This is an optimization exercise on Yosys and OpenROAD, whose aim is a short achievable clock period and few clock cycles, not a production implementation. Function was checked by simulation only, so behaviour that the tests miss may differ from the original. Not every run is shown, and edits may drop behaviour that the tests do not exercise. Power and IR drop assume default switching activity.

<file path="design/flow/config.mk">
export PLATFORM = sky130hd
export DESIGN_NAME = riscv_pipeline
export DESIGN_NICKNAME = riscv_pipeline
export VERILOG_FILES = /design/flow/design.v
export SDC_FILE = /design/flow/constraint.sdc
export NUM_CORES = 4
export LEC_CHECK = 0
export CAP_MARGIN = 20
export CORE_MARGIN = 2
export CORE_UTILIZATION = 30
export SLEW_MARGIN = 20
</file>
<file path="design/flow/constraint.sdc">
create_clock -name core_clock -period 12.0 [get_ports {clock}]
set_input_delay 2.4000 -clock core_clock [delete_from_list [all_inputs] [get_ports {clock}]]
set_output_delay 2.4000 -clock core_clock [all_outputs]
set_load 0.01 [all_outputs]
</file>
<file path="design/flow/design.v">
module mux_2 #(
    parameter WIDTH = 32
) (
    input  select,
    input  [WIDTH-1:0]    D0,
    input  [WIDTH-1:0]    D1,
    output [WIDTH-1:0]    out
);
assign out = ( select == 1'b0   ) ? D0 : D1;
endmodule
module mux_4 (
    input  [1 :0]    select,
    input  [31:0]    D0,
    input  [31:0]    D1,
    input  [31:0]   D2,
    input  [31:0]   D3,
    output [31:0]   out
);
assign out = ( select == 2'd0   ) ? D0 : 
             ( select == 2'd1   ) ? D1 : 
             ( select == 2'd2   ) ? D2 :
                                    D3 ;
endmodule
module add_sub32 (
    input             op,
    input   [31:0]    A,
    input   [31:0]    B,
    output  [31:0]    R,
    output            carryOut
);
    wire [32:0] result;
    assign result = !op ? A + B : A + ((~B) + 1); 
    assign R = result[31:0];
    assign carryOut = op ? result[32] : 1'b0;
endmodule
module comparator (
    input   [31:0]    A,
    input   [31:0]    B,
    output            eq,
    output            lt,
    output            gt
);
    assign eq = ( A == B ); 
    assign lt = ( A <  B ); 
    assign gt = ( A >  B ); 
endmodule
module mod_and (
    input   [31:0]    A,
    input   [31:0]    B,
    output  [31:0]    R
);
    assign R = A & B;
endmodule
module mod_or (
    input   [31:0]    A,
    input   [31:0]    B,
    output  [31:0]    R
);
    assign R = A | B;
endmodule
module mod_xor (
    input   [31:0]    A,
    input   [31:0]    B,
    output  [31:0]    R
);
    assign R = A ^ B;
endmodule
module alu_dp (
    input   [2: 0]    op,
    input   [31:0]    A,
    input   [31:0]    B,
    output  [3: 0]    flags,
    output  [31:0]    R
);
    wire eq, lt, gt;
    wire opAddSub = op[0];
    wire [31:0] resultAddSub;
    wire [31:0] resultOr;
    wire [31:0] resultXor;
    wire [31:0] resultAnd;
    comparator LOGIC (
            .A      ( A     ),
            .B      ( B     ),
            .eq     ( eq    ),
            .lt     ( lt    ),
            .gt     ( gt    )
    );
    assign flags[0] = !(eq);
    assign flags[1] = eq;
    assign flags[2] = lt;
    assign flags[3] = gt;
    add_sub32 ARITHMETIC (
            .op         ( opAddSub      ),
            .A          ( A             ),
            .B          ( B             ),
            .R          ( resultAddSub  ),
            .carryOut   (               )
    );
    mod_or OR (
        .A ( A          ),
        .B ( B          ),
        .R ( resultOr   )
    );
    mod_xor XOR (
        .A ( A          ),
        .B ( B          ),
        .R ( resultXor  )
    );
    mod_and AND (
        .A ( A          ),
        .B ( B          ),
        .R ( resultAnd  )
    );
    assign R =  ( (op ==  3'd0) || (op ==  3'd1) ) ? resultAddSub :  
                (  op ==  3'd2 ) ? resultAnd :                       
                (  op ==  3'd3 ) ? resultOr  :                       
                (  op ==  3'd4 ) ? resultXor :                       
                32'b0;                              
endmodule
module alu_uc (
    input               clk,
    input       [6:0]   funct7e3, 
    input       [1:0]   aluOp,
    input       [3:0]   flags,
    output              branch,
    output reg  [2:0]   op
);
parameter   add     = 3'd0,
            sub     = 3'd1,
            _and    = 3'd2,
            _or     = 3'd3,
            _xor    = 3'd4;
always @(*) begin
    case(aluOp)
        2'b00: begin
            op = add;
        end
        2'b01: begin                 
            op = add;
        end
        2'b10: begin                 
            casex(funct7e3)
                7'b0000000: begin    
                    op = add;
                end
                7'b0100000: begin    
                    op = sub;
                end
                7'bxxxx111: begin    
                    op = _and;
                end
                7'bxxxx110: begin    
                    op = _or;
                end
                7'bxxxx100: begin    
                    op = _xor;
                end
                default: begin
                    op = add;
                end
            endcase
        end
        default: begin
            op = add;
        end
    endcase
end
    assign branch = funct7e3[2:0] == 3'b001 ? flags[0]:   
                    (funct7e3[2:0] == 3'b000 ? flags[1]:   
                    (funct7e3[2:0] == 3'b100 ? flags[2]:   
                    (funct7e3[2:0] == 3'b101 ? flags[3]:   
                    1'b0)));
endmodule
module immediateG(
    input   [31:0]      instruction,
    output  [31:0]      immediate 
);
    assign immediate =  ( instruction[6:0] == 7'b0000011 ) ? {{20{instruction[31]}}, instruction[31:20]                                     } :  
                        ( instruction[6:0] == 7'b1100011 ) ? {{20{instruction[31]}}, instruction[31], instruction[30:25], instruction[11:7] } :  
                        ( instruction[6:0] == 7'b0100011 ) ? {{20{instruction[31]}}, instruction[31:25], instruction[11:7]                  } :  
                        32'b0;  
endmodule
module mod_reg(
        input [31:0] in, 
        input clk, 
        input load, 
        output reg [31:0] out
        );
    always @(posedge clk) begin
        if(load == 1'b1) out <= in; 
    end
endmodule
module reg_file (
    input   [4:0]   ra,     
    input   [4:0]   rb,         
    input           we,      
    input   [31:0]  Din,       
    input   [4: 0]  rw,      
    input           clk,
    input reset,              
    output  [31:0]  DoutA, 
    output  [31:0]  DoutB  
);
    wire [31:0] r_out [31:0];    
    reg [31:0] we_reg;           
    integer j;
    always @ (*) begin
        for(j = 0; j < 32; j = j + 1)
            we_reg[j] = 1'b0;               
        if(we == 1'b1) we_reg[rw] = 1'b1;   
    end
    assign r_out[0] = 32'b0;     
    genvar i;        
    generate    
        for(i = 1; i < 32; i = i+1) begin : regs
            mod_reg xI (.in(Din), .clk(clk), .load(we_reg[i]), .out(r_out[i]));  
        end
    endgenerate
    assign DoutA = (we && (rw == ra) && (ra != 5'd0)) ? Din : r_out[ra];
    assign DoutB = (we && (rw == rb) && (rb != 5'd0)) ? Din : r_out[rb];
endmodule
module controller (
    input       [6 :0]  opcode,
    output reg          mem_re,
    output reg          mem_we,
    output reg          reg_file_write,
    output reg          branch_instruction,
    output reg  [1 :0]  alu_op,
    output reg  [1 :0]  select_mux_1,
    output reg  [1 :0]  select_mux_2,
    output reg  [1 :0]  select_mux_4
);
    always @(*) begin
            case (opcode)
                7'b0110011: begin    
                    mem_re          = 1'b0;
                    mem_we          = 1'b0;
                    reg_file_write  = 1'b1;
                    alu_op          = 2'b10;
                    select_mux_1    = 2'b0;
                    select_mux_2    = 2'b1;
                    select_mux_4    = 2'b0;
                    branch_instruction = 1'b0;
                end    
                7'b0000011: begin    
                    mem_re          = 1'b1;
                    mem_we          = 1'b0;
                    reg_file_write  = 1'b1;
                    alu_op          = 2'b01;
                    select_mux_1    = 2'b1;
                    select_mux_2    = 2'b0;
                    select_mux_4    = 2'b0;
                    branch_instruction = 1'b0;
                end    
                7'b0100011: begin    
                    mem_re          = 1'b0;
                    mem_we          = 1'b1;
                    reg_file_write  = 1'b0;
                    alu_op          = 2'b00;
                    select_mux_1    = 2'b1;
                    select_mux_2    = 2'b0;
                    select_mux_4    = 2'b01;
                    branch_instruction = 1'b0;
                end
                7'b1100011: begin    
                    mem_re          = 1'b0;
                    mem_we          = 1'b0;
                    reg_file_write  = 1'b0;
                    alu_op          = 2'b00;
                    select_mux_1    = 2'b0;
                    select_mux_2    = 2'b0;
                    select_mux_4    = 2'b0;
                    branch_instruction = 1'b1;
                end
                default: begin       
                    mem_re          = 1'b0;
                    mem_we          = 1'b0;
                    reg_file_write  = 1'b0;
                    alu_op          = 2'b0;
                    select_mux_1    = 2'b0;
                    select_mux_2    = 2'b0;
                    select_mux_4    = 2'b0;
                    branch_instruction = 1'b0;
                end
            endcase
    end
endmodule
module hazard(
    input clock,
    input reset,
    input select_mux_3,
    input select_mux_3_wb,
    input [6:0] opcode,
    input [4:0] rs1,
    input [4:0] rs2,
    input [4:0] rd_ex_mem,
    input [4:0] rd_mem_wb,
    input branch_instruction_controller,
    input branch_instruction_id_ex,
    output pc_load,
    output if_id_load,
    output mux5_selector
);
parameter [6:0] RTYPE = 7'b0110011,
                STYPE = 7'b0100011,
                SBTYPE = 7'b1100011,
                ITYPE =  7'b0000011;
wire data_hazard;
assign data_hazard = (((opcode == RTYPE) || (opcode == STYPE) || (opcode == SBTYPE) || (opcode == ITYPE)) && 
                     (((rs1 != 0) && ((rs1 == rd_ex_mem) || (rs1 == rd_mem_wb))))) ||
                     (((opcode == RTYPE) || (opcode == STYPE) || (opcode == SBTYPE)) && 
                     ((rs2 != 0) && ((rs2 == rd_ex_mem) || (rs2 == rd_mem_wb))));
assign pc_load = ~(data_hazard);
assign if_id_load = ~(data_hazard);
assign mux5_selector = data_hazard ;
endmodule
module id_ex_reg (
    input               clk,
    input               reset,
    input               mem_re_in,
    input               mem_we_in,
    input               branch_instruction_in,
    input               reg_file_write_in,
    input       [1:0]   alu_op_in,
    input       [4:0]   addr_rd_in,
    input       [1:0]   select_mux_1_in,
    input       [1:0]   select_mux_2_in,
    input       [1:0]   select_mux_4_in,
    input       [31:0]  reg_a_in,
    input       [31:0]  reg_b_in,
    input       [31:0]  immediate_in,
    input       [31:0]  pc_in,            
    input       [6:0]   funct7e3_in,
    output reg          mem_re_out,
    output reg          branch_instruction_out,
    output reg          mem_we_out,
    output reg          reg_file_write_out,
    output reg  [1:0]   alu_op_out,
    output reg  [1:0]   select_mux_1_out,
    output reg  [1:0]   select_mux_2_out,
    output reg  [1:0]   select_mux_4_out,
    output reg  [31:0]  reg_a_out,
    output reg  [31:0]  reg_b_out,
    output reg  [31:0]  immediate_out,
    output reg  [31:0]  pc_out,    
    output reg  [4:0]   addr_rd_out,       
    output reg  [6:0]   funct7e3_out
);
    always @(posedge clk) begin
        if (reset) begin
            mem_re_out          <= 1'b0;
            mem_we_out          <= 1'b0;
            reg_file_write_out  <= 1'b0;
            alu_op_out          <= 2'b0;
            select_mux_1_out    <= 2'b0;
            select_mux_2_out    <= 2'b0;
            select_mux_4_out    <= 2'b0;
            branch_instruction_out <= 1'b0;
            reg_a_out           <= 32'b0;
            addr_rd_out         <= 5'b0;
            reg_b_out           <= 32'b0;
            immediate_out       <= 32'b0;
            pc_out              <= 32'b0;   
            funct7e3_out        <= 7'b0;
        end else begin
            mem_re_out          <= mem_re_in;
            branch_instruction_out <= branch_instruction_in;
            mem_we_out          <= mem_we_in;
            reg_file_write_out  <= reg_file_write_in;
            alu_op_out          <= alu_op_in;
            select_mux_1_out    <= select_mux_1_in;
            select_mux_2_out    <= select_mux_2_in;
            select_mux_4_out    <= select_mux_4_in;
            addr_rd_out         <= addr_rd_in;            
            reg_a_out           <= reg_a_in;
            reg_b_out           <= reg_b_in;
            immediate_out       <= immediate_in;
            pc_out              <= pc_in;     
            funct7e3_out        <= funct7e3_in;
        end
    end
endmodule
module ex_mem_reg (
    input               clk,
    input               reset,
    input               branch_instruction_in,
    input               mem_re_in,
    input               mem_we_in,
    input               reg_file_write_in,
    input               branch_in,
    input       [1:0]   select_mux_2_in,
    input       [1:0]   select_mux_4_in,
    input       [31:0]  reg_b_in,
    input       [4:0]   addr_rd_in,
    input       [31:0]  alu_in,
    input       [31:0]  add_pc_in,
    output reg          mem_re_out,
    output reg          mem_we_out,
    output reg          reg_file_write_out,
    output reg          branch_out,
    output reg  [1:0]   select_mux_2_out,
    output reg  [1:0]   select_mux_4_out,
    output reg  [31:0]  reg_b_out,
    output reg  [31:0]  alu_out,
    output reg          branch_instruction_out,
    output reg [4:0]    addr_rd_out,
    output reg  [31:0]  add_pc_out
);
    always @(posedge clk) begin
        if (reset) begin
            mem_re_out          <= 1'b0;
            mem_we_out          <= 1'b0;
            branch_instruction_out <= 1'b0;
            reg_file_write_out  <= 1'b0;
            branch_out          <= 1'b0;
            select_mux_2_out    <= 2'b0;
            select_mux_4_out    <= 2'b0;
            addr_rd_out         <= 5'b0;
            reg_b_out           <= 32'b0;
            alu_out             <= 32'b0;
            add_pc_out          <= 32'b0;
        end else begin
            mem_re_out          <= mem_re_in;
            mem_we_out          <= mem_we_in;
            reg_file_write_out  <= reg_file_write_in;
            branch_out          <= branch_in;
            select_mux_2_out    <= select_mux_2_in;
            select_mux_4_out    <= select_mux_4_in;
            branch_instruction_out <= branch_instruction_in;
            addr_rd_out         <= addr_rd_in;
            reg_b_out           <= reg_b_in;
            alu_out             <= alu_in;
            add_pc_out          <= add_pc_in;
        end
    end
endmodule
module mem_wb_reg (
    input               clk,
    input               reset,
    input               select_mux_3_in,
    input        [4:0]  addr_rd_in,
    input               reg_file_write_in,
    input       [31:0]  mem_in,
    input       [31:0]  alu_result_in,
    input       [1:0]   select_mux_2_in,
    output reg          select_mux_3_out,
    output reg          reg_file_write_out,
    output reg  [4:0]   addr_rd_out,
    output reg  [31:0]  mem_out,
    output reg  [31:0]  alu_result_out,
    output reg  [1:0]   select_mux_2_out
);
    always @(posedge clk) begin
        if (reset) begin
            select_mux_3_out          <= 1'b0;
            reg_file_write_out  <= 1'b0;
            select_mux_2_out    <= 2'b0;
            addr_rd_out         <= 5'b0;
            mem_out             <= 32'b0;
            alu_result_out      <= 32'b0;
        end else begin
            select_mux_3_out          <= select_mux_3_in;
            addr_rd_out          <= addr_rd_in;
            reg_file_write_out  <= reg_file_write_in;
            select_mux_2_out    <= select_mux_2_in;
            mem_out             <= mem_in;
            alu_result_out      <= alu_result_in;
        end
    end
endmodule
module if_id_register(
    input clock,
    input reset,
    input load,
    input [31:0] instruction_in,
    input [31:0] pc_in,
    output [31:0] instruction_out,
    output [31:0] pc_out
);
reg [31:0] instruction, pc;
always @(posedge clock) begin
    if(reset) begin
        instruction <= 32'b0;
        pc <= 32'b0;
    end else if (load) begin
        instruction <= instruction_in;
        pc <= pc_in;
    end else begin
        instruction <= instruction;
        pc <= pc;
    end
end
assign instruction_out = instruction;
assign pc_out = pc;
endmodule
module pc(
    input clock,
    input reset,
    input load,
    input [31:0] pc_in,
    output [31:0] pc_out,
    output [31:0] pc_fetch
);
reg [31:0] pc;
    always @(posedge clock) begin
        if(reset) begin
            pc <= 32'hFFFFFFFF;
        end else begin
            pc <= pc_fetch;
        end
    end
assign pc_fetch = load ? pc_in : pc;
assign pc_out = pc;
endmodule
module instruction_fetch(
    input clock,
    input reset,
    input pc_load,
    input if_id_load,
    input mux3_selector,
    input [31:0] pc_branch_in,
    output [31:0] imem_addr,
    input [31:0] imem_rdata,
    output [31:0] pc_out,
    output [31:0] instruction_out
);
parameter WIDTH_PC = 32;
wire [WIDTH_PC - 1:0] s_pc_out, s_pc_in, s_pc_fetch, s_instruction_out;
mux_2 #(
    .WIDTH(32)
) MUX3 (
    .select(mux3_selector),
    .D0(s_pc_out + 32'd1),
    .D1(pc_branch_in),
    .out(s_pc_in)
);
pc PC(
    .clock(clock),
    .reset(reset),
    .load(pc_load),
    .pc_in(s_pc_in),
    .pc_out(s_pc_out),
    .pc_fetch(s_pc_fetch)
);
assign imem_addr = s_pc_fetch;
assign s_instruction_out = imem_rdata;
if_id_register IF_ID (
    .clock(clock),
    .load(if_id_load),
    .reset(reset),
    .instruction_in(s_instruction_out),
    .pc_in(s_pc_fetch),
    .instruction_out(instruction_out),
    .pc_out(pc_out)
);
endmodule
module instruction_decode(
    input clock,
    input reset,
    input write_enable,
    input select_mux_3,
    input select_mux_3_wb,
    input [31:0] instruction,
    input [31:0] pc,
    input [31:0] Din,
    input [4:0]  rw,
    input [4:0]  rd_ex_mem,
    input [4:0]  rd_mem_wb,
    output pc_load,
    output if_id_load,
    output          mem_re_out,
    output          mem_we_out,
    output          reg_file_write_out,
    output          branch_instruction,
    output  [1:0]   alu_op_out,
    output  [1:0]   select_mux_1_out,
    output  [1:0]   select_mux_2_out,
    output  [1:0]   select_mux_4_out,
    output  [31:0]  reg_a_out,
    output  [31:0]  reg_b_out,
    output  [31:0]  immediate_out,
    output  [31:0]  pc_out,
    output  [4:0]   addr_rd_out,           
    output  [6:0]   funct7e3_out,
    output          mux3_selector,
    output  [31:0]   branch_address
);
parameter [6:0] RTYPE = 7'b0110011,
                STYPE = 7'b0100011,
                SBTYPE = 7'b1100011,
                ITYPE =  7'b0000011;
wire [4:0] s_ra, s_rb, s_rd;
wire [31:0] s_out_a, s_out_b, s_immediate, s_branch_address;
wire s_pc_load, s_if_id_load, s_mux5_selector;
wire s_do_branch;
wire mem_re_int, mem_we_int, reg_file_write_int, branch_instruction_int, branch_instruction_id_ex;
wire [1:0] alu_op_int, select_mux_1_int, select_mux_2_int, select_mux_4_int;
hazard HAZARD(
    .clock(clock),
    .reset(reset),
    .rs1(s_ra),
    .select_mux_3(select_mux_3),
    .select_mux_3_wb(select_mux_3_wb),
    .rs2(s_rb),
    .opcode(instruction[6:0]),
    .rd_ex_mem(rd_ex_mem),
    .rd_mem_wb(rd_mem_wb),
    .branch_instruction_controller(branch_instruction_int),
    .branch_instruction_id_ex(branch_instruction_id_ex),
    .pc_load(s_pc_load),
    .if_id_load(s_if_id_load),
    .mux5_selector(s_mux5_selector)
);
controller CONTROLLER(
    .opcode(instruction[6:0]),
    .mem_re(mem_re_int),
    .mem_we(mem_we_int),
    .reg_file_write(reg_file_write_int),
    .branch_instruction(branch_instruction_int),
    .alu_op(alu_op_int),
    .select_mux_1(select_mux_1_int),
    .select_mux_2(select_mux_2_int),
    .select_mux_4(select_mux_4_int)
);
reg_file REGISTER_FILE (
    .reset(reset),
    .ra(s_ra),
    .rb(s_rb),
    .we(write_enable),
    .Din(Din),
    .rw(rw),
    .clk(clock),
    .DoutA(s_out_a),
    .DoutB(s_out_b)
);
immediateG IMMEDIATE(
    .instruction(instruction),
    .immediate(s_immediate)
);
id_ex_reg ID_EX_REGISTER(
    .clk(clock),
    .reset(reset),  
    .mem_re_in(s_mux5_selector ? 1'b0 :  mem_re_int),
    .mem_we_in(s_mux5_selector ? 1'b0  : mem_we_int),
    .reg_file_write_in(s_mux5_selector ? 1'b0  : reg_file_write_int),
    .alu_op_in(s_mux5_selector ? 2'b0  : alu_op_int),
    .select_mux_1_in(s_mux5_selector ? 2'b0  : select_mux_1_int),
    .select_mux_2_in(s_mux5_selector ? 2'b0  : select_mux_2_int),
    .select_mux_4_in(s_mux5_selector ? 2'b0  : select_mux_4_int),
    .reg_a_in(s_out_a),
    .reg_b_in(s_out_b),
    .addr_rd_in((s_mux5_selector || !reg_file_write_int) ? 5'b0 : s_rd),
    .addr_rd_out(addr_rd_out),
    .immediate_in(s_immediate),
    .pc_in(pc),
    .funct7e3_in({1'b0, instruction[30], 2'b00, instruction[14:12]}),
    .mem_re_out(mem_re_out),
    .mem_we_out(mem_we_out),
    .reg_file_write_out(reg_file_write_out),
    .alu_op_out(alu_op_out),
    .select_mux_1_out(select_mux_1_out),
    .select_mux_2_out(select_mux_2_out),
    .select_mux_4_out(select_mux_4_out),
    .reg_a_out(reg_a_out),
    .reg_b_out(reg_b_out),
    .immediate_out(immediate_out),
    .pc_out(pc_out),
    .branch_instruction_in(s_mux5_selector ? 1'b0 : branch_instruction_int),
    .branch_instruction_out(branch_instruction_id_ex),
    .funct7e3_out(funct7e3_out)
);
assign s_ra = instruction[19:15];
assign s_rb = instruction[24:20];
assign s_rd = instruction[11:7];
assign pc_load = s_pc_load;
assign if_id_load = s_if_id_load;
assign branch_instruction = branch_instruction_id_ex;
assign branch_address = pc + s_immediate;
assign mux3_selector = (s_out_a == s_out_b) && (instruction[6:0] == SBTYPE);
endmodule
module ex (
    input               clk,
    input               reset,
    input               mem_re_in,
    input               mem_we_in,
    input               branch_instruction_in,
    input               reg_file_write_in,
    input       [6:0]   funct7e3,
    input       [1:0]   alu_op,
    input       [4:0]   addr_rd_in,
    input       [1:0]   select_mux_1,
    input       [1:0]   select_mux_2_in,
    input       [1:0]   select_mux_4_in,
    input       [31:0]  reg_in_a,
    input       [31:0]  reg_in_b,
    input       [31:0]  immediate_in,
    input       [31:0]  pc_in,
    output              mem_re_out,
    output              mem_we_out,
    output              reg_file_write_out,
    output              branch_out,
    output      [1:0]   select_mux_2_out,
    output      [1:0]   select_mux_4_out,
    output      [4:0]   addr_rd_out,
    output      [31:0]  reg_b_out,
    output      [31:0]  alu_out,
    output              branch_instruction_out,
    output      [31:0]  add_pc_out
    );
    wire [3:0] flags;
    wire [2:0] op;
    wire branch_in;
    wire [31:0] alu_in, add_pc_in;
    wire [31:0] mux_1_out;
    mux_4 MUX_1 (
        .select     (select_mux_1),
        .D0         (reg_in_b),
        .D1         (immediate_in),
        .D2         (32'b0),  
        .D3         (32'b0),
        .out        (mux_1_out)
    );
    alu_uc ALU_UC (
        .clk        (clk),
        .funct7e3   (funct7e3),
        .aluOp      (alu_op),
        .op         (op),
        .branch     (branch_in),
        .flags      (flags)
    );
    alu_dp ALU_DP (
        .op         (op),
        .A          (reg_in_a),
        .B          (mux_1_out),
        .flags      (flags),
        .R          (alu_in)
    );
    add_sub32 ADD_BRANCH (
    .op         ( 1'b0             ),
    .A          ( immediate_in    ),
    .B          ( pc_in           ),
    .R          ( add_pc_in       ),
    .carryOut   (                  )
);
    ex_mem_reg EX_MEM_REG (
        .clk                (clk),
        .reset              (reset),
        .mem_re_in          (mem_re_in),
        .mem_we_in          (mem_we_in),
        .addr_rd_in         (addr_rd_in),
        .addr_rd_out        (addr_rd_out),
        .branch_instruction_in (branch_instruction_in),
        .branch_instruction_out (branch_instruction_out),
        .reg_file_write_in  (reg_file_write_in),
        .branch_in          (branch_in),
        .select_mux_2_in    (select_mux_2_in),
        .select_mux_4_in    (select_mux_4_in),
        .reg_b_in           (reg_in_b),
        .alu_in             (alu_in),
        .add_pc_in          (add_pc_in),
        .mem_re_out         (mem_re_out),
        .mem_we_out         (mem_we_out),
        .reg_file_write_out (reg_file_write_out),
        .branch_out         (branch_out),
        .select_mux_2_out   (select_mux_2_out),
        .select_mux_4_out   (select_mux_4_out),
        .reg_b_out          (reg_b_out),
        .alu_out            (alu_out),
        .add_pc_out         (add_pc_out)
    );
endmodule
module mem (
    input               clk,
    input               reset,
    input               mem_we,
    input               mem_re,
    input   [4:0]       addr_rd_in,
    input               branch_instruction,
    input               branch_in,
    input               reg_file_write_in,
    input       [31:0]  alu_out,
    input       [31:0]  reg_out_b,
    input       [1:0]   select_mux_4_in,
    input       [1:0]   select_mux_2_in,
    output      [31:0]  dmem_addr,
    output      [31:0]  dmem_wdata,
    output              dmem_we,
    input       [31:0]  dmem_rdata,
    output              reg_file_write_out,
    output      [4:0]   addr_rd_out,
    output      [31:0]  mem_out,
    output      [31:0]  alu_result_out,
    output      [1:0]   select_mux_2_out,
    output              select_mux_3_out,
    output             select_mux_3_out_wb
);
    wire [31:0] mem_data_out, mux_4_out;
    assign select_mux_3_out = branch_instruction & branch_in;
    mux_4 MUX_4 (
            .select     ( select_mux_4_in  ),
            .D0         ( alu_out       ),
            .D1         ( reg_out_b     ),
            .D2         ( 32'b0         ),
            .D3         ( 32'b0         ),
            .out        ( mux_4_out     )
    );
    assign dmem_addr    = alu_out;
    assign dmem_wdata   = mux_4_out;
    assign dmem_we      = mem_we;
    assign mem_data_out = dmem_rdata;
    mem_wb_reg MEM_WB (
        .clk                ( clk                ),
        .reset              ( reset              ),
        .reg_file_write_in  ( reg_file_write_in  ),
        .addr_rd_in         (addr_rd_in),
        .select_mux_3_in    (select_mux_3_out),
        .mem_in             ( mem_data_out       ),
        .alu_result_in      ( alu_out            ),
        .select_mux_2_in    ( select_mux_2_in    ),
        .reg_file_write_out ( reg_file_write_out ),
        .mem_out            ( mem_out            ),
        .select_mux_3_out   (select_mux_3_out_wb),
        .addr_rd_out        (addr_rd_out),
        .alu_result_out     ( alu_result_out     ),
        .select_mux_2_out   ( select_mux_2_out   )
    );
endmodule
module wb (
    input wire reg_file_write_in,
    input  wire [4:0] addr_rd,    
    input  wire [1:0] select_mux_2,  
    input  wire [31:0] mem_out,   
    input  wire [31:0] alu_out,   
    output wire [31:0] mux_2_out,  
    output wire [4:0] addr_out,    
    output wire reg_file_write_out
);
    assign addr_out = addr_rd;
    assign reg_file_write_out = reg_file_write_in;
    mux_4 MUX_2 (
        .select (select_mux_2),
        .D0     (mem_out),
        .D1     (alu_out),
        .D2     (32'b0),        
        .D3     (32'b0),        
        .out    (mux_2_out)
    );
endmodule
module riscv_pipeline(
    input               clock,
    input               reset,
    output      [31:0]  imem_addr,
    input       [31:0]  imem_rdata,
    output      [31:0]  dmem_addr,
    output      [31:0]  dmem_wdata,
    output              dmem_we,
    input       [31:0]  dmem_rdata
    );
    wire pc_load, if_id_load;
    wire mem_re_out_id, mem_we_out_id, reg_file_write_out_id, branch_instruction_id, branch_instruction_ex;
    wire [1:0] alu_op_out, select_mux_1_out, select_mux_2_out_id, select_mux_4_out_id;
    wire [31:0] reg_a_out, reg_b_out_id, immediate_out, pc_out_if, pc_out_id, instruction_out, alu_out_ex, add_pc_out_ex;
    wire [6:0] funct7e3_out;
    wire branch_out_ex, mem_re_out_ex, mem_we_out_ex, reg_file_write_out_ex;
    wire [1:0] select_mux_2_out_ex, select_mux_4_out_ex;
    wire [31:0] reg_b_out_ex;
    wire [31:0] alu_result_out_mem, mem_out, add_pc_out_mem;
    wire [1:0] select_mux_2_out_mem;
    wire select_mux_3_out_mem;
    wire select_mux_3_out_wb;
    wire [4:0] addr_rd, addr_rd_out_ID, addr_rd_out_EX, addr_rd_out_MEM, addr_rd_out_WB;
    wire reg_file_write_wb_in, reg_file_write_wb_out;  
    wire [31:0] wb_out;  
    instruction_fetch IF (
        .clock(clock),
        .reset(reset),
        .pc_load(pc_load),
        .if_id_load(if_id_load),
        .mux3_selector(select_mux_3_out_mem),  
        .pc_branch_in(add_pc_out_ex),  
        .imem_addr(imem_addr),
        .imem_rdata(imem_rdata),
        .pc_out(pc_out_if),
        .instruction_out(instruction_out)
    );
    instruction_decode ID (
        .clock(clock),
        .reset(reset),
        .select_mux_3(select_mux_3_out_mem),
        .select_mux_3_wb(select_mux_3_out_wb),
        .write_enable(reg_file_write_wb_out),  
        .instruction(instruction_out),
        .pc(pc_out_if),
        .Din(wb_out),
        .rw(addr_rd_out_WB),
        .rd_ex_mem(addr_rd_out_ID),  
        .rd_mem_wb(addr_rd_out_EX),
        .pc_load(pc_load),
        .if_id_load(if_id_load),
        .mem_re_out(mem_re_out_id),
        .mem_we_out(mem_we_out_id),
        .reg_file_write_out(reg_file_write_out_id),
        .branch_instruction(branch_instruction_id),
        .alu_op_out(alu_op_out),
        .select_mux_1_out(select_mux_1_out),
        .select_mux_2_out(select_mux_2_out_id),
        .select_mux_4_out(select_mux_4_out_id),
        .reg_a_out(reg_a_out),
        .reg_b_out(reg_b_out_id),
        .addr_rd_out(addr_rd_out_ID),
        .immediate_out(immediate_out),
        .pc_out(pc_out_id),
        .funct7e3_out(funct7e3_out),
        .mux3_selector(select_mux_3_out_mem),
        .branch_address(add_pc_out_ex)
    );
    ex EX (
        .clk(clock),
        .reset(reset),
        .addr_rd_in(addr_rd_out_ID),
        .branch_instruction_in(branch_instruction_id),
        .branch_instruction_out(branch_instruction_ex),
        .mem_re_in(mem_re_out_id),
        .mem_we_in(mem_we_out_id),
        .reg_file_write_in(reg_file_write_out_id),
        .funct7e3(funct7e3_out),
        .alu_op(alu_op_out),
        .select_mux_1(select_mux_1_out),
        .select_mux_2_in(select_mux_2_out_id),
        .select_mux_4_in(select_mux_4_out_id),
        .reg_in_a(reg_a_out),
        .reg_in_b(reg_b_out_id),
        .immediate_in(immediate_out),
        .pc_in(pc_out_id),
        .mem_re_out(mem_re_out_ex),
        .mem_we_out(mem_we_out_ex),
        .reg_file_write_out(reg_file_write_out_ex),
        .branch_out(branch_out_ex),
        .select_mux_2_out(select_mux_2_out_ex),
        .select_mux_4_out(select_mux_4_out_ex),
        .reg_b_out(reg_b_out_ex),
        .alu_out(alu_out_ex),
        .addr_rd_out(addr_rd_out_EX),
        .add_pc_out()
    );
    mem MEM (
        .clk(clock),
        .reset(reset),
        .addr_rd_in(addr_rd_out_EX),
        .mem_we(mem_we_out_ex),
        .mem_re(mem_re_out_ex),
        .branch_instruction(branch_instruction_ex),
        .branch_in(branch_out_ex),
        .reg_file_write_in(reg_file_write_out_ex),
        .alu_out(alu_out_ex),
        .reg_out_b(reg_b_out_ex),
        .select_mux_4_in(select_mux_4_out_ex),
        .select_mux_2_in(select_mux_2_out_ex),
        .dmem_addr(dmem_addr),
        .dmem_wdata(dmem_wdata),
        .dmem_we(dmem_we),
        .dmem_rdata(dmem_rdata),
        .reg_file_write_out(reg_file_write_wb_in),
        .mem_out(mem_out),
        .addr_rd_out(addr_rd_out_MEM),
        .alu_result_out(alu_result_out_mem),
        .select_mux_2_out(select_mux_2_out_mem),
        .select_mux_3_out(),
        .select_mux_3_out_wb(select_mux_3_out_wb)
    );
    wb WB (
        .addr_rd(addr_rd_out_MEM),
        .reg_file_write_in(reg_file_write_wb_in),
        .reg_file_write_out(reg_file_write_wb_out),
        .select_mux_2(select_mux_2_out_mem),
        .mem_out(mem_out),
        .alu_out(alu_result_out_mem),
        .mux_2_out(wb_out),
        .addr_out(addr_rd_out_WB)
    );
endmodule
</file>
<file path="design/flow/run.sh">
#!/bin/bash
# synth_recipe.tcl (not shown) runs the flow's synth.tcl, then flattens the netlist and writes it again
# the make line also repeats each setting of config.mk as NAME=value (left out here)
make -C /OpenROAD-flow-scripts/flow DESIGN_CONFIG=/design/flow/config.mk WORK_HOME=/design/flow/orfs CLKGATE_MAP_FILE= SYNTH_SCRIPT=/design/flow/synth_recipe.tcl finish
</file>
==> results.tsv, run 1 <==
metric	value	unit
nonclk buf count	366	
setup ws final	604	ps
pre-CTS WS	1960	ps
vias per inst	6.70	
initial antenna violation count	33	
Initial DRC Count	12038	
hold depth	1	
Main power group	sequential cells	
CP max stage delay	910	ps
clock-pin slew on the worst setup and hold paths	70	ps
met2 usage	41.2	%
IO Port Bufs	162	
starting density of the core	30.1	%
average instance area after synthesis	11.4	µm²
Critical R2R Launch	IF.IF_ID.instruction[15]$_SDFFE_PP0N_	
crit path buf inv count	4	
Worst Setup EP	imem_addr[0]	
Power, Total	0.0117	W
Reg2Reg Depth	15	
Finished Core Util	35.1	%
CTS root buf	clkbuf_16	
placer congestion estimate	1.04	
placed cell count	8429	
comb pwr	0.00163	W
reg2reg setup slack	4160	ps
multiplexer share of the synthesized area	2.01	%
ys flop type	edfxtp_1	
Post-CTS Setup Inserts	0	
PwrDens	155	nW/µm²
RSZ-0062 raised after global routing	false	
DIE WIDTH	468	µm
Commonest cells post-synth	edfxtp_1, and3_1, a22oi_1	
status	no timing/DRC/antenna violations	
net switching fraction of the power	27.6	%
Top reg by flops	ID.REGISTER_FILE.regs.xI.out	
largest net degree at the start of global routing	140	
GRT overflow	0	
Synth Area in XOR/XNOR	2.15	%
max_cap viols	0	
Testbench counts for the RTL of run 1, summed over its fixed seeds: cycles 36,745.
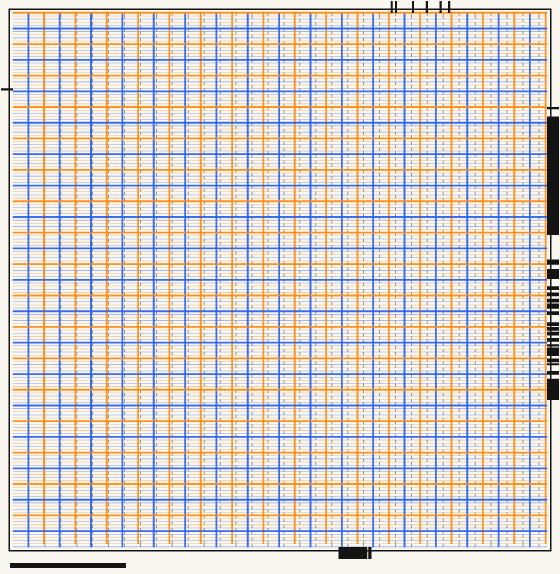
Fig. 1. Floorplan with the power grid (run 1).
Bar = 100 µm. Pins as bars on the die edge. Tap cells in grey.
| colour | net |
|---|---|
| orange | VDD |
| blue | VSS |
signal pins: 163
rows: 170
met5 straps: 34
Die Span Y: 468 µm
core area: 214000 µm²
Peak VDD IR: 0.131 mV

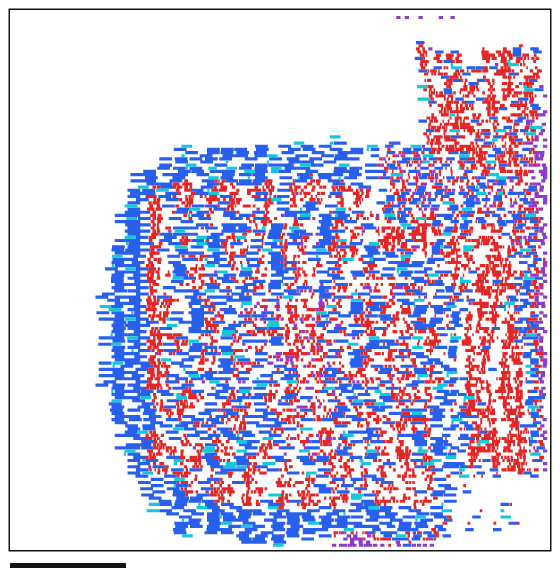
Fig. 2. Cells coloured by class (run 1).
Bar = 100 µm.
| colour | class | cells | share of their area |
|---|---|---|---|
| red | combinational and other logic | 3872 | 37% |
| cyan | clock drivers and dummy loads | 270 | 6.9% |
| blue | flops | 1353 | 52% |
| purple | other buffers and delay cells | 366 | 4.5% |
Seq area share: 49.3%
placement row count: 170

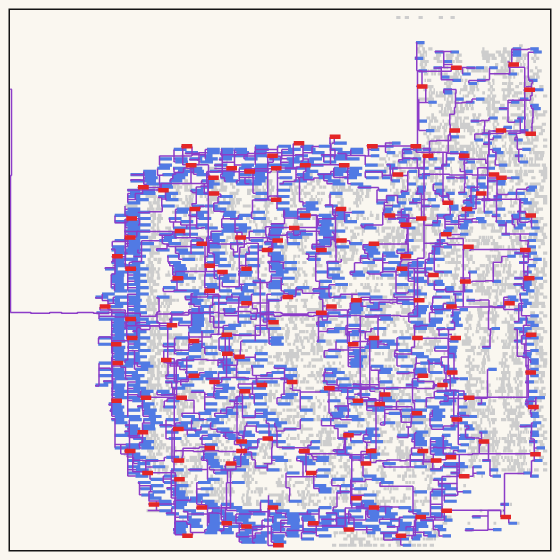
Fig. 3. Clock network drawn from the DEF (run 1).
[purple] clock wires | length: 18000 µm
[blue] flip-flops | count: 1353
[red] clock drivers | count: 147
routed clock nets: 148
skew final: 36.5 ps
worst skew pair latency: 840 ps
reported clock group power: 0.00478 W

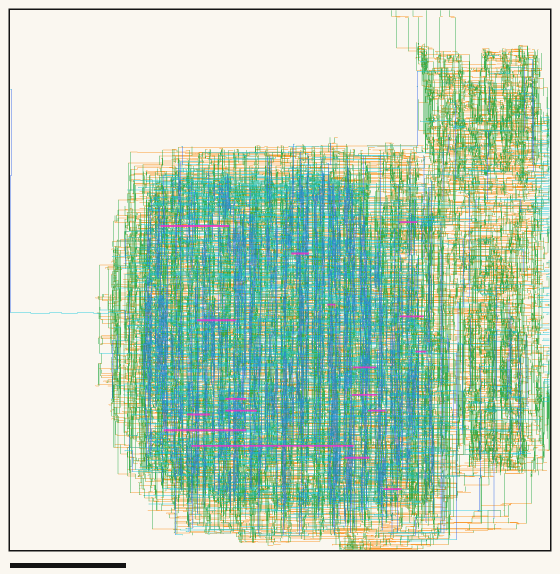
Fig. 4. Metal layers overlaid (run 1).
Bar = 100 µm.
| colour | layer | wire length |
|---|---|---|
| magenta | metal 5 | 506 µm |
| blue | metal 4 | 28.8 mm |
| orange | metal 1 | 116 mm |
| cyan | metal 3 | 55.3 mm |
| green | metal 2 | 133 mm |
total track usage: 29.3%
final WL: 334000 µm
via count: 58.4k
Routed wire per std cell: 38.3 µm

Fig. 5: run 1, routing congestion
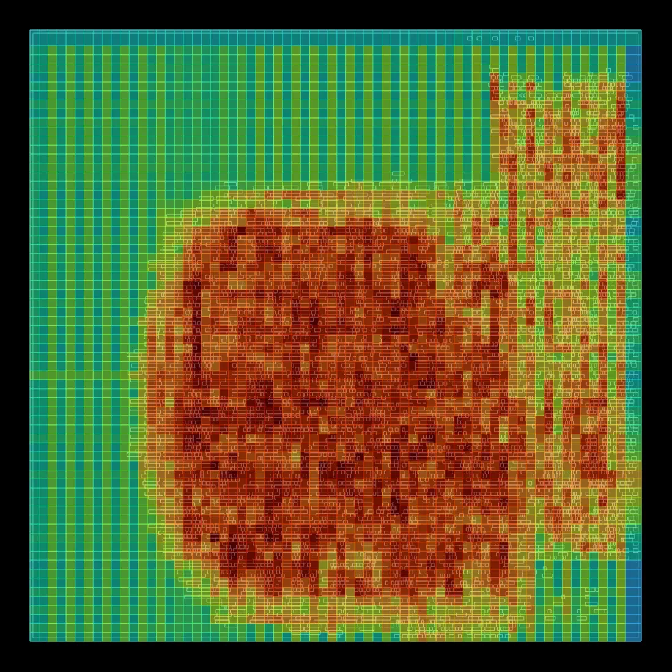

==> run 2: a larger rewrite; changed files in full <==
==> design/flow/design.v <==
module riscv_pipeline(
    input               clock,
    input               reset,
    output      [31:0]  imem_addr,
    input       [31:0]  imem_rdata,
    output      [31:0]  dmem_addr,
    output      [31:0]  dmem_wdata,
    output              dmem_we,
    input       [31:0]  dmem_rdata
    );
    localparam [6:0] OP_R  = 7'b0110011,
                     OP_LW = 7'b0000011,
                     OP_SW = 7'b0100011,
                     OP_BR = 7'b1100011;
    localparam [2:0] ALU_ADD = 3'd0,
                     ALU_SUB = 3'd1,
                     ALU_AND = 3'd2,
                     ALU_OR  = 3'd3,
                     ALU_XOR = 3'd4;
    reg  [31:0] fpc;                  
    reg         d_valid;
    reg  [31:0] d_ir;
    reg  [31:0] d_pc;
    reg         x_valid;
    reg         x_we;                 
    reg  [4:0]  x_rd;
    reg         x_lw;
    reg         x_br;                 
    reg  [2:0]  x_aluop;
    reg  [31:0] x_a, x_b;
    reg         x_fa, x_fb;           
    reg  [31:0] x_target;
    reg         w_we;
    reg  [4:0]  w_rd;
    reg         w_lw;
    reg  [31:0] w_alu;
    reg  [31:0] w_ld;
    reg  [31:0] m_addr;
    reg  [31:0] m_wdata;
    reg         m_we;
    reg  [31:0] rf [1:31];
    assign imem_addr  = fpc;
    assign dmem_addr  = m_addr;
    assign dmem_wdata = m_wdata;
    assign dmem_we    = m_we;
    wire [31:0] w_res = w_lw ? w_ld : w_alu;
    always @(posedge clock) begin
        if (w_we)
            rf[w_rd] <= w_res;
    end
    wire [31:0] opa = x_fa ? w_res : x_a;
    wire [31:0] opb = x_fb ? w_res : x_b;
    reg  [31:0] alu;
    always @(*) begin
        case (x_aluop)
            ALU_SUB: alu = opa - opb;
            ALU_AND: alu = opa & opb;
            ALU_OR:  alu = opa | opb;
            ALU_XOR: alu = opa ^ opb;
            default: alu = opa + opb;
        endcase
    end
    wire x_redirect = x_valid & x_br & (opa == opb);
    wire [6:0] d_op  = d_ir[6:0];
    wire [4:0] d_rd  = d_ir[11:7];
    wire [4:0] d_rs1 = d_ir[19:15];
    wire [4:0] d_rs2 = d_ir[24:20];
    wire [31:0] d_imm_i = {{20{d_ir[31]}}, d_ir[31:20]};
    wire [31:0] d_imm_s = {{20{d_ir[31]}}, d_ir[31:25], d_ir[11:7]};
    wire d_is_r  = d_op == OP_R;
    wire d_is_lw = d_op == OP_LW;
    wire d_is_sw = d_op == OP_SW;
    wire d_is_br = d_op == OP_BR;
    wire d_same  = d_rs1 == d_rs2;    
    reg  [2:0] d_aluop;
    always @(*) begin
        case (d_ir[14:12])
            3'b111:  d_aluop = ALU_AND;
            3'b110:  d_aluop = ALU_OR;
            3'b100:  d_aluop = ALU_XOR;
            default: d_aluop = d_ir[30] ? ALU_SUB : ALU_ADD;
        endcase
    end
    wire d_we = (d_is_r | d_is_lw) & (d_rd != 5'd0);
    wire [31:0] rf1 = (d_rs1 == 5'd0) ? 32'd0 : rf[d_rs1];
    wire [31:0] rf2 = (d_rs2 == 5'd0) ? 32'd0 : rf[d_rs2];
    wire byp1 = w_we & (w_rd == d_rs1);
    wire byp2 = w_we & (w_rd == d_rs2);
    wire [31:0] v1 = byp1 ? w_res : rf1;
    wire [31:0] v2 = byp2 ? w_res : rf2;
    wire dep1 = x_valid & x_we & (x_rd == d_rs1);
    wire dep2 = x_valid & x_we & (x_rd == d_rs2);
    wire d_stall = d_valid & (
                     ((d_is_lw | d_is_sw) & dep1) |
                     (d_is_sw & dep2 & x_lw & 1'b0));
    wire d_br_late    = d_is_br & ~d_same & (dep1 | dep2);
    wire [31:0] d_target = d_pc + d_imm_s;
    wire d_redirect   = d_valid & ~x_redirect & d_is_br & ~d_same & ~(dep1 | dep2) & (v1 == v2);
    wire d_issue = d_valid & ~d_stall & ~x_redirect;
    wire [31:0] x_res = x_lw ? dmem_rdata : alu;
    wire [31:0] st_data = dep2 ? x_res : v2;
    wire [6:0] f_op  = imem_rdata[6:0];
    wire f_same = (f_op == OP_BR) & (imem_rdata[19:15] == imem_rdata[24:20]);
    wire [31:0] f_imm_s = {{20{imem_rdata[31]}}, imem_rdata[31:25], imem_rdata[11:7]};
    wire [31:0] f_seq = f_same ? fpc + f_imm_s : fpc + 32'd1;
    wire f_keep = ~x_redirect & ~d_redirect & ~d_stall;
    always @(posedge clock) begin
        if (reset) begin
            fpc     <= 32'd0;
            d_valid <= 1'b0;
            x_valid <= 1'b0;
            x_we    <= 1'b0;
            x_br    <= 1'b0;
            x_lw    <= 1'b0;
            w_we    <= 1'b0;
            m_we    <= 1'b0;
        end else begin
            if (x_redirect)
                fpc <= x_target;
            else if (d_redirect)
                fpc <= d_target;
            else if (!d_stall)
                fpc <= f_seq;
            if (x_redirect | d_redirect)
                d_valid <= 1'b0;
            else if (!d_stall)
                d_valid <= 1'b1;
            x_valid <= d_issue;
            x_we    <= d_issue & d_we;
            x_br    <= d_issue & d_br_late;
            x_lw    <= d_issue & d_is_lw;
            m_we    <= d_issue & d_is_sw;
            w_we    <= x_valid & x_we;
        end
    end
    always @(posedge clock) begin
        if (!d_stall) begin
            d_ir <= imem_rdata;
            d_pc <= fpc;
        end
        x_rd     <= d_rd;
        x_aluop  <= d_aluop;
        x_a      <= v1;
        x_b      <= v2;
        x_fa     <= dep1;
        x_fb     <= dep2;
        x_target <= d_target;
        m_addr   <= v1 + (d_is_sw ? d_imm_s : d_imm_i);
        m_wdata  <= st_data;
        w_rd     <= x_rd;
        w_lw     <= x_lw;
        w_alu    <= alu;
        w_ld     <= dmem_rdata;
    end
endmodule
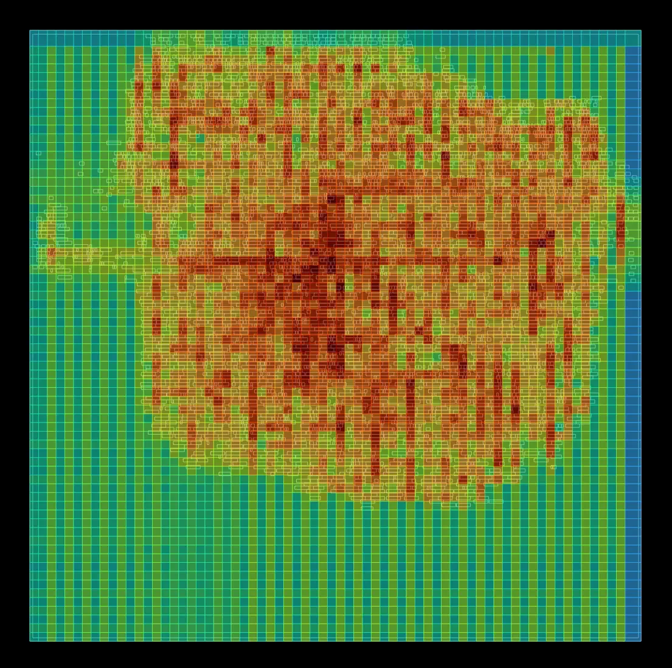
Fig. 6. Routing congestion (run 2).
Finished Core Util: 34.4%
met3 usage: 5.40%
Routed wire per std cell: 29.1 µm
M1 GR Usage: 27.8%

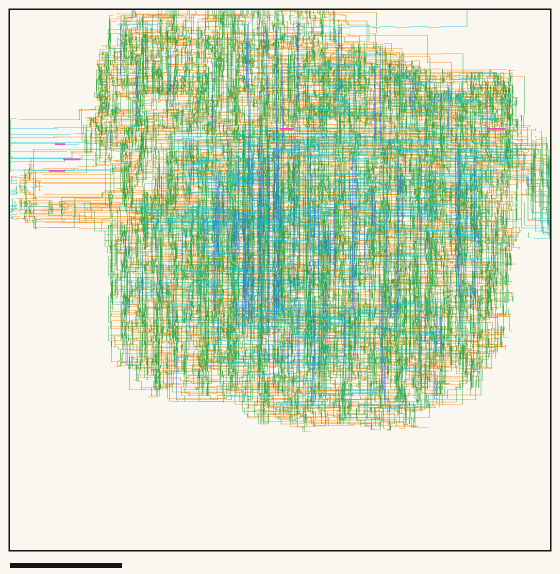
Fig. 7. Metal layers overlaid (run 2).
Bar = 100 µm.
| colour | layer | wire length |
|---|---|---|
| magenta | metal 5 | 58.9 µm |
| green | metal 2 | 105 mm |
| cyan | metal 3 | 27.8 mm |
| blue | metal 4 | 10600 µm |
| orange | metal 1 | 96.9 mm |
via count: 48.0k
total track usage: 20.2%

==> run 2 against run 1 <==
  * Sequential power grew 7.2%
  * Count of clock-buffer cells in the layout rose by 13
  * Synthesized cell count is 12% lower
  * Critical path type is now in2reg
  * Hold slack got worse by 24 ps
  * Sequential share of layout area fell by 1.3 points
  * Non-clock buffer count decreased by 70
  * Global-route usage shrank 9.1 points
  * Largest cell class unchanged
  * Via count down 18%
  * Power rose by 5.3%
==> results.tsv, run 2 <==
metric	value	unit	change
PwrDens	157	nW/µm²	was 155 nW/µm²
Power, Total	0.0123	W	was 0.0117 W
Die Span Y	482	µm	was 468 µm
placer congestion estimate	0.946		was 1.04
status	no timing/DRC/antenna violations		unchanged
multiplexer share of the synthesized area	17.3	%	was 2.01%
starting density of the core	30.1	%	about the same
vias per inst	5.82		was 6.70
Post-CTS Setup Inserts	0		unchanged
Main power group	sequential cells		unchanged
Seq area share	48.0	%	was 49.3%
Top reg by flops	rf		was ID.REGISTER_FILE.regs.xI.out
DIE WIDTH	482	µm	was 468 µm
CP max stage delay	810	ps	was 910 ps
comb pwr	0.00220	W	was 0.00163 W
Initial DRC Count	7202		was 12.0k
Peak VDD IR	0.113	mV	was 0.131 mV
largest net degree at the start of global routing	101		was 140
worst skew pair latency	810	ps	was 840 ps
Worst Setup EP	fpc[30]$_SDFFE_PP0P_		was imem_addr[0]
clock-pin slew on the worst setup and hold paths	60	ps	was 70 ps
nonclk buf count	296		was 366
final WL	240000	µm	was 334000 µm
hold depth	0		was 1
initial antenna violation count	17		was 33
CTS root buf	clkbuf_16		unchanged
max_cap viols	0		unchanged
RSZ-0062 raised after global routing	false		unchanged
IO Port Bufs	162		unchanged
Testbench counts for the RTL of run 2, summed over its fixed seeds: cycles 26,614.
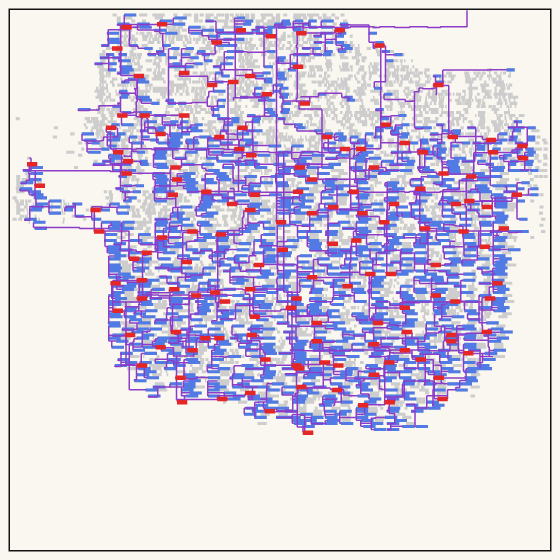
Fig. 8. Clock network drawn from the DEF (run 2).
[blue] flip-flops | count: 1345
[red] clock drivers | count: 144
[purple] clock wires | length: 17500 µm
routed clock nets: 145
skew final: 55.0 ps
reported clock group power: 0.00443 W

==> run 3: a larger rewrite; changed files in full <==
removed: design/flow/run.sh
==> design/flow/design.v <==
module add32 (
    input  [31:0] a,
    input  [31:0] b,
    input         cin,
    output [31:0] s
);
    wire [32:0] t = {a, cin} + {b, cin};
    assign s = t[32:1];
endmodule
module add12 (
    input  [11:0] a,
    input  [11:0] b,
    output [12:0] s
);
    assign s = {1'b0, a} + {1'b0, b};
endmodule
module eq32 (
    input  [31:0] a,
    input  [31:0] b,
    output        eq
);
    assign eq = (a == b);
endmodule
module alu_eq (
    input  [2:0]  op,        
    input  [31:0] a,
    input  [31:0] b,
    input  [31:0] c,
    output        eq
);
    wire        sub = (op == 3'd1);
    wire [31:0] bb  = sub ? ~b : b;
    wire [31:0] k   = a ^ bb ^ c;                     
    wire [31:0] co  = (a & bb) | ((a ^ bb) & k);      
    wire        eq_arith = (k == {co[30:0], sub});
    assign eq = (op == 3'd2) ? ((a & b) == c) :
                (op == 3'd3) ? ((a | b) == c) :
                (op == 3'd4) ? ((a ^ b) == c) : eq_arith;
endmodule
module rf_read (
    input  [991:0] r,
    input  [4:0]   sel,
    output [31:0]  q
);
    wire [1023:0] all = {r, 32'd0};
    assign q = all[sel*32 +: 32];
endmodule
module riscv_pipeline(
    input               clock,
    input               reset,
    output      [31:0]  imem_addr,
    input       [31:0]  imem_rdata,
    output      [31:0]  dmem_addr,
    output      [31:0]  dmem_wdata,
    output              dmem_we,
    input       [31:0]  dmem_rdata
    );
    localparam [6:0] OP_R  = 7'b0110011,
                     OP_LW = 7'b0000011,
                     OP_SW = 7'b0100011,
                     OP_BR = 7'b1100011;
    localparam [2:0] ALU_ADD = 3'd0,
                     ALU_SUB = 3'd1,
                     ALU_AND = 3'd2,
                     ALU_OR  = 3'd3,
                     ALU_XOR = 3'd4;
    function automatic [31:0] pick(input s, input [31:0] a, input [31:0] b);
        pick = ({32{s}} & a) | ({32{~s}} & b);
    endfunction
    reg  [31:0] fpc;                  
    reg         d_valid;
    reg  [31:0] d_ir;
    reg  [31:0] d_pc;
    reg  [31:0] d_rf1, d_rf2;         
    reg         x_valid;
    reg         x_we;                 
    reg  [4:0]  x_rd;
    reg         x_lw;
    reg  [2:0]  x_aluop;
    reg  [31:0] x_a, x_b;
    reg         x_fa, x_fb;           
    reg         w_we;
    reg  [4:0]  w_rd;
    reg  [31:0] w_res;
    reg         p_we;                 
    reg  [4:0]  p_rd;
    reg  [31:0] p_res;
    reg  [31:0] m_addr;
    reg  [31:0] m_wdata;
    reg         m_we;
    reg  [31:0] rf [1:31];
    assign imem_addr  = fpc;
    assign dmem_addr  = m_addr;
    assign dmem_wdata = m_wdata;
    assign dmem_we    = m_we;
    always @(posedge clock) begin
        if (w_we)
            rf[w_rd] <= w_res;
    end
    wire [31:0] opa = x_fa ? w_res : x_a;
    wire [31:0] opb = x_fb ? w_res : x_b;
    wire        x_sub = (x_aluop == ALU_SUB);
    wire [31:0] x_sum;
    add32 ALU_ADD_SUB (.a(opa), .b(x_sub ? ~opb : opb), .cin(x_sub), .s(x_sum));
    reg  [31:0] alu;
    always @(*) begin
        case (x_aluop)
            ALU_AND: alu = opa & opb;
            ALU_OR:  alu = opa | opb;
            ALU_XOR: alu = opa ^ opb;
            default: alu = x_sum;
        endcase
    end
    wire [31:0] x_res = x_lw ? dmem_rdata : alu;
    wire [6:0] d_op  = d_ir[6:0];
    wire [4:0] d_rd  = d_ir[11:7];
    wire [4:0] d_rs1 = d_ir[19:15];
    wire [4:0] d_rs2 = d_ir[24:20];
    wire [31:0] d_imm_i = {{20{d_ir[31]}}, d_ir[31:20]};
    wire [31:0] d_imm_s = {{20{d_ir[31]}}, d_ir[31:25], d_ir[11:7]};
    wire d_is_r  = d_op == OP_R;
    wire d_is_lw = d_op == OP_LW;
    wire d_is_sw = d_op == OP_SW;
    wire d_is_br = d_op == OP_BR;
    wire d_same  = d_rs1 == d_rs2;    
    reg  [2:0] d_aluop;
    always @(*) begin
        case (d_ir[14:12])
            3'b111:  d_aluop = ALU_AND;
            3'b110:  d_aluop = ALU_OR;
            3'b100:  d_aluop = ALU_XOR;
            default: d_aluop = d_ir[30] ? ALU_SUB : ALU_ADD;
        endcase
    end
    wire d_we = (d_is_r | d_is_lw) & (d_rd != 5'd0);
    wire [991:0] rf_flat;
    genvar gi;
    generate
        for (gi = 1; gi < 32; gi = gi + 1) begin : flat
            assign rf_flat[32*gi-1 -: 32] = rf[gi];
        end
    endgenerate
    wire [31:0] f_rf1, f_rf2;
    rf_read RD1 (.r(rf_flat), .sel(imem_rdata[19:15]), .q(f_rf1));
    rf_read RD2 (.r(rf_flat), .sel(imem_rdata[24:20]), .q(f_rf2));
    wire byp1  = w_we & (w_rd == d_rs1);
    wire byp2  = w_we & (w_rd == d_rs2);
    wire pbyp1 = p_we & (p_rd == d_rs1);
    wire pbyp2 = p_we & (p_rd == d_rs2);
    wire [31:0] v1 = byp1 ? w_res : pbyp1 ? p_res : d_rf1;
    wire [31:0] v2 = byp2 ? w_res : pbyp2 ? p_res : d_rf2;
    wire dep1 = x_valid & x_we & (x_rd == d_rs1);
    wire dep2 = x_valid & x_we & (x_rd == d_rs2);
    wire [31:0] d_imm_m = d_is_sw ? d_imm_s : d_imm_i;
    wire        x_arith = (x_aluop == ALU_ADD) | (x_aluop == ALU_SUB);
    wire [31:0] x_logic = (x_aluop == ALU_AND) ? (opa & opb) :
                          (x_aluop == ALU_OR)  ? (opa | opb) : (opa ^ opb);
    wire [31:0] csa_u   = x_arith ? opa : x_logic;
    wire [31:0] csa_w   = x_arith ? (x_sub ? ~opb : opb) : 32'd0;
    wire [31:0] csa_s   = csa_u ^ csa_w ^ d_imm_m;
    wire [31:0] csa_c   = (csa_u & csa_w) | (csa_u & d_imm_m) | (csa_w & d_imm_m);
    wire [31:0] addr_alu, addr_ld, addr_rf;
    add32 AGU_X  (.a(csa_s), .b({csa_c[30:0], 1'b0}), .cin(x_sub), .s(addr_alu));
    add32 AGU_LD (.a(dmem_rdata), .b(d_imm_m), .cin(1'b0), .s(addr_ld));
    add32 AGU_RF (.a(v1), .b(d_imm_m), .cin(1'b0), .s(addr_rf));
    wire [31:0] d_addr = pick(dep1, pick(x_lw, addr_ld, addr_alu), addr_rf);
    wire [31:0] d_other = dep1 ? v2 : v1;
    wire eq_rf, eq_ld, eq_alu;
    eq32   CMP_RF  (.a(v1), .b(v2), .eq(eq_rf));
    eq32   CMP_LD  (.a(dmem_rdata), .b(d_other), .eq(eq_ld));
    alu_eq CMP_ALU (.op(x_aluop), .a(opa), .b(opb), .c(d_other), .eq(eq_alu));
    wire d_eq = (dep1 | dep2) ? (x_lw ? eq_ld : eq_alu) : eq_rf;
    wire [31:0] d_target;
    add32 BR_TARGET (.a(d_pc), .b(d_imm_s), .cin(1'b0), .s(d_target));
    wire d_redirect = d_valid & d_is_br & ~d_same & d_eq;
    wire [31:0] st_data = dep2 ? x_res : v2;
    wire [6:0] f_op  = imem_rdata[6:0];
    wire f_same = (f_op == OP_BR) & (imem_rdata[19:15] == imem_rdata[24:20]);
    wire [11:0] f_imm_s = {imem_rdata[31:25], imem_rdata[11:7]};
    wire [12:0] f_lo;
    add12 F_TARGET (.a(fpc[11:0]), .b(f_imm_s), .s(f_lo));
    wire [19:0] f_hi   = fpc[31:12];
    wire [19:0] f_hi_p = fpc[31:12] + 20'd1;
    wire [19:0] f_hi_m = fpc[31:12] - 20'd1;
    wire [31:0] f_hi_t = pick(f_lo[12] == f_imm_s[11], {12'd0, f_hi},
                              pick(f_lo[12], {12'd0, f_hi_p}, {12'd0, f_hi_m}));
    wire [31:0] f_target = {f_hi_t[19:0], f_lo[11:0]};
    wire [31:0] f_inc    = fpc + 32'd1;
    wire [31:0] f_seq    = pick(f_same, f_target, f_inc);
    wire [31:0] f_next   = pick(d_redirect, d_target, f_seq);
    always @(posedge clock) begin
        if (reset) begin
            fpc     <= 32'd0;
            d_valid <= 1'b0;
            x_valid <= 1'b0;
            x_we    <= 1'b0;
            x_lw    <= 1'b0;
            w_we    <= 1'b0;
            p_we    <= 1'b0;
            m_we    <= 1'b0;
        end else begin
            fpc     <= f_next;
            d_valid <= ~d_redirect;
            x_valid <= d_valid;
            x_we    <= d_valid & d_we;
            x_lw    <= d_valid & d_is_lw;
            m_we    <= d_valid & d_is_sw;
            w_we    <= x_valid & x_we;
            p_we    <= w_we;
        end
    end
    always @(posedge clock) begin
        d_ir     <= imem_rdata;
        d_pc     <= fpc;
        d_rf1    <= f_rf1;
        d_rf2    <= f_rf2;
        x_rd     <= d_rd;
        x_aluop  <= d_aluop;
        x_a      <= v1;
        x_b      <= v2;
        x_fa     <= dep1;
        x_fb     <= dep2;
        m_addr   <= d_addr;
        m_wdata  <= st_data;
        w_rd     <= x_rd;
        w_res    <= x_res;
        p_rd     <= w_rd;
        p_res    <= w_res;
    end
endmodule
==> design/flow/flow/run.sh <==
#!/bin/bash
# Layout: the standard flow (standard.sh, standard synthesis unchanged),
# with a timing-repair target well below the 12 ns clock, so that the repair
# works on every path and not only on ones that fail 12 ns; repairs may use
# any cell footprint, and the port buffers are strong buffers rather than the
# default delay cell. Everything else is the standard flow.
set -uo pipefail
bash standard.sh \
    SETUP_SLACK_MARGIN=8.7 \
    MATCH_CELL_FOOTPRINT=0 \
    'BUFFER_PORTS_ARGS=-buffer_cell sky130_fd_sc_hd__buf_8' \
    finish > standard_flow.log 2>&1
status=$?
cp -f orfs/logs/*/*/*/*.log . 2>/dev/null || true
exit $status
==> design/flow/standard.sh <==
#!/bin/bash
# synth_recipe.tcl (not shown) runs the flow's synth.tcl, then flattens the netlist and writes it again
# the make line also repeats each setting of config.mk as NAME=value (left out here)
make -C /OpenROAD-flow-scripts/flow DESIGN_CONFIG=/design/flow/config.mk WORK_HOME=/design/flow/orfs CLKGATE_MAP_FILE= SYNTH_SCRIPT=/design/flow/synth_recipe.tcl "${@:-finish}"
==> design/flow/config.mk <==
export PLATFORM = sky130hd
export DESIGN_NAME = riscv_pipeline
export DESIGN_NICKNAME = riscv_pipeline
export VERILOG_FILES = /design/flow/design.v
export SDC_FILE = /design/flow/constraint.sdc
export NUM_CORES = 4
export LEC_CHECK = 0
export CAP_MARGIN = 20
export CORE_MARGIN = 2
export CORE_UTILIZATION = 70
export PLACE_DENSITY = 0.75
export SLEW_MARGIN = 20
export SYNTH_HIERARCHICAL = 1
export SYNTH_MINIMUM_KEEP_SIZE = 0
==> run 3 against run 2 <==
  * The run now fails in 5_1_grt
  * Area after synthesis rose by 13%
  * Synthesized cell count is 23% higher
==> results.tsv, run 3 <==
metric	value	unit	change
status	stopped before the end		was no timing/DRC/antenna violations
Stop stage	5_1_grt		
error message	[ERROR GRT-0232] Routing congestion too high. Check the congestion heatmap in the GUI.		
hpwl dp	167000	µm	was 158000 µm
Post-CTS Setup Inserts	317		was 0
H-tree depth	4		unchanged
ys flop type	edfxtp_1		unchanged
Post-synth EDFFs	992		was 1056
IO Port Bufs	162		unchanged
starting density of the core	70.4	%	was 30.1%
Post-Synth Adder-Cell Area	6.55	%	was 3.58%
post-synthesis register bit count	1371		was 1345
Commonest cells post-synth	edfxtp_1, nand2_1, mux2i_1		was edfxtp_1, mux4_2, nor2_1
met3 usage	80.9	%	
Synth Area in Compound Gates	10.9	%	was 11.8%
largest cells by area after synthesis	edfxtp_1, mux4_2, dfxtp_1		unchanged
cts bufs inserted	143		was 144
placer congestion estimate	1.09		was 0.946
placed cell count	7493		was 7981
simple-gate share of the synthesized area	6.85	%	was 7.13%
Yosys cell types	90		was 104
pre-CTS WS	5730	ps	was 4220 ps
register area share after synthesis	48.1	%	was 54.7%
Synth Area in XOR/XNOR	5.53	%	was 1.73%
largest family of logic cells by synthesized area	multiplexers		unchanged
num ports	163		unchanged
CTS root buf	clkbuf_16		unchanged
placement row count	122		was 175
DIE WIDTH	337	µm	was 482 µm
global routing's busiest layer	met2		
Yosys top cell area share	38.3	%	was 46.3%
largest net degree at the start of global routing	71		
area leader, netlist	edfxtp_1		unchanged
Syn Inst Count	6115		was 4991
GRT overflow	623		
total track usage	87.4	%	
M1 GR Usage	87.0	%	
most common cell in the netlist	edfxtp_1		unchanged
Syn. warnings	7		was 1
Async S/R FF share, synth	0	%	unchanged
multiplexer share of the synthesized area	18.4	%	was 17.3%
Die Span Y	337	µm	was 482 µm
average instance area after synthesis	12.7	µm²	was 13.7 µm²
Synth Cell Area	77700	µm²	was 68500 µm²
post-CTS sizing	1082		was 0
met2 usage	95.7	%	
Testbench counts for the RTL of run 3, summed over its fixed seeds: cycles 25,940.
--- run 4 (changed files replaced; the others as in run 3) ---
==> design/flow/design.v <==
module add32 (
    input  [31:0] a,
    input  [31:0] b,
    input         cin,
    output [31:0] s
);
    wire [32:0] t = {a, cin} + {b, cin};
    assign s = t[32:1];
endmodule
module add12 (
    input  [11:0] a,
    input  [11:0] b,
    output [12:0] s
);
    assign s = {1'b0, a} + {1'b0, b};
endmodule
module eq32 (
    input  [31:0] a,
    input  [31:0] b,
    output        eq
);
    assign eq = (a == b);
endmodule
module alu_pg (
    input  [31:0] a,
    input  [31:0] b,
    output [31:0] p,
    output [31:0] g
);
    assign p = a ^ b;
    assign g = a & b;
endmodule
module alu_eq (
    input  [2:0]  op,        
    input  [31:0] p,
    input  [31:0] g,
    input  [31:0] c,
    output        eq
);
    wire [31:0] k  = p ^ c;
    wire [31:0] co = g | (p & ~c);
    wire        eq_arith = (k == {co[30:0], op == 3'd1});
    assign eq = (op == 3'd2) ? (g == c) :
                (op == 3'd3) ? ((p | g) == c) :
                (op == 3'd4) ? (p == c) : eq_arith;
endmodule
module rf_read (
    input  [991:0] r,
    input  [4:0]   sel,
    output [31:0]  q
);
    wire [1023:0] all = {r, 32'd0};
    assign q = all[sel*32 +: 32];
endmodule
module riscv_pipeline(
    input               clock,
    input               reset,
    output      [31:0]  imem_addr,
    input       [31:0]  imem_rdata,
    output      [31:0]  dmem_addr,
    output      [31:0]  dmem_wdata,
    output              dmem_we,
    input       [31:0]  dmem_rdata
    );
    localparam [6:0] OP_R  = 7'b0110011,
                     OP_LW = 7'b0000011,
                     OP_SW = 7'b0100011,
                     OP_BR = 7'b1100011;
    localparam [2:0] ALU_ADD = 3'd0,
                     ALU_SUB = 3'd1,
                     ALU_AND = 3'd2,
                     ALU_OR  = 3'd3,
                     ALU_XOR = 3'd4;
    function automatic [31:0] pick(input s, input [31:0] a, input [31:0] b);
        pick = ({32{s}} & a) | ({32{~s}} & b);
    endfunction
    reg  [31:0] fpc;                  
    reg         d_valid;
    reg  [31:0] d_ir;
    reg  [31:0] d_rf1, d_rf2;         
    reg         d_is_lw, d_is_sw;
    reg         d_brl;                
    reg         d_we;                 
    reg  [31:0] d_imm_m;              
    reg  [31:0] d_target;             
    reg  [2:0]  d_aluop;
    reg         d_dep1, d_dep2;       
    reg         d_byp1, d_byp2;       
    reg         d_pby1, d_pby2;       
    reg         x_valid;
    reg         x_we;                 
    reg  [4:0]  x_rd;
    reg         x_lw;
    reg  [2:0]  x_aluop;
    reg         x_sub, x_arith;       
    reg  [1:0]  x_lop;                
    reg  [31:0] x_a;
    reg  [31:0] x_b;                  
    reg         w_we;
    reg  [4:0]  w_rd;
    reg  [31:0] w_res;
    reg  [31:0] w_wd;                 
    reg         p_we;                 
    reg  [4:0]  p_rd;
    reg  [31:0] p_res;
    reg  [31:0] m_addr;
    reg  [31:0] m_wdata;
    reg         m_we;
    reg  [31:0] rf [1:31];
    assign imem_addr  = fpc;
    assign dmem_addr  = m_addr;
    assign dmem_wdata = m_wdata;
    assign dmem_we    = m_we;
    always @(posedge clock) begin
        if (w_we)
            rf[w_rd] <= w_wd;
    end
    wire [31:0] x_p, x_g;
    alu_pg ALU_PG (.a(x_a), .b(x_b), .p(x_p), .g(x_g));
    wire [31:0] x_sum;
    add32 ALU_ADD_SUB (.a(x_a), .b(x_b), .cin(x_sub), .s(x_sum));
    wire [31:0] x_logic = (x_lop == 2'd0) ? x_g :
                          (x_lop == 2'd1) ? (x_p | x_g) : x_p;
    wire [31:0] alu   = x_arith ? x_sum : x_logic;
    wire [31:0] x_res = x_lw ? dmem_rdata : alu;
    wire [4:0] d_rd  = d_ir[11:7];
    wire [4:0] d_rs1 = d_ir[19:15];
    wire [4:0] d_rs2 = d_ir[24:20];
    wire [31:0] v1 = d_byp1 ? w_res : d_pby1 ? p_res : d_rf1;
    wire [31:0] v2 = d_byp2 ? w_res : d_pby2 ? p_res : d_rf2;
    wire [31:0] csa_s = x_arith ? (x_p ^ d_imm_m) : (x_logic ^ d_imm_m);
    wire [31:0] csa_c = x_arith ? (x_g | (x_p & d_imm_m)) : (x_logic & d_imm_m);
    wire [31:0] addr_alu, addr_rf;
    add32 AGU_X  (.a(csa_s), .b({csa_c[30:0], 1'b0}), .cin(x_sub), .s(addr_alu));
    add32 AGU_RF (.a(v1), .b(d_imm_m), .cin(1'b0), .s(addr_rf));
    wire [31:0] d_addr = pick(d_dep1, addr_alu, addr_rf);
    wire [31:0] d_other = d_dep1 ? v2 : v1;
    wire eq_rf, eq_ld, eq_alu;
    eq32   CMP_RF  (.a(v1), .b(v2), .eq(eq_rf));
    eq32   CMP_LD  (.a(dmem_rdata), .b(d_other), .eq(eq_ld));
    alu_eq CMP_ALU (.op(x_aluop), .p(x_p), .g(x_g), .c(d_other), .eq(eq_alu));
    wire d_eq = (d_dep1 | d_dep2) ? (x_lw ? eq_ld : eq_alu) : eq_rf;
    wire d_stall = d_valid & x_lw & (d_is_lw | d_is_sw) & d_dep1;
    wire d_go = d_valid & ~d_stall;
    wire d_redirect = d_go & d_brl & d_eq;
    wire [31:0] st_data = d_dep2 ? x_res : v2;
    wire [6:0] f_op  = imem_rdata[6:0];
    wire [4:0] f_rd  = imem_rdata[11:7];
    wire f_is_r  = f_op == OP_R;
    wire f_is_lw = f_op == OP_LW;
    wire f_is_sw = f_op == OP_SW;
    wire f_is_br = f_op == OP_BR;
    wire f_same  = f_is_br & (imem_rdata[19:15] == imem_rdata[24:20]);
    wire f_brl   = f_is_br & (imem_rdata[19:15] != imem_rdata[24:20]);
    wire f_we    = (f_is_r | f_is_lw) & (f_rd != 5'd0);
    wire [11:0] f_imm_s = {imem_rdata[31:25], imem_rdata[11:7]};
    wire [31:0] f_imm_m = f_is_sw ? {{20{imem_rdata[31]}}, f_imm_s}
                                  : {{20{imem_rdata[31]}}, imem_rdata[31:20]};
    reg  [2:0] f_aluop;
    always @(*) begin
        case (imem_rdata[14:12])
            3'b111:  f_aluop = ALU_AND;
            3'b110:  f_aluop = ALU_OR;
            3'b100:  f_aluop = ALU_XOR;
            default: f_aluop = imem_rdata[30] ? ALU_SUB : ALU_ADD;
        endcase
    end
    wire [12:0] f_lo;
    add12 F_TARGET (.a(fpc[11:0]), .b(f_imm_s), .s(f_lo));
    wire [19:0] f_hi   = fpc[31:12];
    wire [19:0] f_hi_p = fpc[31:12] + 20'd1;
    wire [19:0] f_hi_m = fpc[31:12] - 20'd1;
    wire [31:0] f_hi_t = pick(f_lo[12] == f_imm_s[11], {12'd0, f_hi},
                              pick(f_lo[12], {12'd0, f_hi_p}, {12'd0, f_hi_m}));
    wire [31:0] f_target = {f_hi_t[19:0], f_lo[11:0]};
    wire [31:0] f_inc    = fpc + 32'd1;
    wire [31:0] f_seq    = pick(f_same, f_target, f_inc);
    wire [31:0] f_next   = d_stall ? fpc : pick(d_redirect, d_target, f_seq);
    wire [4:0] n_rs1 = d_stall ? d_rs1 : imem_rdata[19:15];
    wire [4:0] n_rs2 = d_stall ? d_rs2 : imem_rdata[24:20];
    wire [31:0] f_rf1, f_rf2;
    wire [991:0] rf_flat;
    genvar gi;
    generate
        for (gi = 1; gi < 32; gi = gi + 1) begin : flat
            assign rf_flat[32*gi-1 -: 32] = rf[gi];
        end
    endgenerate
    rf_read RD1 (.r(rf_flat), .sel(imem_rdata[19:15]), .q(f_rf1));
    rf_read RD2 (.r(rf_flat), .sel(imem_rdata[24:20]), .q(f_rf2));
    wire       n_xwe = d_go & d_we;
    wire       n_wwe = x_valid & x_we;
    always @(posedge clock) begin
        if (reset) begin
            fpc     <= 32'd0;
            d_valid <= 1'b0;
            d_dep1  <= 1'b0;
            d_dep2  <= 1'b0;
            d_byp1  <= 1'b0;
            d_byp2  <= 1'b0;
            d_pby1  <= 1'b0;
            d_pby2  <= 1'b0;
            x_valid <= 1'b0;
            x_we    <= 1'b0;
            x_lw    <= 1'b0;
            w_we    <= 1'b0;
            p_we    <= 1'b0;
            m_we    <= 1'b0;
        end else begin
            fpc     <= f_next;
            if (!d_stall)
                d_valid <= ~d_redirect;
            d_dep1  <= n_xwe & (d_rd == n_rs1);
            d_dep2  <= n_xwe & (d_rd == n_rs2);
            d_byp1  <= n_wwe & (x_rd == n_rs1);
            d_byp2  <= n_wwe & (x_rd == n_rs2);
            d_pby1  <= w_we & (w_rd == n_rs1);
            d_pby2  <= w_we & (w_rd == n_rs2);
            x_valid <= d_go;
            x_we    <= n_xwe;
            x_lw    <= d_go & d_is_lw;
            m_we    <= d_go & d_is_sw;
            w_we    <= n_wwe;
            p_we    <= w_we;
        end
    end
    always @(posedge clock) begin
        if (!d_stall) begin
            d_ir     <= imem_rdata;
            d_is_lw  <= f_is_lw;
            d_is_sw  <= f_is_sw;
            d_brl    <= f_brl;
            d_we     <= f_we;
            d_imm_m  <= f_imm_m;
            d_target <= f_target;
            d_aluop  <= f_aluop;
        end
        d_rf1    <= d_stall ? v1 : f_rf1;
        d_rf2    <= d_stall ? v2 : f_rf2;
        x_rd     <= d_rd;
        x_aluop  <= d_aluop;
        x_sub    <= d_aluop == ALU_SUB;
        x_arith  <= (d_aluop == ALU_ADD) | (d_aluop == ALU_SUB);
        x_lop    <= (d_aluop == ALU_AND) ? 2'd0 : (d_aluop == ALU_OR) ? 2'd1 : 2'd2;
        x_a      <= d_dep1 ? x_res : v1;
        x_b      <= (d_dep2 ? x_res : v2) ^ {32{d_aluop == ALU_SUB}};
        m_addr   <= d_addr;
        m_wdata  <= st_data;
        w_rd     <= x_rd;
        w_res    <= x_res;
        if (n_wwe)
            w_wd <= x_res;
        p_rd     <= w_rd;
        p_res    <= w_res;
    end
endmodule
==> design/flow/flow/run.sh <==
#!/bin/bash
# Layout: the standard flow (standard.sh, standard synthesis unchanged),
# with a timing-repair target well below the 12 ns clock, so that the repair
# works on every path and not only on ones that fail 12 ns; repairs may use
# any cell footprint, and the port buffers are strong buffers rather than the
# default delay cell. Everything else is the standard flow.
set -uo pipefail
bash standard.sh \
    SETUP_SLACK_MARGIN=8.3 \
    MATCH_CELL_FOOTPRINT=0 \
    'BUFFER_PORTS_ARGS=-buffer_cell sky130_fd_sc_hd__buf_8' \
    finish > standard_flow.log 2>&1
status=$?
cp -f orfs/logs/*/*/*/*.log . 2>/dev/null || true
exit $status
==> design/flow/config.mk <==
export PLATFORM = sky130hd
export DESIGN_NAME = riscv_pipeline
export DESIGN_NICKNAME = riscv_pipeline
export VERILOG_FILES = /design/flow/design.v
export SDC_FILE = /design/flow/constraint.sdc
export NUM_CORES = 4
export LEC_CHECK = 0
export CAP_MARGIN = 20
export CORE_MARGIN = 2
export CORE_UTILIZATION = 45
export SLEW_MARGIN = 20
export SYNTH_HIERARCHICAL = 1
export SYNTH_MINIMUM_KEEP_SIZE = 0
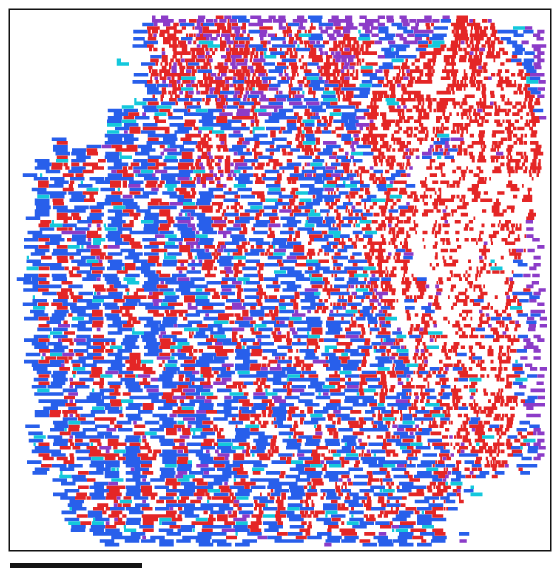
Fig. 9. Cells coloured by class (run 4).
Bar = 100 µm.
| colour | class | cells | share of their area |
|---|---|---|---|
| cyan | clock drivers and dummy loads | 290 | 5.9% |
| blue | flops | 1407 | 45% |
| red | combinational and other logic | 3826 | 41% |
| purple | other buffers and delay cells | 613 | 8.8% |
Seq area share: 43.2%
Final Cell Area: 90900 µm²
core area: 163000 µm²

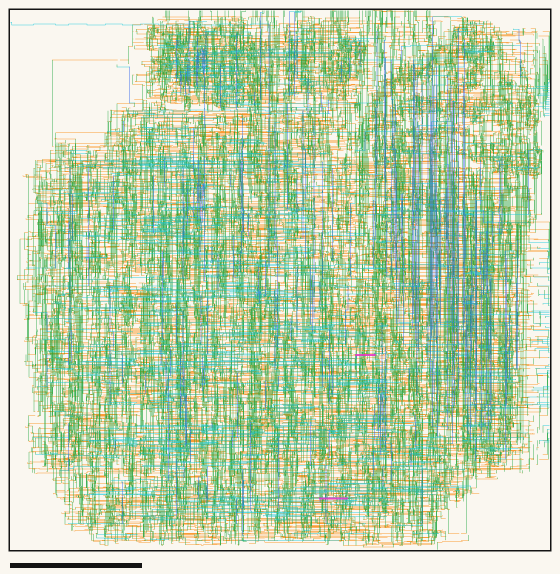
Fig. 10. Metal layers overlaid (run 4).
Bar = 100 µm.
| colour | layer | wire length |
|---|---|---|
| cyan | metal 3 | 27.1 mm |
| blue | metal 4 | 13400 µm |
| green | metal 2 | 127 mm |
| orange | metal 1 | 109 mm |
| magenta | metal 5 | 34.0 µm |
total track usage: 31.6%
via count: 54.7k
final WL: 276000 µm
Routed wire per std cell: 33.2 µm

==> run 4 against run 3 <==
  * The layout now fails its checks (capacitance limit, slew limit)
  * Area after synthesis is 4.8% lower
  * Synthesized cell count is 8.2% lower
==> results.tsv, run 4 <==
metric	value	unit	change
vias per inst	6.58		
Worst Setup EP	fpc[30]$_SDFFE_PP0P_		
largest cells by area after synthesis	edfxtp_1, mux4_2, dfxtp_1		unchanged
GRT overflow	0		
Blocking Checks	capacitance limit, slew limit		
ys flop type	edfxtp_1		unchanged
max_cap viols	1		
Synth Area in Compound Gates	11.9	%	was 10.9%
setup ws final	7120	ps	
skew final	49.2	ps	
worst skew pair latency	830	ps	
largest family of logic cells by synthesized area	multiplexers		unchanged
Critical R2R Launch	d_pby1$_SDFF_PP0_		
Power, Total	0.0139	W	
status	failed layout checks		was stopped before the end
post-CTS sizing	551		was 1082
pins over their slew limit	1		
Finished Core Util	55.8	%	
placer congestion estimate	0.972		was 1.09
nonclk buf count	613		
Post-CTS Setup Inserts	145		was 317
IO Port Bufs	162		unchanged
Synth Area in XOR/XNOR	4.17	%	was 5.53%
Commonest cells post-synth	edfxtp_1, mux4_2, nand2_1		was edfxtp_1, nand2_1, mux2i_1
reported clock group power	0.00485	W	
reg2reg setup slack	7540	ps	
Syn. warnings	7		unchanged
RSZ-0062 raised after global routing	true		
Reg2Reg Depth	21		
net switching fraction of the power	30.5	%	
CTS root buf	clkbuf_16		unchanged
multiplexer share of the synthesized area	17.5	%	was 18.4%
Syn Inst Count	5615		was 6115
simple-gate share of the synthesized area	7.67	%	was 6.85%
CP max stage delay	1210	ps	
Initial DRC Count	7133		
met3 usage	6.50	%	
Testbench counts for the RTL of run 4, summed over its fixed seeds: cycles 25,994.
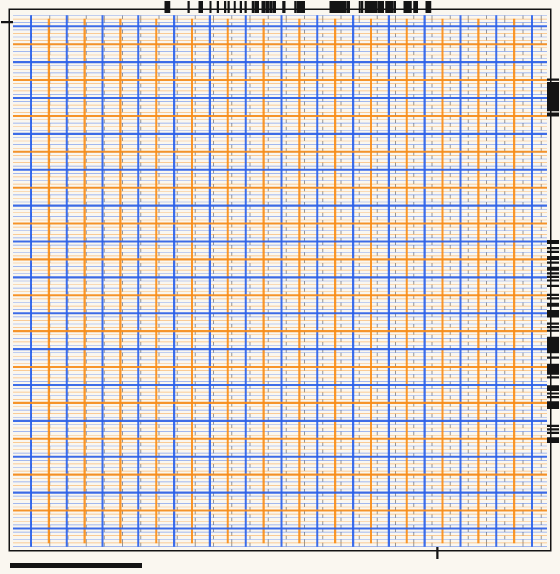
Fig. 11. Floorplan with the power grid (run 4).
Bar = 100 µm. Pins as bars on the die edge. Tap cells in grey.
| colour | net |
|---|---|
| orange | VDD |
| blue | VSS |
met1 rails: 149
tap cells: 2175
signal pins: 163
rows: 148
met5 straps: 29
Die Span Y: 409 µm
DIE WIDTH: 409 µm
Peak VDD IR: 0.159 mV

Fig. 12: run 4, clock network drawn from the DEF
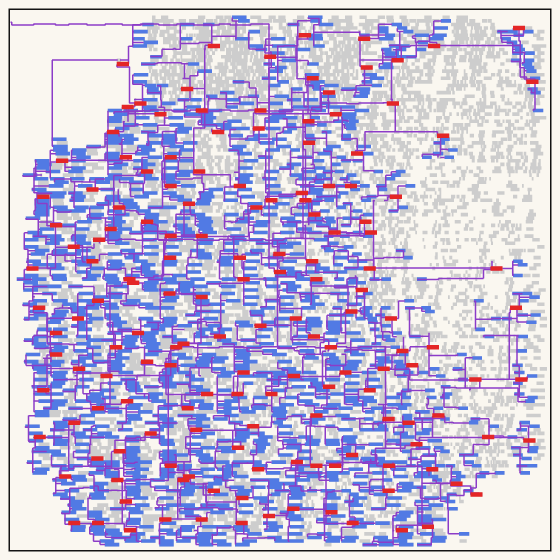

## Run 5: what changed since run 4
--- a/design/flow/design.v
+++ b/design/flow/design.v
@@ -1,2 +1,37 @@
+module pg32 (
+    input  [31:0] a,
+    input  [31:0] b,
+    output [31:0] p,
+    output [31:0] g
+);
+    assign p = a ^ b;
+    assign g = a & b;
+endmodule
+module ks32 (
+    input  [31:0] p,
+    input  [31:0] g,
+    input         cin,
+    output [31:0] s
+);
+    wire [31:0] G0, P0, G1, P1, G2, P2, G3, P3, G4, P4, G5;
+    assign G0 = {g[31:1], g[0] | (p[0] & cin)};
+    assign P0 = p;
+    genvar i;
+    generate
+        for (i = 0; i < 32; i = i + 1) begin : lvl
+            if (i >= 1)  begin : a1 assign G1[i] = G0[i] | (P0[i] & G0[i-1]);  assign P1[i] = P0[i] & P0[i-1];  end
+            else         begin : b1 assign G1[i] = G0[i];                       assign P1[i] = P0[i];             end
+            if (i >= 2)  begin : a2 assign G2[i] = G1[i] | (P1[i] & G1[i-2]);  assign P2[i] = P1[i] & P1[i-2];  end
+            else         begin : b2 assign G2[i] = G1[i];                       assign P2[i] = P1[i];             end
+            if (i >= 4)  begin : a3 assign G3[i] = G2[i] | (P2[i] & G2[i-4]);  assign P3[i] = P2[i] & P2[i-4];  end
+            else         begin : b3 assign G3[i] = G2[i];                       assign P3[i] = P2[i];             end
+            if (i >= 8)  begin : a4 assign G4[i] = G3[i] | (P3[i] & G3[i-8]);  assign P4[i] = P3[i] & P3[i-8];  end
+            else         begin : b4 assign G4[i] = G3[i];                       assign P4[i] = P3[i];             end
+            if (i >= 16) begin : a5 assign G5[i] = G4[i] | (P4[i] & G4[i-16]); end
+            else         begin : b5 assign G5[i] = G4[i];                       end
+        end
+    endgenerate
+    assign s = p ^ {G5[30:0], cin};
+endmodule
 module add32 (
     input  [31:0] a,
@@ -5,6 +40,37 @@
     output [31:0] s
 );
-    wire [32:0] t = {a, cin} + {b, cin};
-    assign s = t[32:1];
+    wire [31:0] p, g;
+    pg32 PG (.a(a), .b(b), .p(p), .g(g));
+    ks32 KS (.p(p), .g(g), .cin(cin), .s(s));
+endmodule
+module pg12 (
+    input  [11:0] a,
+    input  [11:0] b,
+    output [11:0] p,
+    output [11:0] g
+);
+    assign p = a ^ b;
+    assign g = a & b;
+endmodule
+module ks12 (
+    input  [11:0] p,
+    input  [11:0] g,
+    output [12:0] s
+);
+    wire [11:0] G1, P1, G2, P2, G3, P3, G4;
+    genvar i;
+    generate
+        for (i = 0; i < 12; i = i + 1) begin : lvl
+            if (i >= 1) begin : a1 assign G1[i] = g[i] | (p[i] & g[i-1]);    assign P1[i] = p[i] & p[i-1];   end
+            else        begin : b1 assign G1[i] = g[i];                      assign P1[i] = p[i];            end
+            if (i >= 2) begin : a2 assign G2[i] = G1[i] | (P1[i] & G1[i-2]); assign P2[i] = P1[i] & P1[i-2]; end
+            else        begin : b2 assign G2[i] = G1[i];                     assign P2[i] = P1[i];           end
+            if (i >= 4) begin : a3 assign G3[i] = G2[i] | (P2[i] & G2[i-4]); assign P3[i] = P2[i] & P2[i-4]; end
+            else        begin : b3 assign G3[i] = G2[i];                     assign P3[i] = P2[i];           end
+            if (i >= 8) begin : a4 assign G4[i] = G3[i] | (P3[i] & G3[i-8]); end
+            else        begin : b4 assign G4[i] = G3[i];                     end
+        end
+    endgenerate
+    assign s = {G4[11], p ^ {G4[10:0], 1'b0}};
 endmodule
 module add12 (
@@ -13,5 +79,17 @@
     output [12:0] s
 );
-    assign s = {1'b0, a} + {1'b0, b};
+    wire [11:0] p, g;
+    pg12 PG (.a(a), .b(b), .p(p), .g(g));
+    ks12 KS (.p(p), .g(g), .s(s));
+endmodule
+module sel20 (
+    input  [19:0] hi,
+    input  [19:0] hi_p,
+    input  [19:0] hi_m,
+    input         keep,
+    input         up,
+    output [19:0] q
+);
+    assign q = keep ? hi : (up ? hi_p : hi_m);
 endmodule
 module eq32 (
@@ -171,10 +249,12 @@
     wire [19:0] f_hi_p = fpc[31:12] + 20'd1;
     wire [19:0] f_hi_m = fpc[31:12] - 20'd1;
-    wire [31:0] f_hi_t = pick(f_lo[12] == f_imm_s[11], {12'd0, f_hi},
-                              pick(f_lo[12], {12'd0, f_hi_p}, {12'd0, f_hi_m}));
-    wire [31:0] f_target = {f_hi_t[19:0], f_lo[11:0]};
+    wire [19:0] f_hi_t;
+    sel20 F_TARGET_HI (.hi(f_hi), .hi_p(f_hi_p), .hi_m(f_hi_m),
+                       .keep(f_lo[12] == f_imm_s[11]), .up(f_lo[12]), .q(f_hi_t));
+    wire [31:0] f_target = {f_hi_t, f_lo[11:0]};
     wire [31:0] f_inc    = fpc + 32'd1;
-    wire [31:0] f_seq    = pick(f_same, f_target, f_inc);
-    wire [31:0] f_next   = d_stall ? fpc : pick(d_redirect, d_target, f_seq);
+    wire [31:0] f_other  = d_stall ? fpc : pick(d_redirect, d_target, f_inc);
+    wire        f_take   = f_same & ~d_stall & ~d_redirect;
+    wire [31:0] f_next   = pick(f_take, f_target, f_other);
     wire [4:0] n_rs1 = d_stall ? d_rs1 : imem_rdata[19:15];
     wire [4:0] n_rs2 = d_stall ? d_rs2 : imem_rdata[24:20];
--- a/design/flow/flow/run.sh
+++ b/design/flow/flow/run.sh
@@ -7,5 +7,5 @@
 set -uo pipefail
 bash standard.sh \
-    SETUP_SLACK_MARGIN=8.3 \
+    SETUP_SLACK_MARGIN=8.0 \
     MATCH_CELL_FOOTPRINT=0 \
     'BUFFER_PORTS_ARGS=-buffer_cell sky130_fd_sc_hd__buf_8' \
--- a/design/flow/config.mk
+++ b/design/flow/config.mk
@@ -6,8 +6,8 @@
 export NUM_CORES = 4
 export LEC_CHECK = 0
-export CAP_MARGIN = 20
+export CAP_MARGIN = 40
 export CORE_MARGIN = 2
-export CORE_UTILIZATION = 45
-export SLEW_MARGIN = 20
+export CORE_UTILIZATION = 40
+export SLEW_MARGIN = 40
 export SYNTH_HIERARCHICAL = 1
 export SYNTH_MINIMUM_KEEP_SIZE = 0
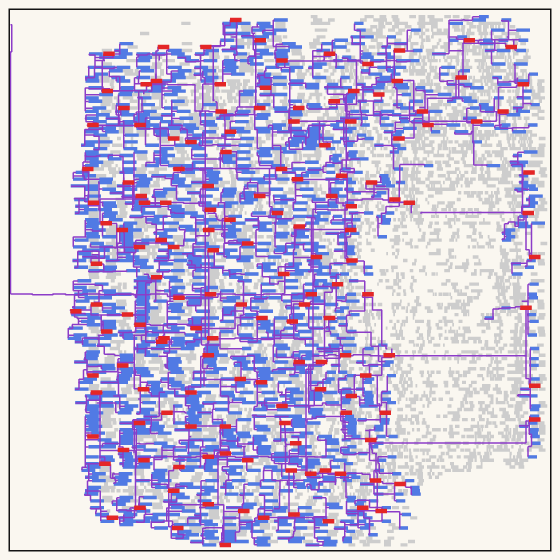
Fig. 13. Clock network drawn from the DEF (run 5).
[blue] flip-flops | count: 1407
[purple] clock wires | length: 18000 µm
[red] clock drivers | count: 151
routed clock nets: 152
clock power share: 34.6%
reported clock group power: 0.00477 W
worst skew pair latency: 830 ps
skew final: 42.1 ps

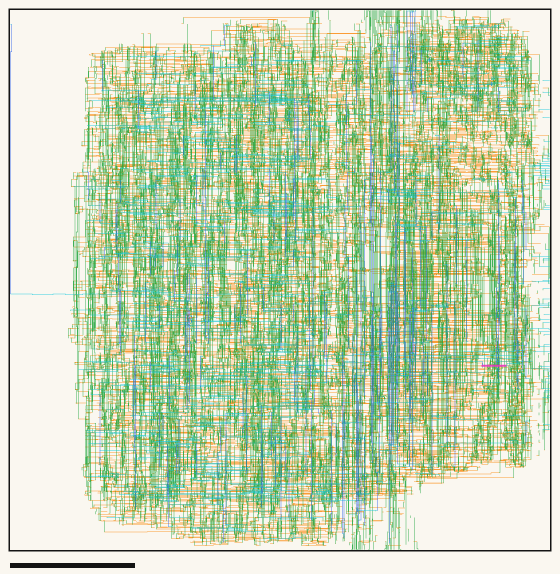
Fig. 14. Metal layers overlaid (run 5).
Bar = 100 µm.
| colour | layer | wire length |
|---|---|---|
| green | metal 2 | 124 mm |
| orange | metal 1 | 105 mm |
| blue | metal 4 | 11300 µm |
| magenta | metal 5 | 18.4 µm |
| cyan | metal 3 | 19100 µm |
Routed wire per std cell: 31.1 µm
final WL: 260000 µm
via count: 51.2k

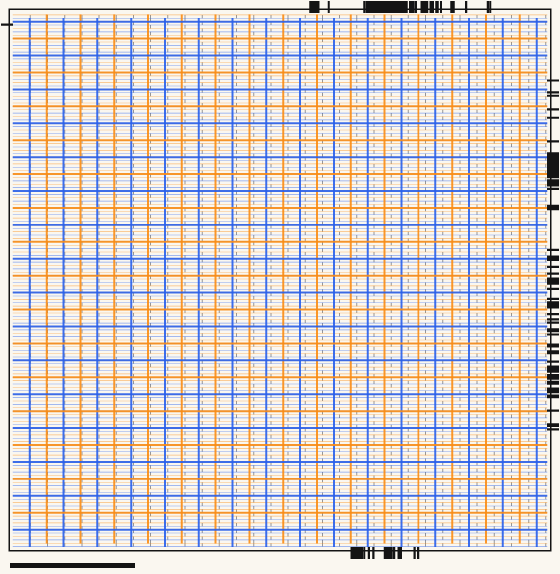
Fig. 15. Floorplan with the power grid (run 5).
Bar = 100 µm. Pins as bars on the die edge. Tap cells in grey.
| colour | net |
|---|---|
| orange | VDD |
| blue | VSS |
tap cells: 2464
met5 straps: 31
signal pins: 163
rows: 157
met4 straps: 31
Peak VDD IR: 0.140 mV
Die Span Y: 434 µm
core area: 183000 µm²
DIE WIDTH: 434 µm

==> run 5 against run 4 <==
  * The run now finishes clean
  * Flip-flop and latch count unchanged
  * Clock power down 2%
  * Area after synthesis down 0.16%
  * Routed wire length down 6.0%
  * Via count down 6.3%
  * Hold slack better by 12 ps
  * Global-route usage down 4.7 points
  * Count of clock-buffer cells in the layout down 13
  * Worst setup slack better by 610 ps
  * Maximum frequency up 14%
  * Clock skew down 7.1 ps
  * Largest cell class unchanged
==> results.tsv, run 5 <==
metric	value	unit	change
net switching fraction of the power	30.4	%	was 30.5%
global routing's busiest layer	met2		unchanged
HP Start	w_res[22]$_DFF_P_		was w_res[8]$_DFF_P_
Synth Area in XOR/XNOR	4.30	%	was 4.17%
Syn Inst Count	5512		was 5615
RSZ-0062 raised after global routing	true		unchanged
met3 usage	4.24	%	was 6.50%
vias per inst	6.14		was 6.58
M1 GR Usage	35.5	%	was 43.2%
Synth Area in Compound Gates	11.7	%	was 11.9%
Finished Core Util	48.1	%	was 55.8%
ys flop type	edfxtp_1		unchanged
comb pwr	0.00337	W	was 0.00339 W
buffering overhead	6.68	%	was 8.58%
Final Cell Area	88100	µm²	was 90900 µm²
largest cells by area after synthesis	edfxtp_1, mux4_2, dfxtp_1		unchanged
num ports	163		unchanged
average instance area after synthesis	13.4	µm²	was 13.2 µm²
largest family of logic cells by synthesized area	multiplexers		unchanged
Syn. warnings	7		unchanged
hold depth	0		unchanged
placement row count	157		was 148
Async S/R FF share, synth	0	%	unchanged
post-CTS sizing	365		was 551
# Taps	2464		was 2175
Synth Cell Area	73900	µm²	was 74000 µm²
GRT overflow	0		unchanged
crit path buf inv count	4		was 2
simple-gate share of the synthesized area	6.48	%	was 7.67%
largest net degree at the start of global routing	81		was 87
post-synthesis register bit count	1407		unchanged
setup ws final	7730	ps	was 7120 ps
Commonest cells post-synth	edfxtp_1, mux4_2, mux2i_1		was edfxtp_1, mux4_2, nand2_1
clock-pin slew on the worst setup and hold paths	60	ps	about the same
area leader, netlist	edfxtp_1		unchanged
hpwl dp	160000	µm	was 166000 µm
H-tree depth	4		unchanged
CTS root buf	clkbuf_16		unchanged
Top reg by flops	rf		unchanged
placed cell count	7902		was 7677
Post-Synth Adder-Cell Area	3.07	%	was 3.00%
most common cell in the netlist	edfxtp_1		unchanged
total track usage	26.8	%	was 31.6%
placer congestion estimate	0.970		was 0.972
max_cap viols	0		was 1
Seq area share	44.4	%	was 43.2%
status	no timing/DRC/antenna violations		was failed layout checks
met2 usage	44.2	%	was 49.0%
pre-CTS WS	5780	ps	was 5730 ps
Initial DRC Count	5223		was 7133
Power, Total	0.0138	W	was 0.0139 W
Post-synth EDFFs	1090		unchanged
# clk buffers	203		was 216
Reg2Reg Depth	20		was 21
pins over their slew limit	0		was 1
register area share after synthesis	52.9	%	was 52.8%
IO Port Bufs	162		unchanged
Testbench counts for the RTL of run 5, summed over its fixed seeds: cycles 25,994.
Fig. 16: run 5, routing congestion
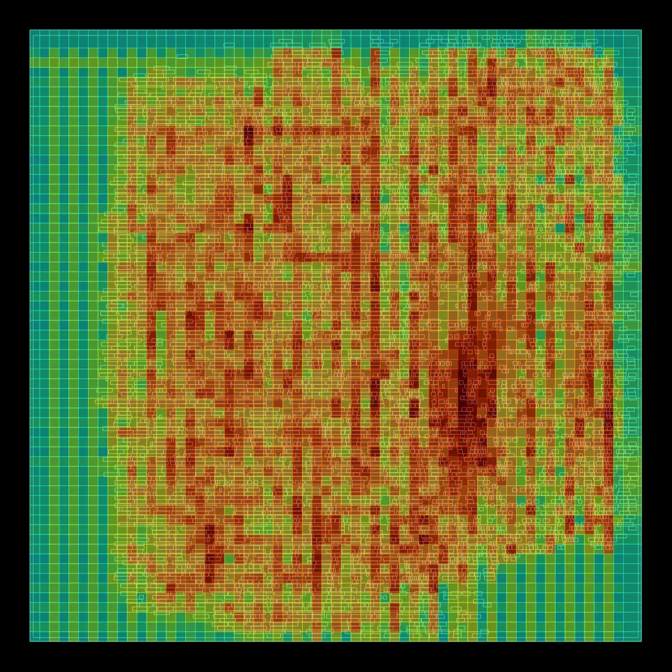

## Run 6: what changed since run 5
--- a/design/flow/design.v
+++ b/design/flow/design.v
@@ -84,12 +84,18 @@
 endmodule
 module sel20 (
-    input  [19:0] hi,
-    input  [19:0] hi_p,
-    input  [19:0] hi_m,
-    input         keep,
-    input         up,
+    input  [19:0] a,
+    input  [19:0] b,
+    input         s,
     output [19:0] q
 );
-    assign q = keep ? hi : (up ? hi_p : hi_m);
+    assign q = s ? a : b;
+endmodule
+module sel32 (
+    input  [31:0] a,
+    input  [31:0] b,
+    input         s,
+    output [31:0] q
+);
+    assign q = s ? a : b;
 endmodule
 module eq32 (
@@ -249,12 +255,14 @@
     wire [19:0] f_hi_p = fpc[31:12] + 20'd1;
     wire [19:0] f_hi_m = fpc[31:12] - 20'd1;
+    wire [19:0] f_hi_c  = f_imm_s[11] ? f_hi   : f_hi_p;
+    wire [19:0] f_hi_nc = f_imm_s[11] ? f_hi_m : f_hi;
     wire [19:0] f_hi_t;
-    sel20 F_TARGET_HI (.hi(f_hi), .hi_p(f_hi_p), .hi_m(f_hi_m),
-                       .keep(f_lo[12] == f_imm_s[11]), .up(f_lo[12]), .q(f_hi_t));
+    sel20 F_TARGET_HI (.a(f_hi_c), .b(f_hi_nc), .s(f_lo[12]), .q(f_hi_t));
     wire [31:0] f_target = {f_hi_t, f_lo[11:0]};
     wire [31:0] f_inc    = fpc + 32'd1;
     wire [31:0] f_other  = d_stall ? fpc : pick(d_redirect, d_target, f_inc);
     wire        f_take   = f_same & ~d_stall & ~d_redirect;
-    wire [31:0] f_next   = pick(f_take, f_target, f_other);
+    wire [31:0] f_next;
+    sel32 F_NEXT (.a(f_target), .b(f_other), .s(f_take), .q(f_next));
     wire [4:0] n_rs1 = d_stall ? d_rs1 : imem_rdata[19:15];
     wire [4:0] n_rs2 = d_stall ? d_rs2 : imem_rdata[24:20];
--- a/design/flow/flow/run.sh
+++ b/design/flow/flow/run.sh
@@ -7,5 +7,5 @@
 set -uo pipefail
 bash standard.sh \
-    SETUP_SLACK_MARGIN=8.0 \
+    SETUP_SLACK_MARGIN=8.3 \
     MATCH_CELL_FOOTPRINT=0 \
     'BUFFER_PORTS_ARGS=-buffer_cell sky130_fd_sc_hd__buf_8' \
--- a/design/flow/config.mk
+++ b/design/flow/config.mk
@@ -8,5 +8,5 @@
 export CAP_MARGIN = 40
 export CORE_MARGIN = 2
-export CORE_UTILIZATION = 40
+export CORE_UTILIZATION = 45
 export SLEW_MARGIN = 40
 export SYNTH_HIERARCHICAL = 1
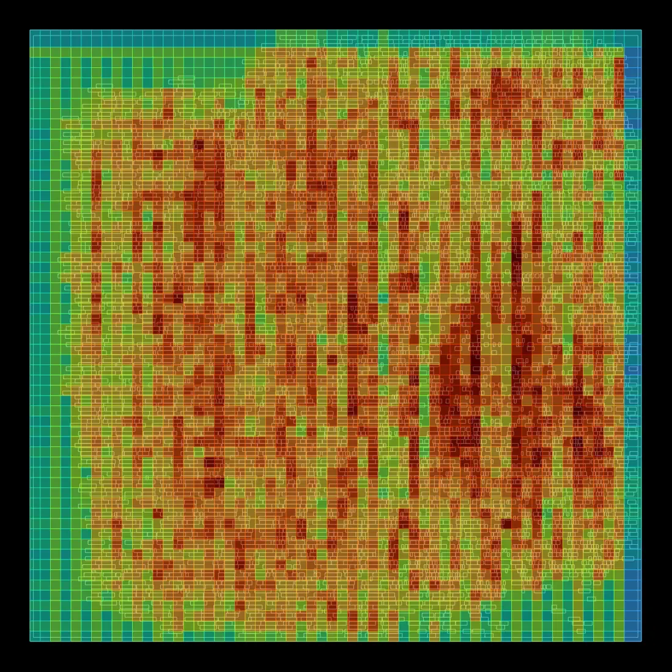
Fig. 17. Routing congestion (run 6).
global routing's busiest layer: met2
met3 usage: 5.17%
Routed wire per std cell: 32.2 µm
total track usage: 30.4%

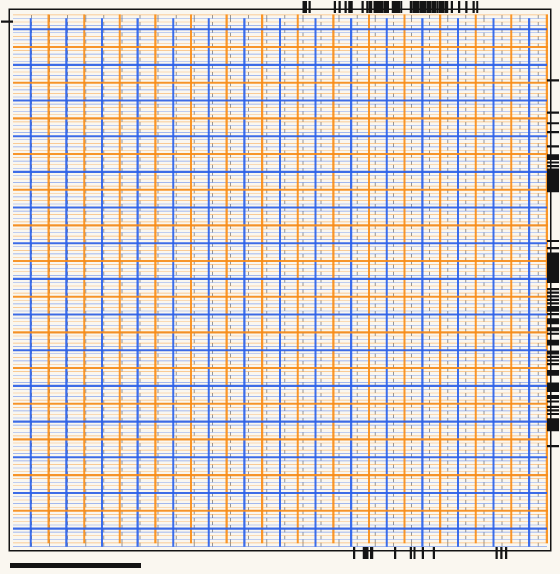
Fig. 18. Floorplan with the power grid (run 6).
Bar = 100 µm. Pins as bars on the die edge. Tap cells in grey.
| colour | net |
|---|---|
| blue | VSS |
| orange | VDD |
tap cells: 2189
met1 rails: 150
signal pins: 163
met5 straps: 29
rows: 149
core area: 165000 µm²
DIE WIDTH: 412 µm
Die Span Y: 412 µm

==> run 6 against run 5 <==
  * Still clean
  * Design area up 2.9%
  * Flip-flop and latch count unchanged
  * Clock power about the same
  * Global-route usage up 3.6 points
  * Power up 0.94%
==> results.tsv, run 6 <==
metric	value	unit	change
status	no timing/DRC/antenna violations		unchanged
largest family of logic cells by synthesized area	multiplexers		unchanged
average instance area after synthesis	13.3	µm²	was 13.4 µm²
Main power group	sequential cells		unchanged
CTS root buf	clkbuf_16		unchanged
area leader, netlist	edfxtp_1		unchanged
Syn Inst Count	5639		was 5512
max_cap viols	0		unchanged
# Taps	2189		was 2464
CP max stage delay	550	ps	was 530 ps
pins over their slew limit	0		unchanged
largest cells by area after synthesis	edfxtp_1, mux4_2, dfxtp_1		unchanged
vias per inst	6.41		was 6.14
pre-CTS WS	5830	ps	was 5780 ps
final WL	266000	µm	was 260000 µm
starting density of the core	45.3	%	was 40.3%
Top reg by flops	rf		unchanged
post-CTS sizing	587		was 365
cts bufs inserted	155		was 151
Critical R2R Launch	d_pby1$_SDFF_PP0_		unchanged
placement row count	149		was 157
reported clock group power	0.00480	W	was 0.00477 W
Peak VDD IR	0.130	mV	was 0.140 mV
IO Port Bufs	162		unchanged
Initial DRC Count	5559		was 5223
setup ws final	7410	ps	was 7730 ps
Synth Area in XOR/XNOR	3.97	%	was 4.30%
Reg2Reg Depth	19		was 20
multiplexer share of the synthesized area	18.2	%	was 18.7%
ys flop type	edfxtp_1		unchanged
Yosys top cell area share	43.7	%	was 44.3%
HP Start	w_res[31]$_DFF_P_		was w_res[22]$_DFF_P_
reg2reg setup slack	7430	ps	was 7730 ps
PwrDens	153	nW/µm²	was 156 nW/µm²
nonclk buf count	523		was 446
hpwl dp	159000	µm	was 160000 µm
Async S/R FF share, synth	0	%	unchanged
placer congestion estimate	0.995		was 0.970
comb pwr	0.00352	W	was 0.00337 W
Testbench counts for the RTL of run 6, summed over its fixed seeds: cycles 25,994.
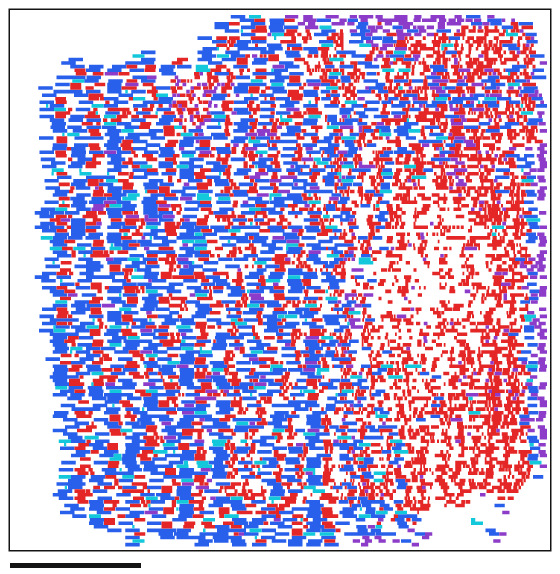
Fig. 19. Cells coloured by class (run 6).
Bar = 100 µm.
| colour | class | cells | share of their area |
|---|---|---|---|
| cyan | clock drivers and dummy loads | 287 | 5.8% |
| red | combinational and other logic | 3857 | 42% |
| blue | flops | 1407 | 45% |
| purple | other buffers and delay cells | 523 | 8.0% |
Seq area share: 43.3%
Finished Core Util: 55.0%
Final Cell Area: 90700 µm²

Fig. 20: run 6, metal layers overlaid
Bar = 100 µm.
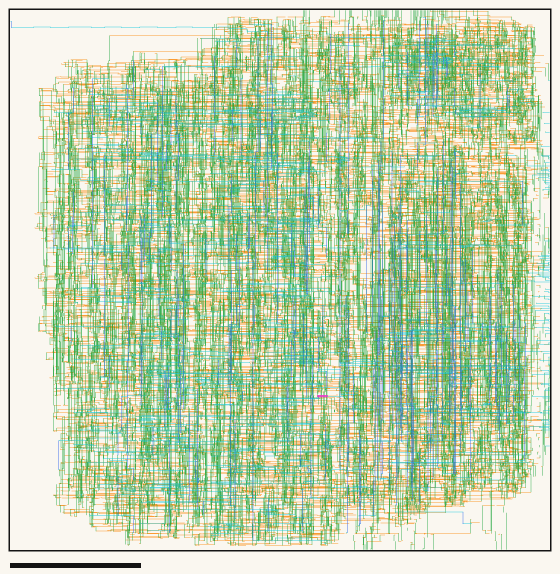

## Run 7: what changed since run 6
--- a/design/flow/design.v
+++ b/design/flow/design.v
@@ -178,5 +178,5 @@
     reg  [2:0]  x_aluop;
     reg         x_sub, x_arith;       
-    reg  [1:0]  x_lop;                
+    reg  [2:0]  x_lop;                
     reg  [31:0] x_a;
     reg  [31:0] x_b;                  
@@ -204,6 +204,6 @@
     wire [31:0] x_sum;
     add32 ALU_ADD_SUB (.a(x_a), .b(x_b), .cin(x_sub), .s(x_sum));
-    wire [31:0] x_logic = (x_lop == 2'd0) ? x_g :
-                          (x_lop == 2'd1) ? (x_p | x_g) : x_p;
+    wire [31:0] x_logic = ({32{x_lop[0]}} & x_g) | ({32{x_lop[1]}} & (x_p | x_g)) |
+                          ({32{x_lop[2]}} & x_p);
     wire [31:0] alu   = x_arith ? x_sum : x_logic;
     wire [31:0] x_res = x_lw ? dmem_rdata : alu;
@@ -220,10 +220,10 @@
     wire [31:0] d_addr = pick(d_dep1, addr_alu, addr_rf);
     wire [31:0] d_other = d_dep1 ? v2 : v1;
-    wire eq_rf, eq_ld, eq_alu;
+    wire eq_rf, eq_alu;
     eq32   CMP_RF  (.a(v1), .b(v2), .eq(eq_rf));
-    eq32   CMP_LD  (.a(dmem_rdata), .b(d_other), .eq(eq_ld));
     alu_eq CMP_ALU (.op(x_aluop), .p(x_p), .g(x_g), .c(d_other), .eq(eq_alu));
-    wire d_eq = (d_dep1 | d_dep2) ? (x_lw ? eq_ld : eq_alu) : eq_rf;
-    wire d_stall = d_valid & x_lw & (d_is_lw | d_is_sw) & d_dep1;
+    wire d_eq = (d_dep1 | d_dep2) ? eq_alu : eq_rf;
+    wire d_stall = d_valid & x_lw & (((d_is_lw | d_is_sw) & d_dep1) |
+                                     (d_brl & (d_dep1 | d_dep2)));
     wire d_go = d_valid & ~d_stall;
     wire d_redirect = d_go & d_brl & d_eq;
@@ -261,8 +261,9 @@
     wire [31:0] f_target = {f_hi_t, f_lo[11:0]};
     wire [31:0] f_inc    = fpc + 32'd1;
-    wire [31:0] f_other  = d_stall ? fpc : pick(d_redirect, d_target, f_inc);
-    wire        f_take   = f_same & ~d_stall & ~d_redirect;
-    wire [31:0] f_next;
-    sel32 F_NEXT (.a(f_target), .b(f_other), .s(f_take), .q(f_next));
+    wire [31:0] f_other  = d_stall ? fpc : f_inc;
+    wire        f_take   = f_same & ~d_stall;
+    wire [31:0] f_seq, f_next;
+    sel32 F_SEQ  (.a(f_target), .b(f_other), .s(f_take), .q(f_seq));
+    sel32 F_NEXT (.a(d_target), .b(f_seq), .s(d_redirect), .q(f_next));
     wire [4:0] n_rs1 = d_stall ? d_rs1 : imem_rdata[19:15];
     wire [4:0] n_rs2 = d_stall ? d_rs2 : imem_rdata[24:20];
@@ -330,5 +331,5 @@
         x_sub    <= d_aluop == ALU_SUB;
         x_arith  <= (d_aluop == ALU_ADD) | (d_aluop == ALU_SUB);
-        x_lop    <= (d_aluop == ALU_AND) ? 2'd0 : (d_aluop == ALU_OR) ? 2'd1 : 2'd2;
+        x_lop    <= {d_aluop == ALU_XOR, d_aluop == ALU_OR, d_aluop == ALU_AND};
         x_a      <= d_dep1 ? x_res : v1;
         x_b      <= (d_dep2 ? x_res : v2) ^ {32{d_aluop == ALU_SUB}};
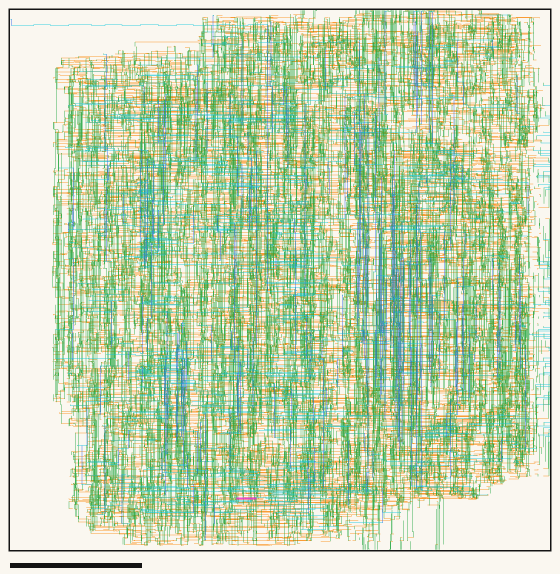
Fig. 21. Metal layers overlaid (run 7).
Bar = 100 µm.
| colour | layer | wire length |
|---|---|---|
| magenta | metal 5 | 13.8 µm |
| cyan | metal 3 | 18200 µm |
| green | metal 2 | 123 mm |
| blue | metal 4 | 10700 µm |
| orange | metal 1 | 98.9 mm |
final WL: 250000 µm
via count: 51.5k
Routed wire per std cell: 30.6 µm
total track usage: 28.9%

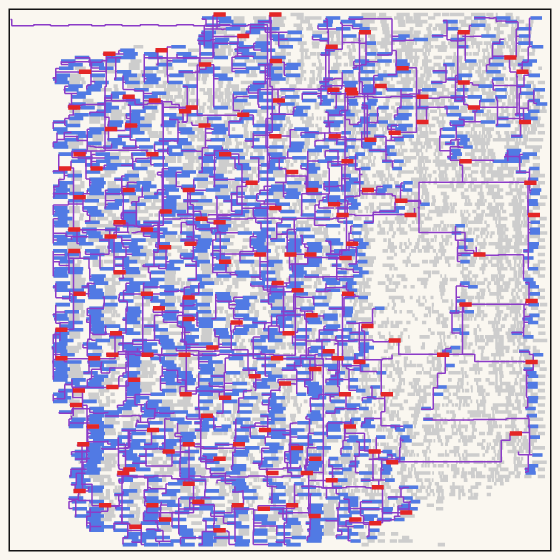
Fig. 22. Clock network drawn from the DEF (run 7).
[purple] clock wires | length: 17700 µm
[red] clock drivers | count: 152
[blue] flip-flops | count: 1408
routed clock nets: 153
worst skew pair latency: 820 ps
skew final: 30.3 ps
clock power share: 35.4%
reported clock group power: 0.00480 W

==> run 7 against run 6 <==
  * Largest power group unchanged
  * Critical path depth is 5 higher
  * Sequential share of layout area rose by 0.64 points
  * Worst setup slack better by 420 ps
  * Still clean
  * Count of clock-buffer cells in the layout down 27
  * Final cell count decreased by 1.0%
  * Power shrank 2.5%
  * Die area fell by 0.84%
  * Register-to-register slack better by 400 ps
  * Clock power hardly changed
  * Flip-flop and latch count rose by 1
  * Via count is 2.7% lower
==> results.tsv, run 7 <==
metric	value	unit	change
CP max stage delay	460	ps	was 550 ps
placed cell count	7710		was 7740
PwrDens	152	nW/µm²	was 153 nW/µm²
met3 usage	4.51	%	was 5.17%
Commonest cells post-synth	edfxtp_1, mux4_2, dfxtp_1		unchanged
Power, Total	0.0136	W	was 0.0139 W
Post-synth EDFFs	1090		unchanged
largest family of logic cells by synthesized area	multiplexers		unchanged
cts bufs inserted	152		was 155
num ports	163		unchanged
# clk buffers	187		was 214
average instance area after synthesis	13.3	µm²	about the same
vias per inst	6.30		was 6.41
Syn. warnings	7		unchanged
Syn Inst Count	5587		was 5639
most common cell in the netlist	edfxtp_1		unchanged
multiplexer share of the synthesized area	18.8	%	was 18.2%
Yosys cell types	92		was 108
Main power group	sequential cells		unchanged
post-synthesis register bit count	1408		was 1407
placement row count	149		unchanged
starting density of the core	45.1	%	was 45.3%
pre-CTS WS	6170	ps	was 5830 ps
register area share after synthesis	52.7	%	was 52.2%
largest cells by area after synthesis	edfxtp_1, mux4_2, dfxtp_1		unchanged
Synth Cell Area	74200	µm²	was 74800 µm²
post-CTS sizing	606		was 587
ys flop type	edfxtp_1		unchanged
Yosys top cell area share	44.1	%	was 43.7%
DIE WIDTH	410	µm	was 412 µm
M1 GR Usage	37.9	%	was 40.6%
hold depth	0		unchanged
simple-gate share of the synthesized area	6.68	%	was 7.02%
H-tree depth	4		unchanged
status	no timing/DRC/antenna violations		unchanged
area leader, netlist	edfxtp_1		unchanged
Peak VDD IR	0.141	mV	was 0.130 mV
Top reg by flops	rf		unchanged
RSZ-0062 raised after global routing	true		unchanged
hpwl dp	150000	µm	was 159000 µm
GRT overflow	0		unchanged
largest net degree at the start of global routing	74		was 86
Die Span Y	410	µm	was 412 µm
Reg2Reg Depth	18		was 19
Synth Area in XOR/XNOR	3.83	%	was 3.97%
max_cap viols	0		unchanged
setup ws final	7830	ps	was 7410 ps
Testbench counts for the RTL of run 7, summed over its fixed seeds: cycles 26,076.
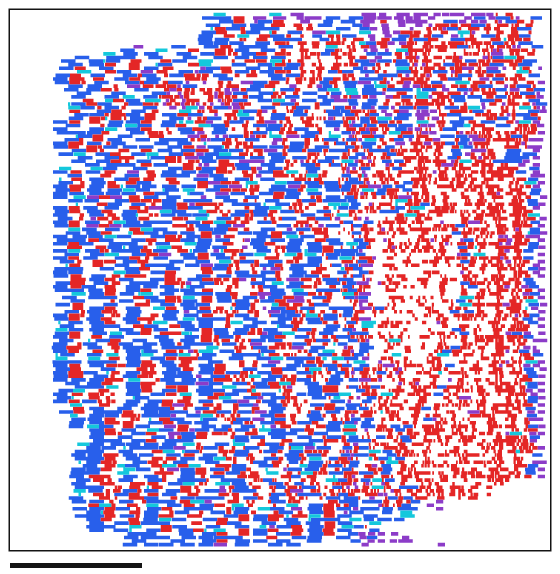
Fig. 23. Cells coloured by class (run 7).
Bar = 100 µm.
| colour | class | cells | share of their area |
|---|---|---|---|
| purple | other buffers and delay cells | 490 | 7.6% |
| red | combinational and other logic | 3807 | 41% |
| cyan | clock drivers and dummy loads | 284 | 5.9% |
| blue | flops | 1408 | 45% |
Finished Core Util: 54.4%
Seq area share: 44.0%
core area: 164000 µm²
Final Cell Area: 89400 µm²

Fig. 24: run 7, routing congestion
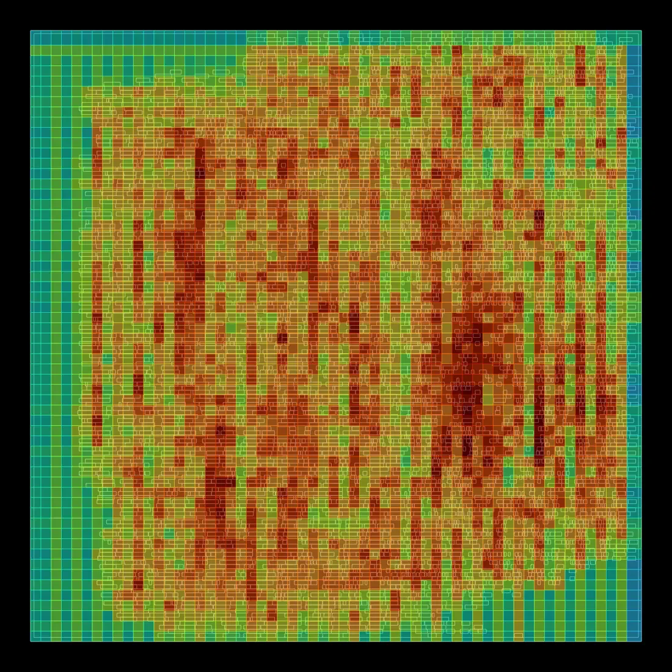

## Run 8: what changed since run 7
--- a/design/flow/design.v
+++ b/design/flow/design.v
@@ -265,5 +265,5 @@
     wire [31:0] f_seq, f_next;
     sel32 F_SEQ  (.a(f_target), .b(f_other), .s(f_take), .q(f_seq));
-    sel32 F_NEXT (.a(d_target), .b(f_seq), .s(d_redirect), .q(f_next));
+    sel32 F_NEXT (.a(d_target & ~{32{reset}}), .b(f_seq), .s(d_redirect | reset), .q(f_next));
     wire [4:0] n_rs1 = d_stall ? d_rs1 : imem_rdata[19:15];
     wire [4:0] n_rs2 = d_stall ? d_rs2 : imem_rdata[24:20];
@@ -281,6 +281,6 @@
     wire       n_wwe = x_valid & x_we;
     always @(posedge clock) begin
+        fpc <= f_next;
         if (reset) begin
-            fpc     <= 32'd0;
             d_valid <= 1'b0;
             d_dep1  <= 1'b0;
@@ -297,5 +297,4 @@
             m_we    <= 1'b0;
         end else begin
-            fpc     <= f_next;
             if (!d_stall)
                 d_valid <= ~d_redirect;
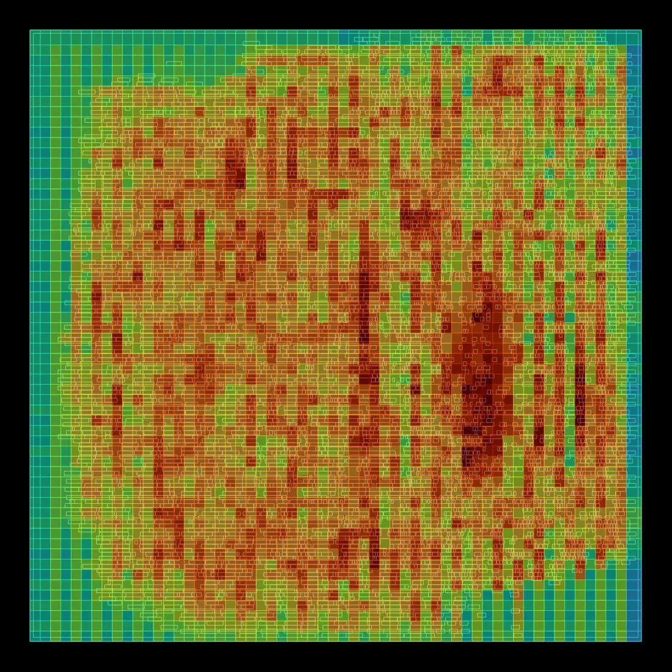
Fig. 25. Routing congestion (run 8).
M1 GR Usage: 39.5%
Finished Core Util: 54.8%
met3 usage: 5.00%

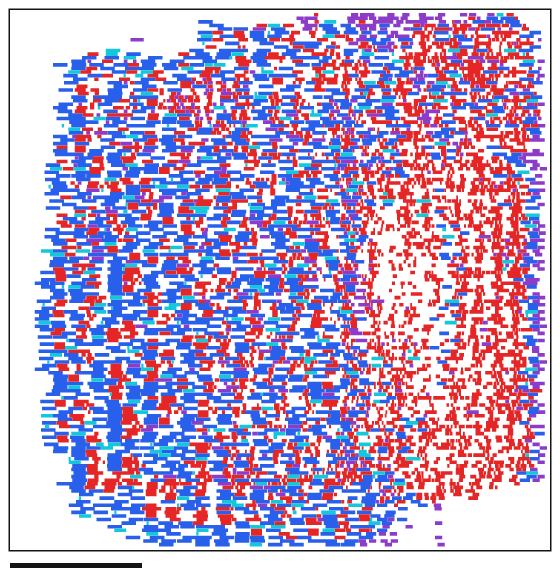
Fig. 26. Cells coloured by class (run 8).
Bar = 100 µm.
| colour | class | cells | share of their area |
|---|---|---|---|
| red | combinational and other logic | 3799 | 41% |
| cyan | clock drivers and dummy loads | 286 | 5.9% |
| blue | flops | 1408 | 45% |
| purple | other buffers and delay cells | 529 | 8.0% |
Final Cell Area: 90200 µm²
Seq area share: 43.6%
placement row count: 149

==> run 8 against run 7 <==
  * Still clean
  * Combinational power rose by 23%
  * Area after synthesis increased by 0.11%
  * Sequential power is 3% higher
  * Flip-flop and latch count unchanged
  * Maximum frequency increased by 4.6%
  * Hold slack got worse by 6.4 ps
  * Via count grew 1.4%
  * Clock power rose by 1%
  * Power rose by 7.1%
  * Highest routed layer unchanged
==> results.tsv, run 8 <==
metric	value	unit	change
status	no timing/DRC/antenna violations		unchanged
largest cells by area after synthesis	edfxtp_1, mux4_2, dfxtp_1		unchanged
via count	52223		was 51.5k
pre-CTS WS	5890	ps	was 6170 ps
max_cap viols	0		unchanged
Power, Total	0.0145	W	was 0.0136 W
multiplexer share of the synthesized area	18.9	%	was 18.8%
placed cell count	7686		was 7710
Yosys top cell area share	44.1	%	about the same
core area	164000	µm²	unchanged
Top reg by flops	rf		unchanged
crit path buf inv count	2		was 4
pins over their slew limit	0		unchanged
average instance area after synthesis	13.3	µm²	about the same
post-CTS sizing	679		was 606
CP max stage delay	550	ps	was 460 ps
post-synthesis register bit count	1408		unchanged
Syn. warnings	7		unchanged
global routing's busiest layer	met2		unchanged
ys flop type	edfxtp_1		unchanged
Synth Area in XOR/XNOR	3.83	%	about the same
final WL	257000	µm	was 250000 µm
clock-pin slew on the worst setup and hold paths	70	ps	was 60 ps
GRT overflow	0		unchanged
# Taps	2189		unchanged
largest family of logic cells by synthesized area	multiplexers		unchanged
met2 usage	49.5	%	was 48.3%
num ports	163		unchanged
simple-gate share of the synthesized area	6.63	%	was 6.68%
total track usage	29.8	%	was 28.9%
HP Start	w_res[3]$_DFF_P_		was w_res[16]$_DFF_P_
skew final	35.5	ps	was 30.3 ps
Critical R2R Launch	d_pby1$_SDFF_PP0_		was d_pby2$_SDFF_PP0_
reported clock group power	0.00487	W	was 0.00480 W
register area share after synthesis	52.6	%	was 52.7%
Synth Area in Compound Gates	11.6	%	about the same
H-tree depth	4		unchanged
hold depth	0		unchanged
Post-synth EDFFs	1090		unchanged
vias per inst	6.36		was 6.30
Post-Synth Adder-Cell Area	3.05	%	about the same
cts bufs inserted	154		was 152
area leader, netlist	edfxtp_1		unchanged
Commonest cells post-synth	edfxtp_1, mux4_2, dfxtp_1		unchanged
Worst Setup EP	m_addr[28]$_DFF_P_		was fpc[21]$_SDFF_PP0_
placer congestion estimate	1.01		was 0.965
# clk buffers	203		was 187
worst skew pair latency	830	ps	was 820 ps
initial antenna violation count	3		was 1
IO Port Bufs	162		unchanged
most common cell in the netlist	edfxtp_1		unchanged
comb pwr	0.00392	W	was 0.00318 W
nonclk buf count	529		was 490
Syn Inst Count	5572		was 5587
Testbench counts for the RTL of run 8, summed over its fixed seeds: cycles 26,076.
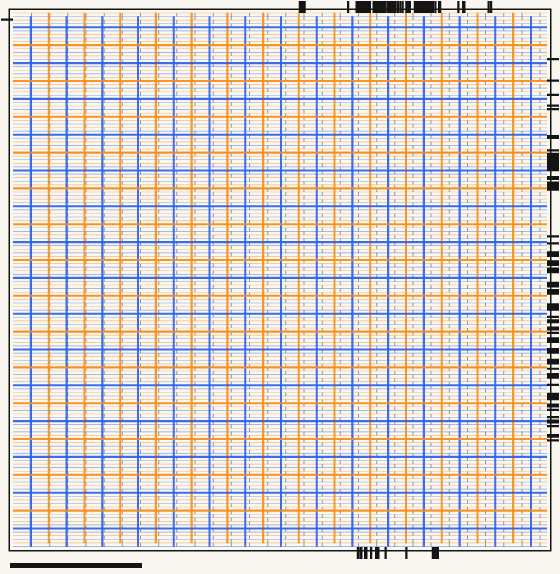
Fig. 27. Floorplan with the power grid (run 8).
Bar = 100 µm. Pins as bars on the die edge. Tap cells in grey.
| colour | net |
|---|---|
| orange | VDD |
| blue | VSS |
met4 straps: 29
signal pins: 163
Die Span Y: 410 µm
DIE WIDTH: 410 µm
Peak VDD IR: 0.138 mV

Fig. 28: run 8, metal layers overlaid
Bar = 100 µm.
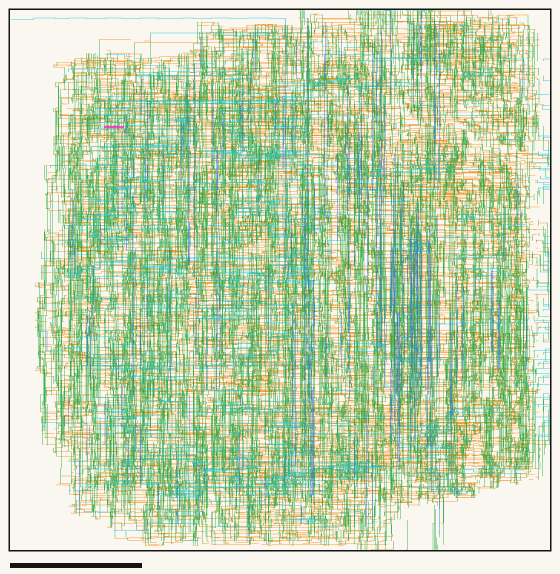

## Run 9: what changed since run 8
--- a/design/flow/flow/run.sh
+++ b/design/flow/flow/run.sh
@@ -7,5 +7,5 @@
 set -uo pipefail
 bash standard.sh \
-    SETUP_SLACK_MARGIN=8.3 \
+    SETUP_SLACK_MARGIN=8.5 \
     MATCH_CELL_FOOTPRINT=0 \
     'BUFFER_PORTS_ARGS=-buffer_cell sky130_fd_sc_hd__buf_8' \
--- a/design/flow/config.mk
+++ b/design/flow/config.mk
@@ -8,5 +8,5 @@
 export CAP_MARGIN = 40
 export CORE_MARGIN = 2
-export CORE_UTILIZATION = 45
+export CORE_UTILIZATION = 50
 export SLEW_MARGIN = 40
 export SYNTH_HIERARCHICAL = 1
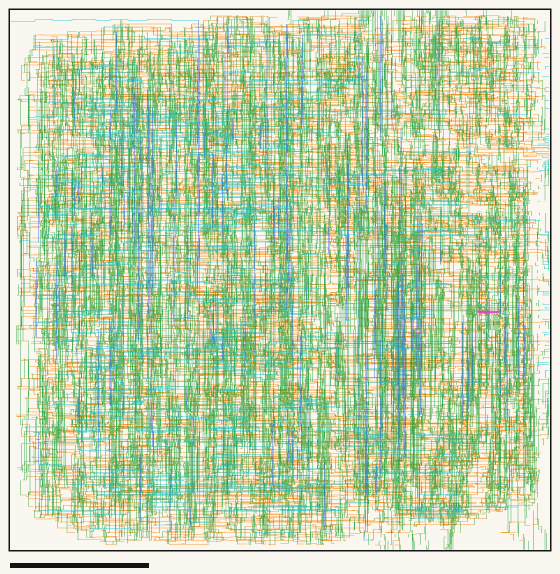
Fig. 29. Metal layers overlaid (run 9).
Bar = 100 µm.
| colour | layer | wire length |
|---|---|---|
| blue | metal 4 | 11000 µm |
| magenta | metal 5 | 13.8 µm |
| cyan | metal 3 | 22.2 mm |
| orange | metal 1 | 103 mm |
| green | metal 2 | 125 mm |
final WL: 261000 µm
total track usage: 33.5%

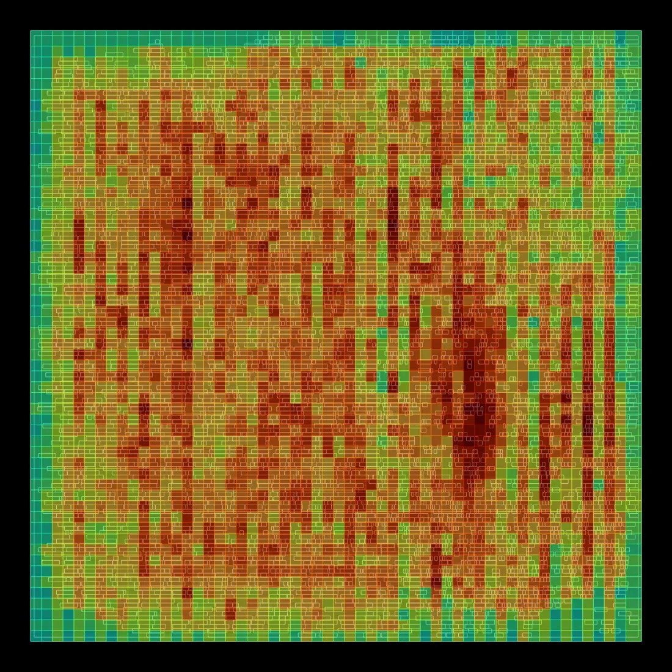
Fig. 30. Routing congestion (run 9).
met2 usage: 55.3%
Routed wire per std cell: 32.4 µm
met3 usage: 5.44%
M1 GR Usage: 44.6%

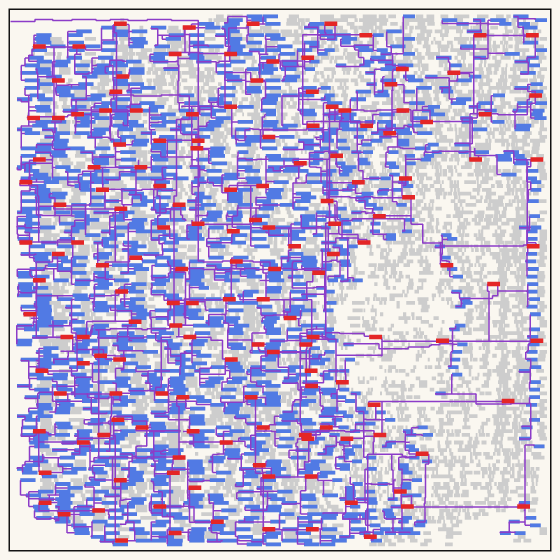
Fig. 31. Clock network drawn from the DEF (run 9).
[purple] clock wires | length: 17900 µm
[blue] flip-flops | count: 1408
[red] clock drivers | count: 154
flops lie: spread over the die
clock power share: 32.7%
reported clock group power: 0.00477 W

==> run 9 against run 8 <==
  * Sequential power about the same
  * Global-route usage up 3.7 points
  * Final cell count down 1.8%
  * Synthesized cell count unchanged
  * Routed wire length up 1.6%
  * Die area down 9.9%
  * Count of clock-buffer cells in the layout up 2
  * Via count up 1.6%
  * Combinational power up 4%
  * Flip-flop and latch count unchanged
==> results.tsv, run 9 <==
metric	value	unit	change
Main power group	sequential cells		unchanged
clock-pin slew on the worst setup and hold paths	60	ps	was 70 ps
DIE WIDTH	389	µm	was 410 µm
hold depth	0		unchanged
global routing's busiest layer	met2		unchanged
hpwl dp	149000	µm	was 153000 µm
crit path buf inv count	4		was 2
buffering overhead	9.29	%	was 7.75%
Post-CTS Setup Inserts	156		was 108
Critical R2R Launch	d_pby2$_SDFF_PP0_		was d_pby1$_SDFF_PP0_
starting density of the core	50.3	%	was 45.2%
RSZ-0062 raised after global routing	true		unchanged
vias per inst	6.58		was 6.36
Commonest cells post-synth	edfxtp_1, mux4_2, dfxtp_1		unchanged
max_cap viols	0		unchanged
Synth Area in XOR/XNOR	3.83	%	unchanged
core area	148000	µm²	was 164000 µm²
Finished Core Util	62.4	%	was 54.8%
Seq area share	42.7	%	was 43.6%
GRT overflow	0		unchanged
Top reg by flops	rf		unchanged
status	no timing/DRC/antenna violations		unchanged
Synth Area in Compound Gates	11.6	%	unchanged
Reg2Reg Depth	17		was 16
post-synthesis register bit count	1408		unchanged
Yosys cell types	97		unchanged
pre-CTS WS	6080	ps	was 5890 ps
cts bufs inserted	154		unchanged
# Taps	1930		was 2189
average instance area after synthesis	13.3	µm²	unchanged
nonclk buf count	641		was 529
Peak VDD IR	0.117	mV	was 0.138 mV
Power, Total	0.0146	W	was 0.0145 W
post-CTS sizing	791		was 679
reg2reg setup slack	8000	ps	was 8010 ps
# clk buffers	205		was 203
Synth Cell Area	74300	µm²	unchanged
simple-gate share of the synthesized area	6.63	%	unchanged
comb pwr	0.00409	W	was 0.00392 W
Final Cell Area	92200	µm²	was 90200 µm²

==> separate check: timing with driven ports <==
No port has a modelled driver above. Below, the same layouts with a new extraction and two added sets of constraints.
Step 1 assumes that a clkbuf_16 drives the clock port and a buf_2 every other input.
Step 2 also shifts input and output timing later by t, the mid clock arrival at the registers, as if the neighbouring blocks saw the same clock.
Slacks: ideal ports / drivers / drivers and shift; pairs: ideal ports / drivers.
run	t, ns	slack for setup (ns)	worst slew at a driven data input, ns
run 1	0.909	0.604 / 0.511 / 1.419	0.08
run 2	0.869	4.976 / 5.028 / 4.164	0.07
run 4	0.891	7.124 / 7.165 / 6.274	0.32
run 5	0.891	7.731 / 7.731 / 6.897	0.25
run 6	0.893	7.407 / 7.426 / 6.560	0.47
run 7	0.899	7.828 / 7.828 / 7.040	0.37
run 8	0.895	8.012 / 7.995 / 7.099	0.38
run 9	0.881	7.997 / 7.997 / 7.168	0.48
The setup slack of run 8, which loses most, moves by -0.017 ns with the drivers and by -0.913 ns with both steps.
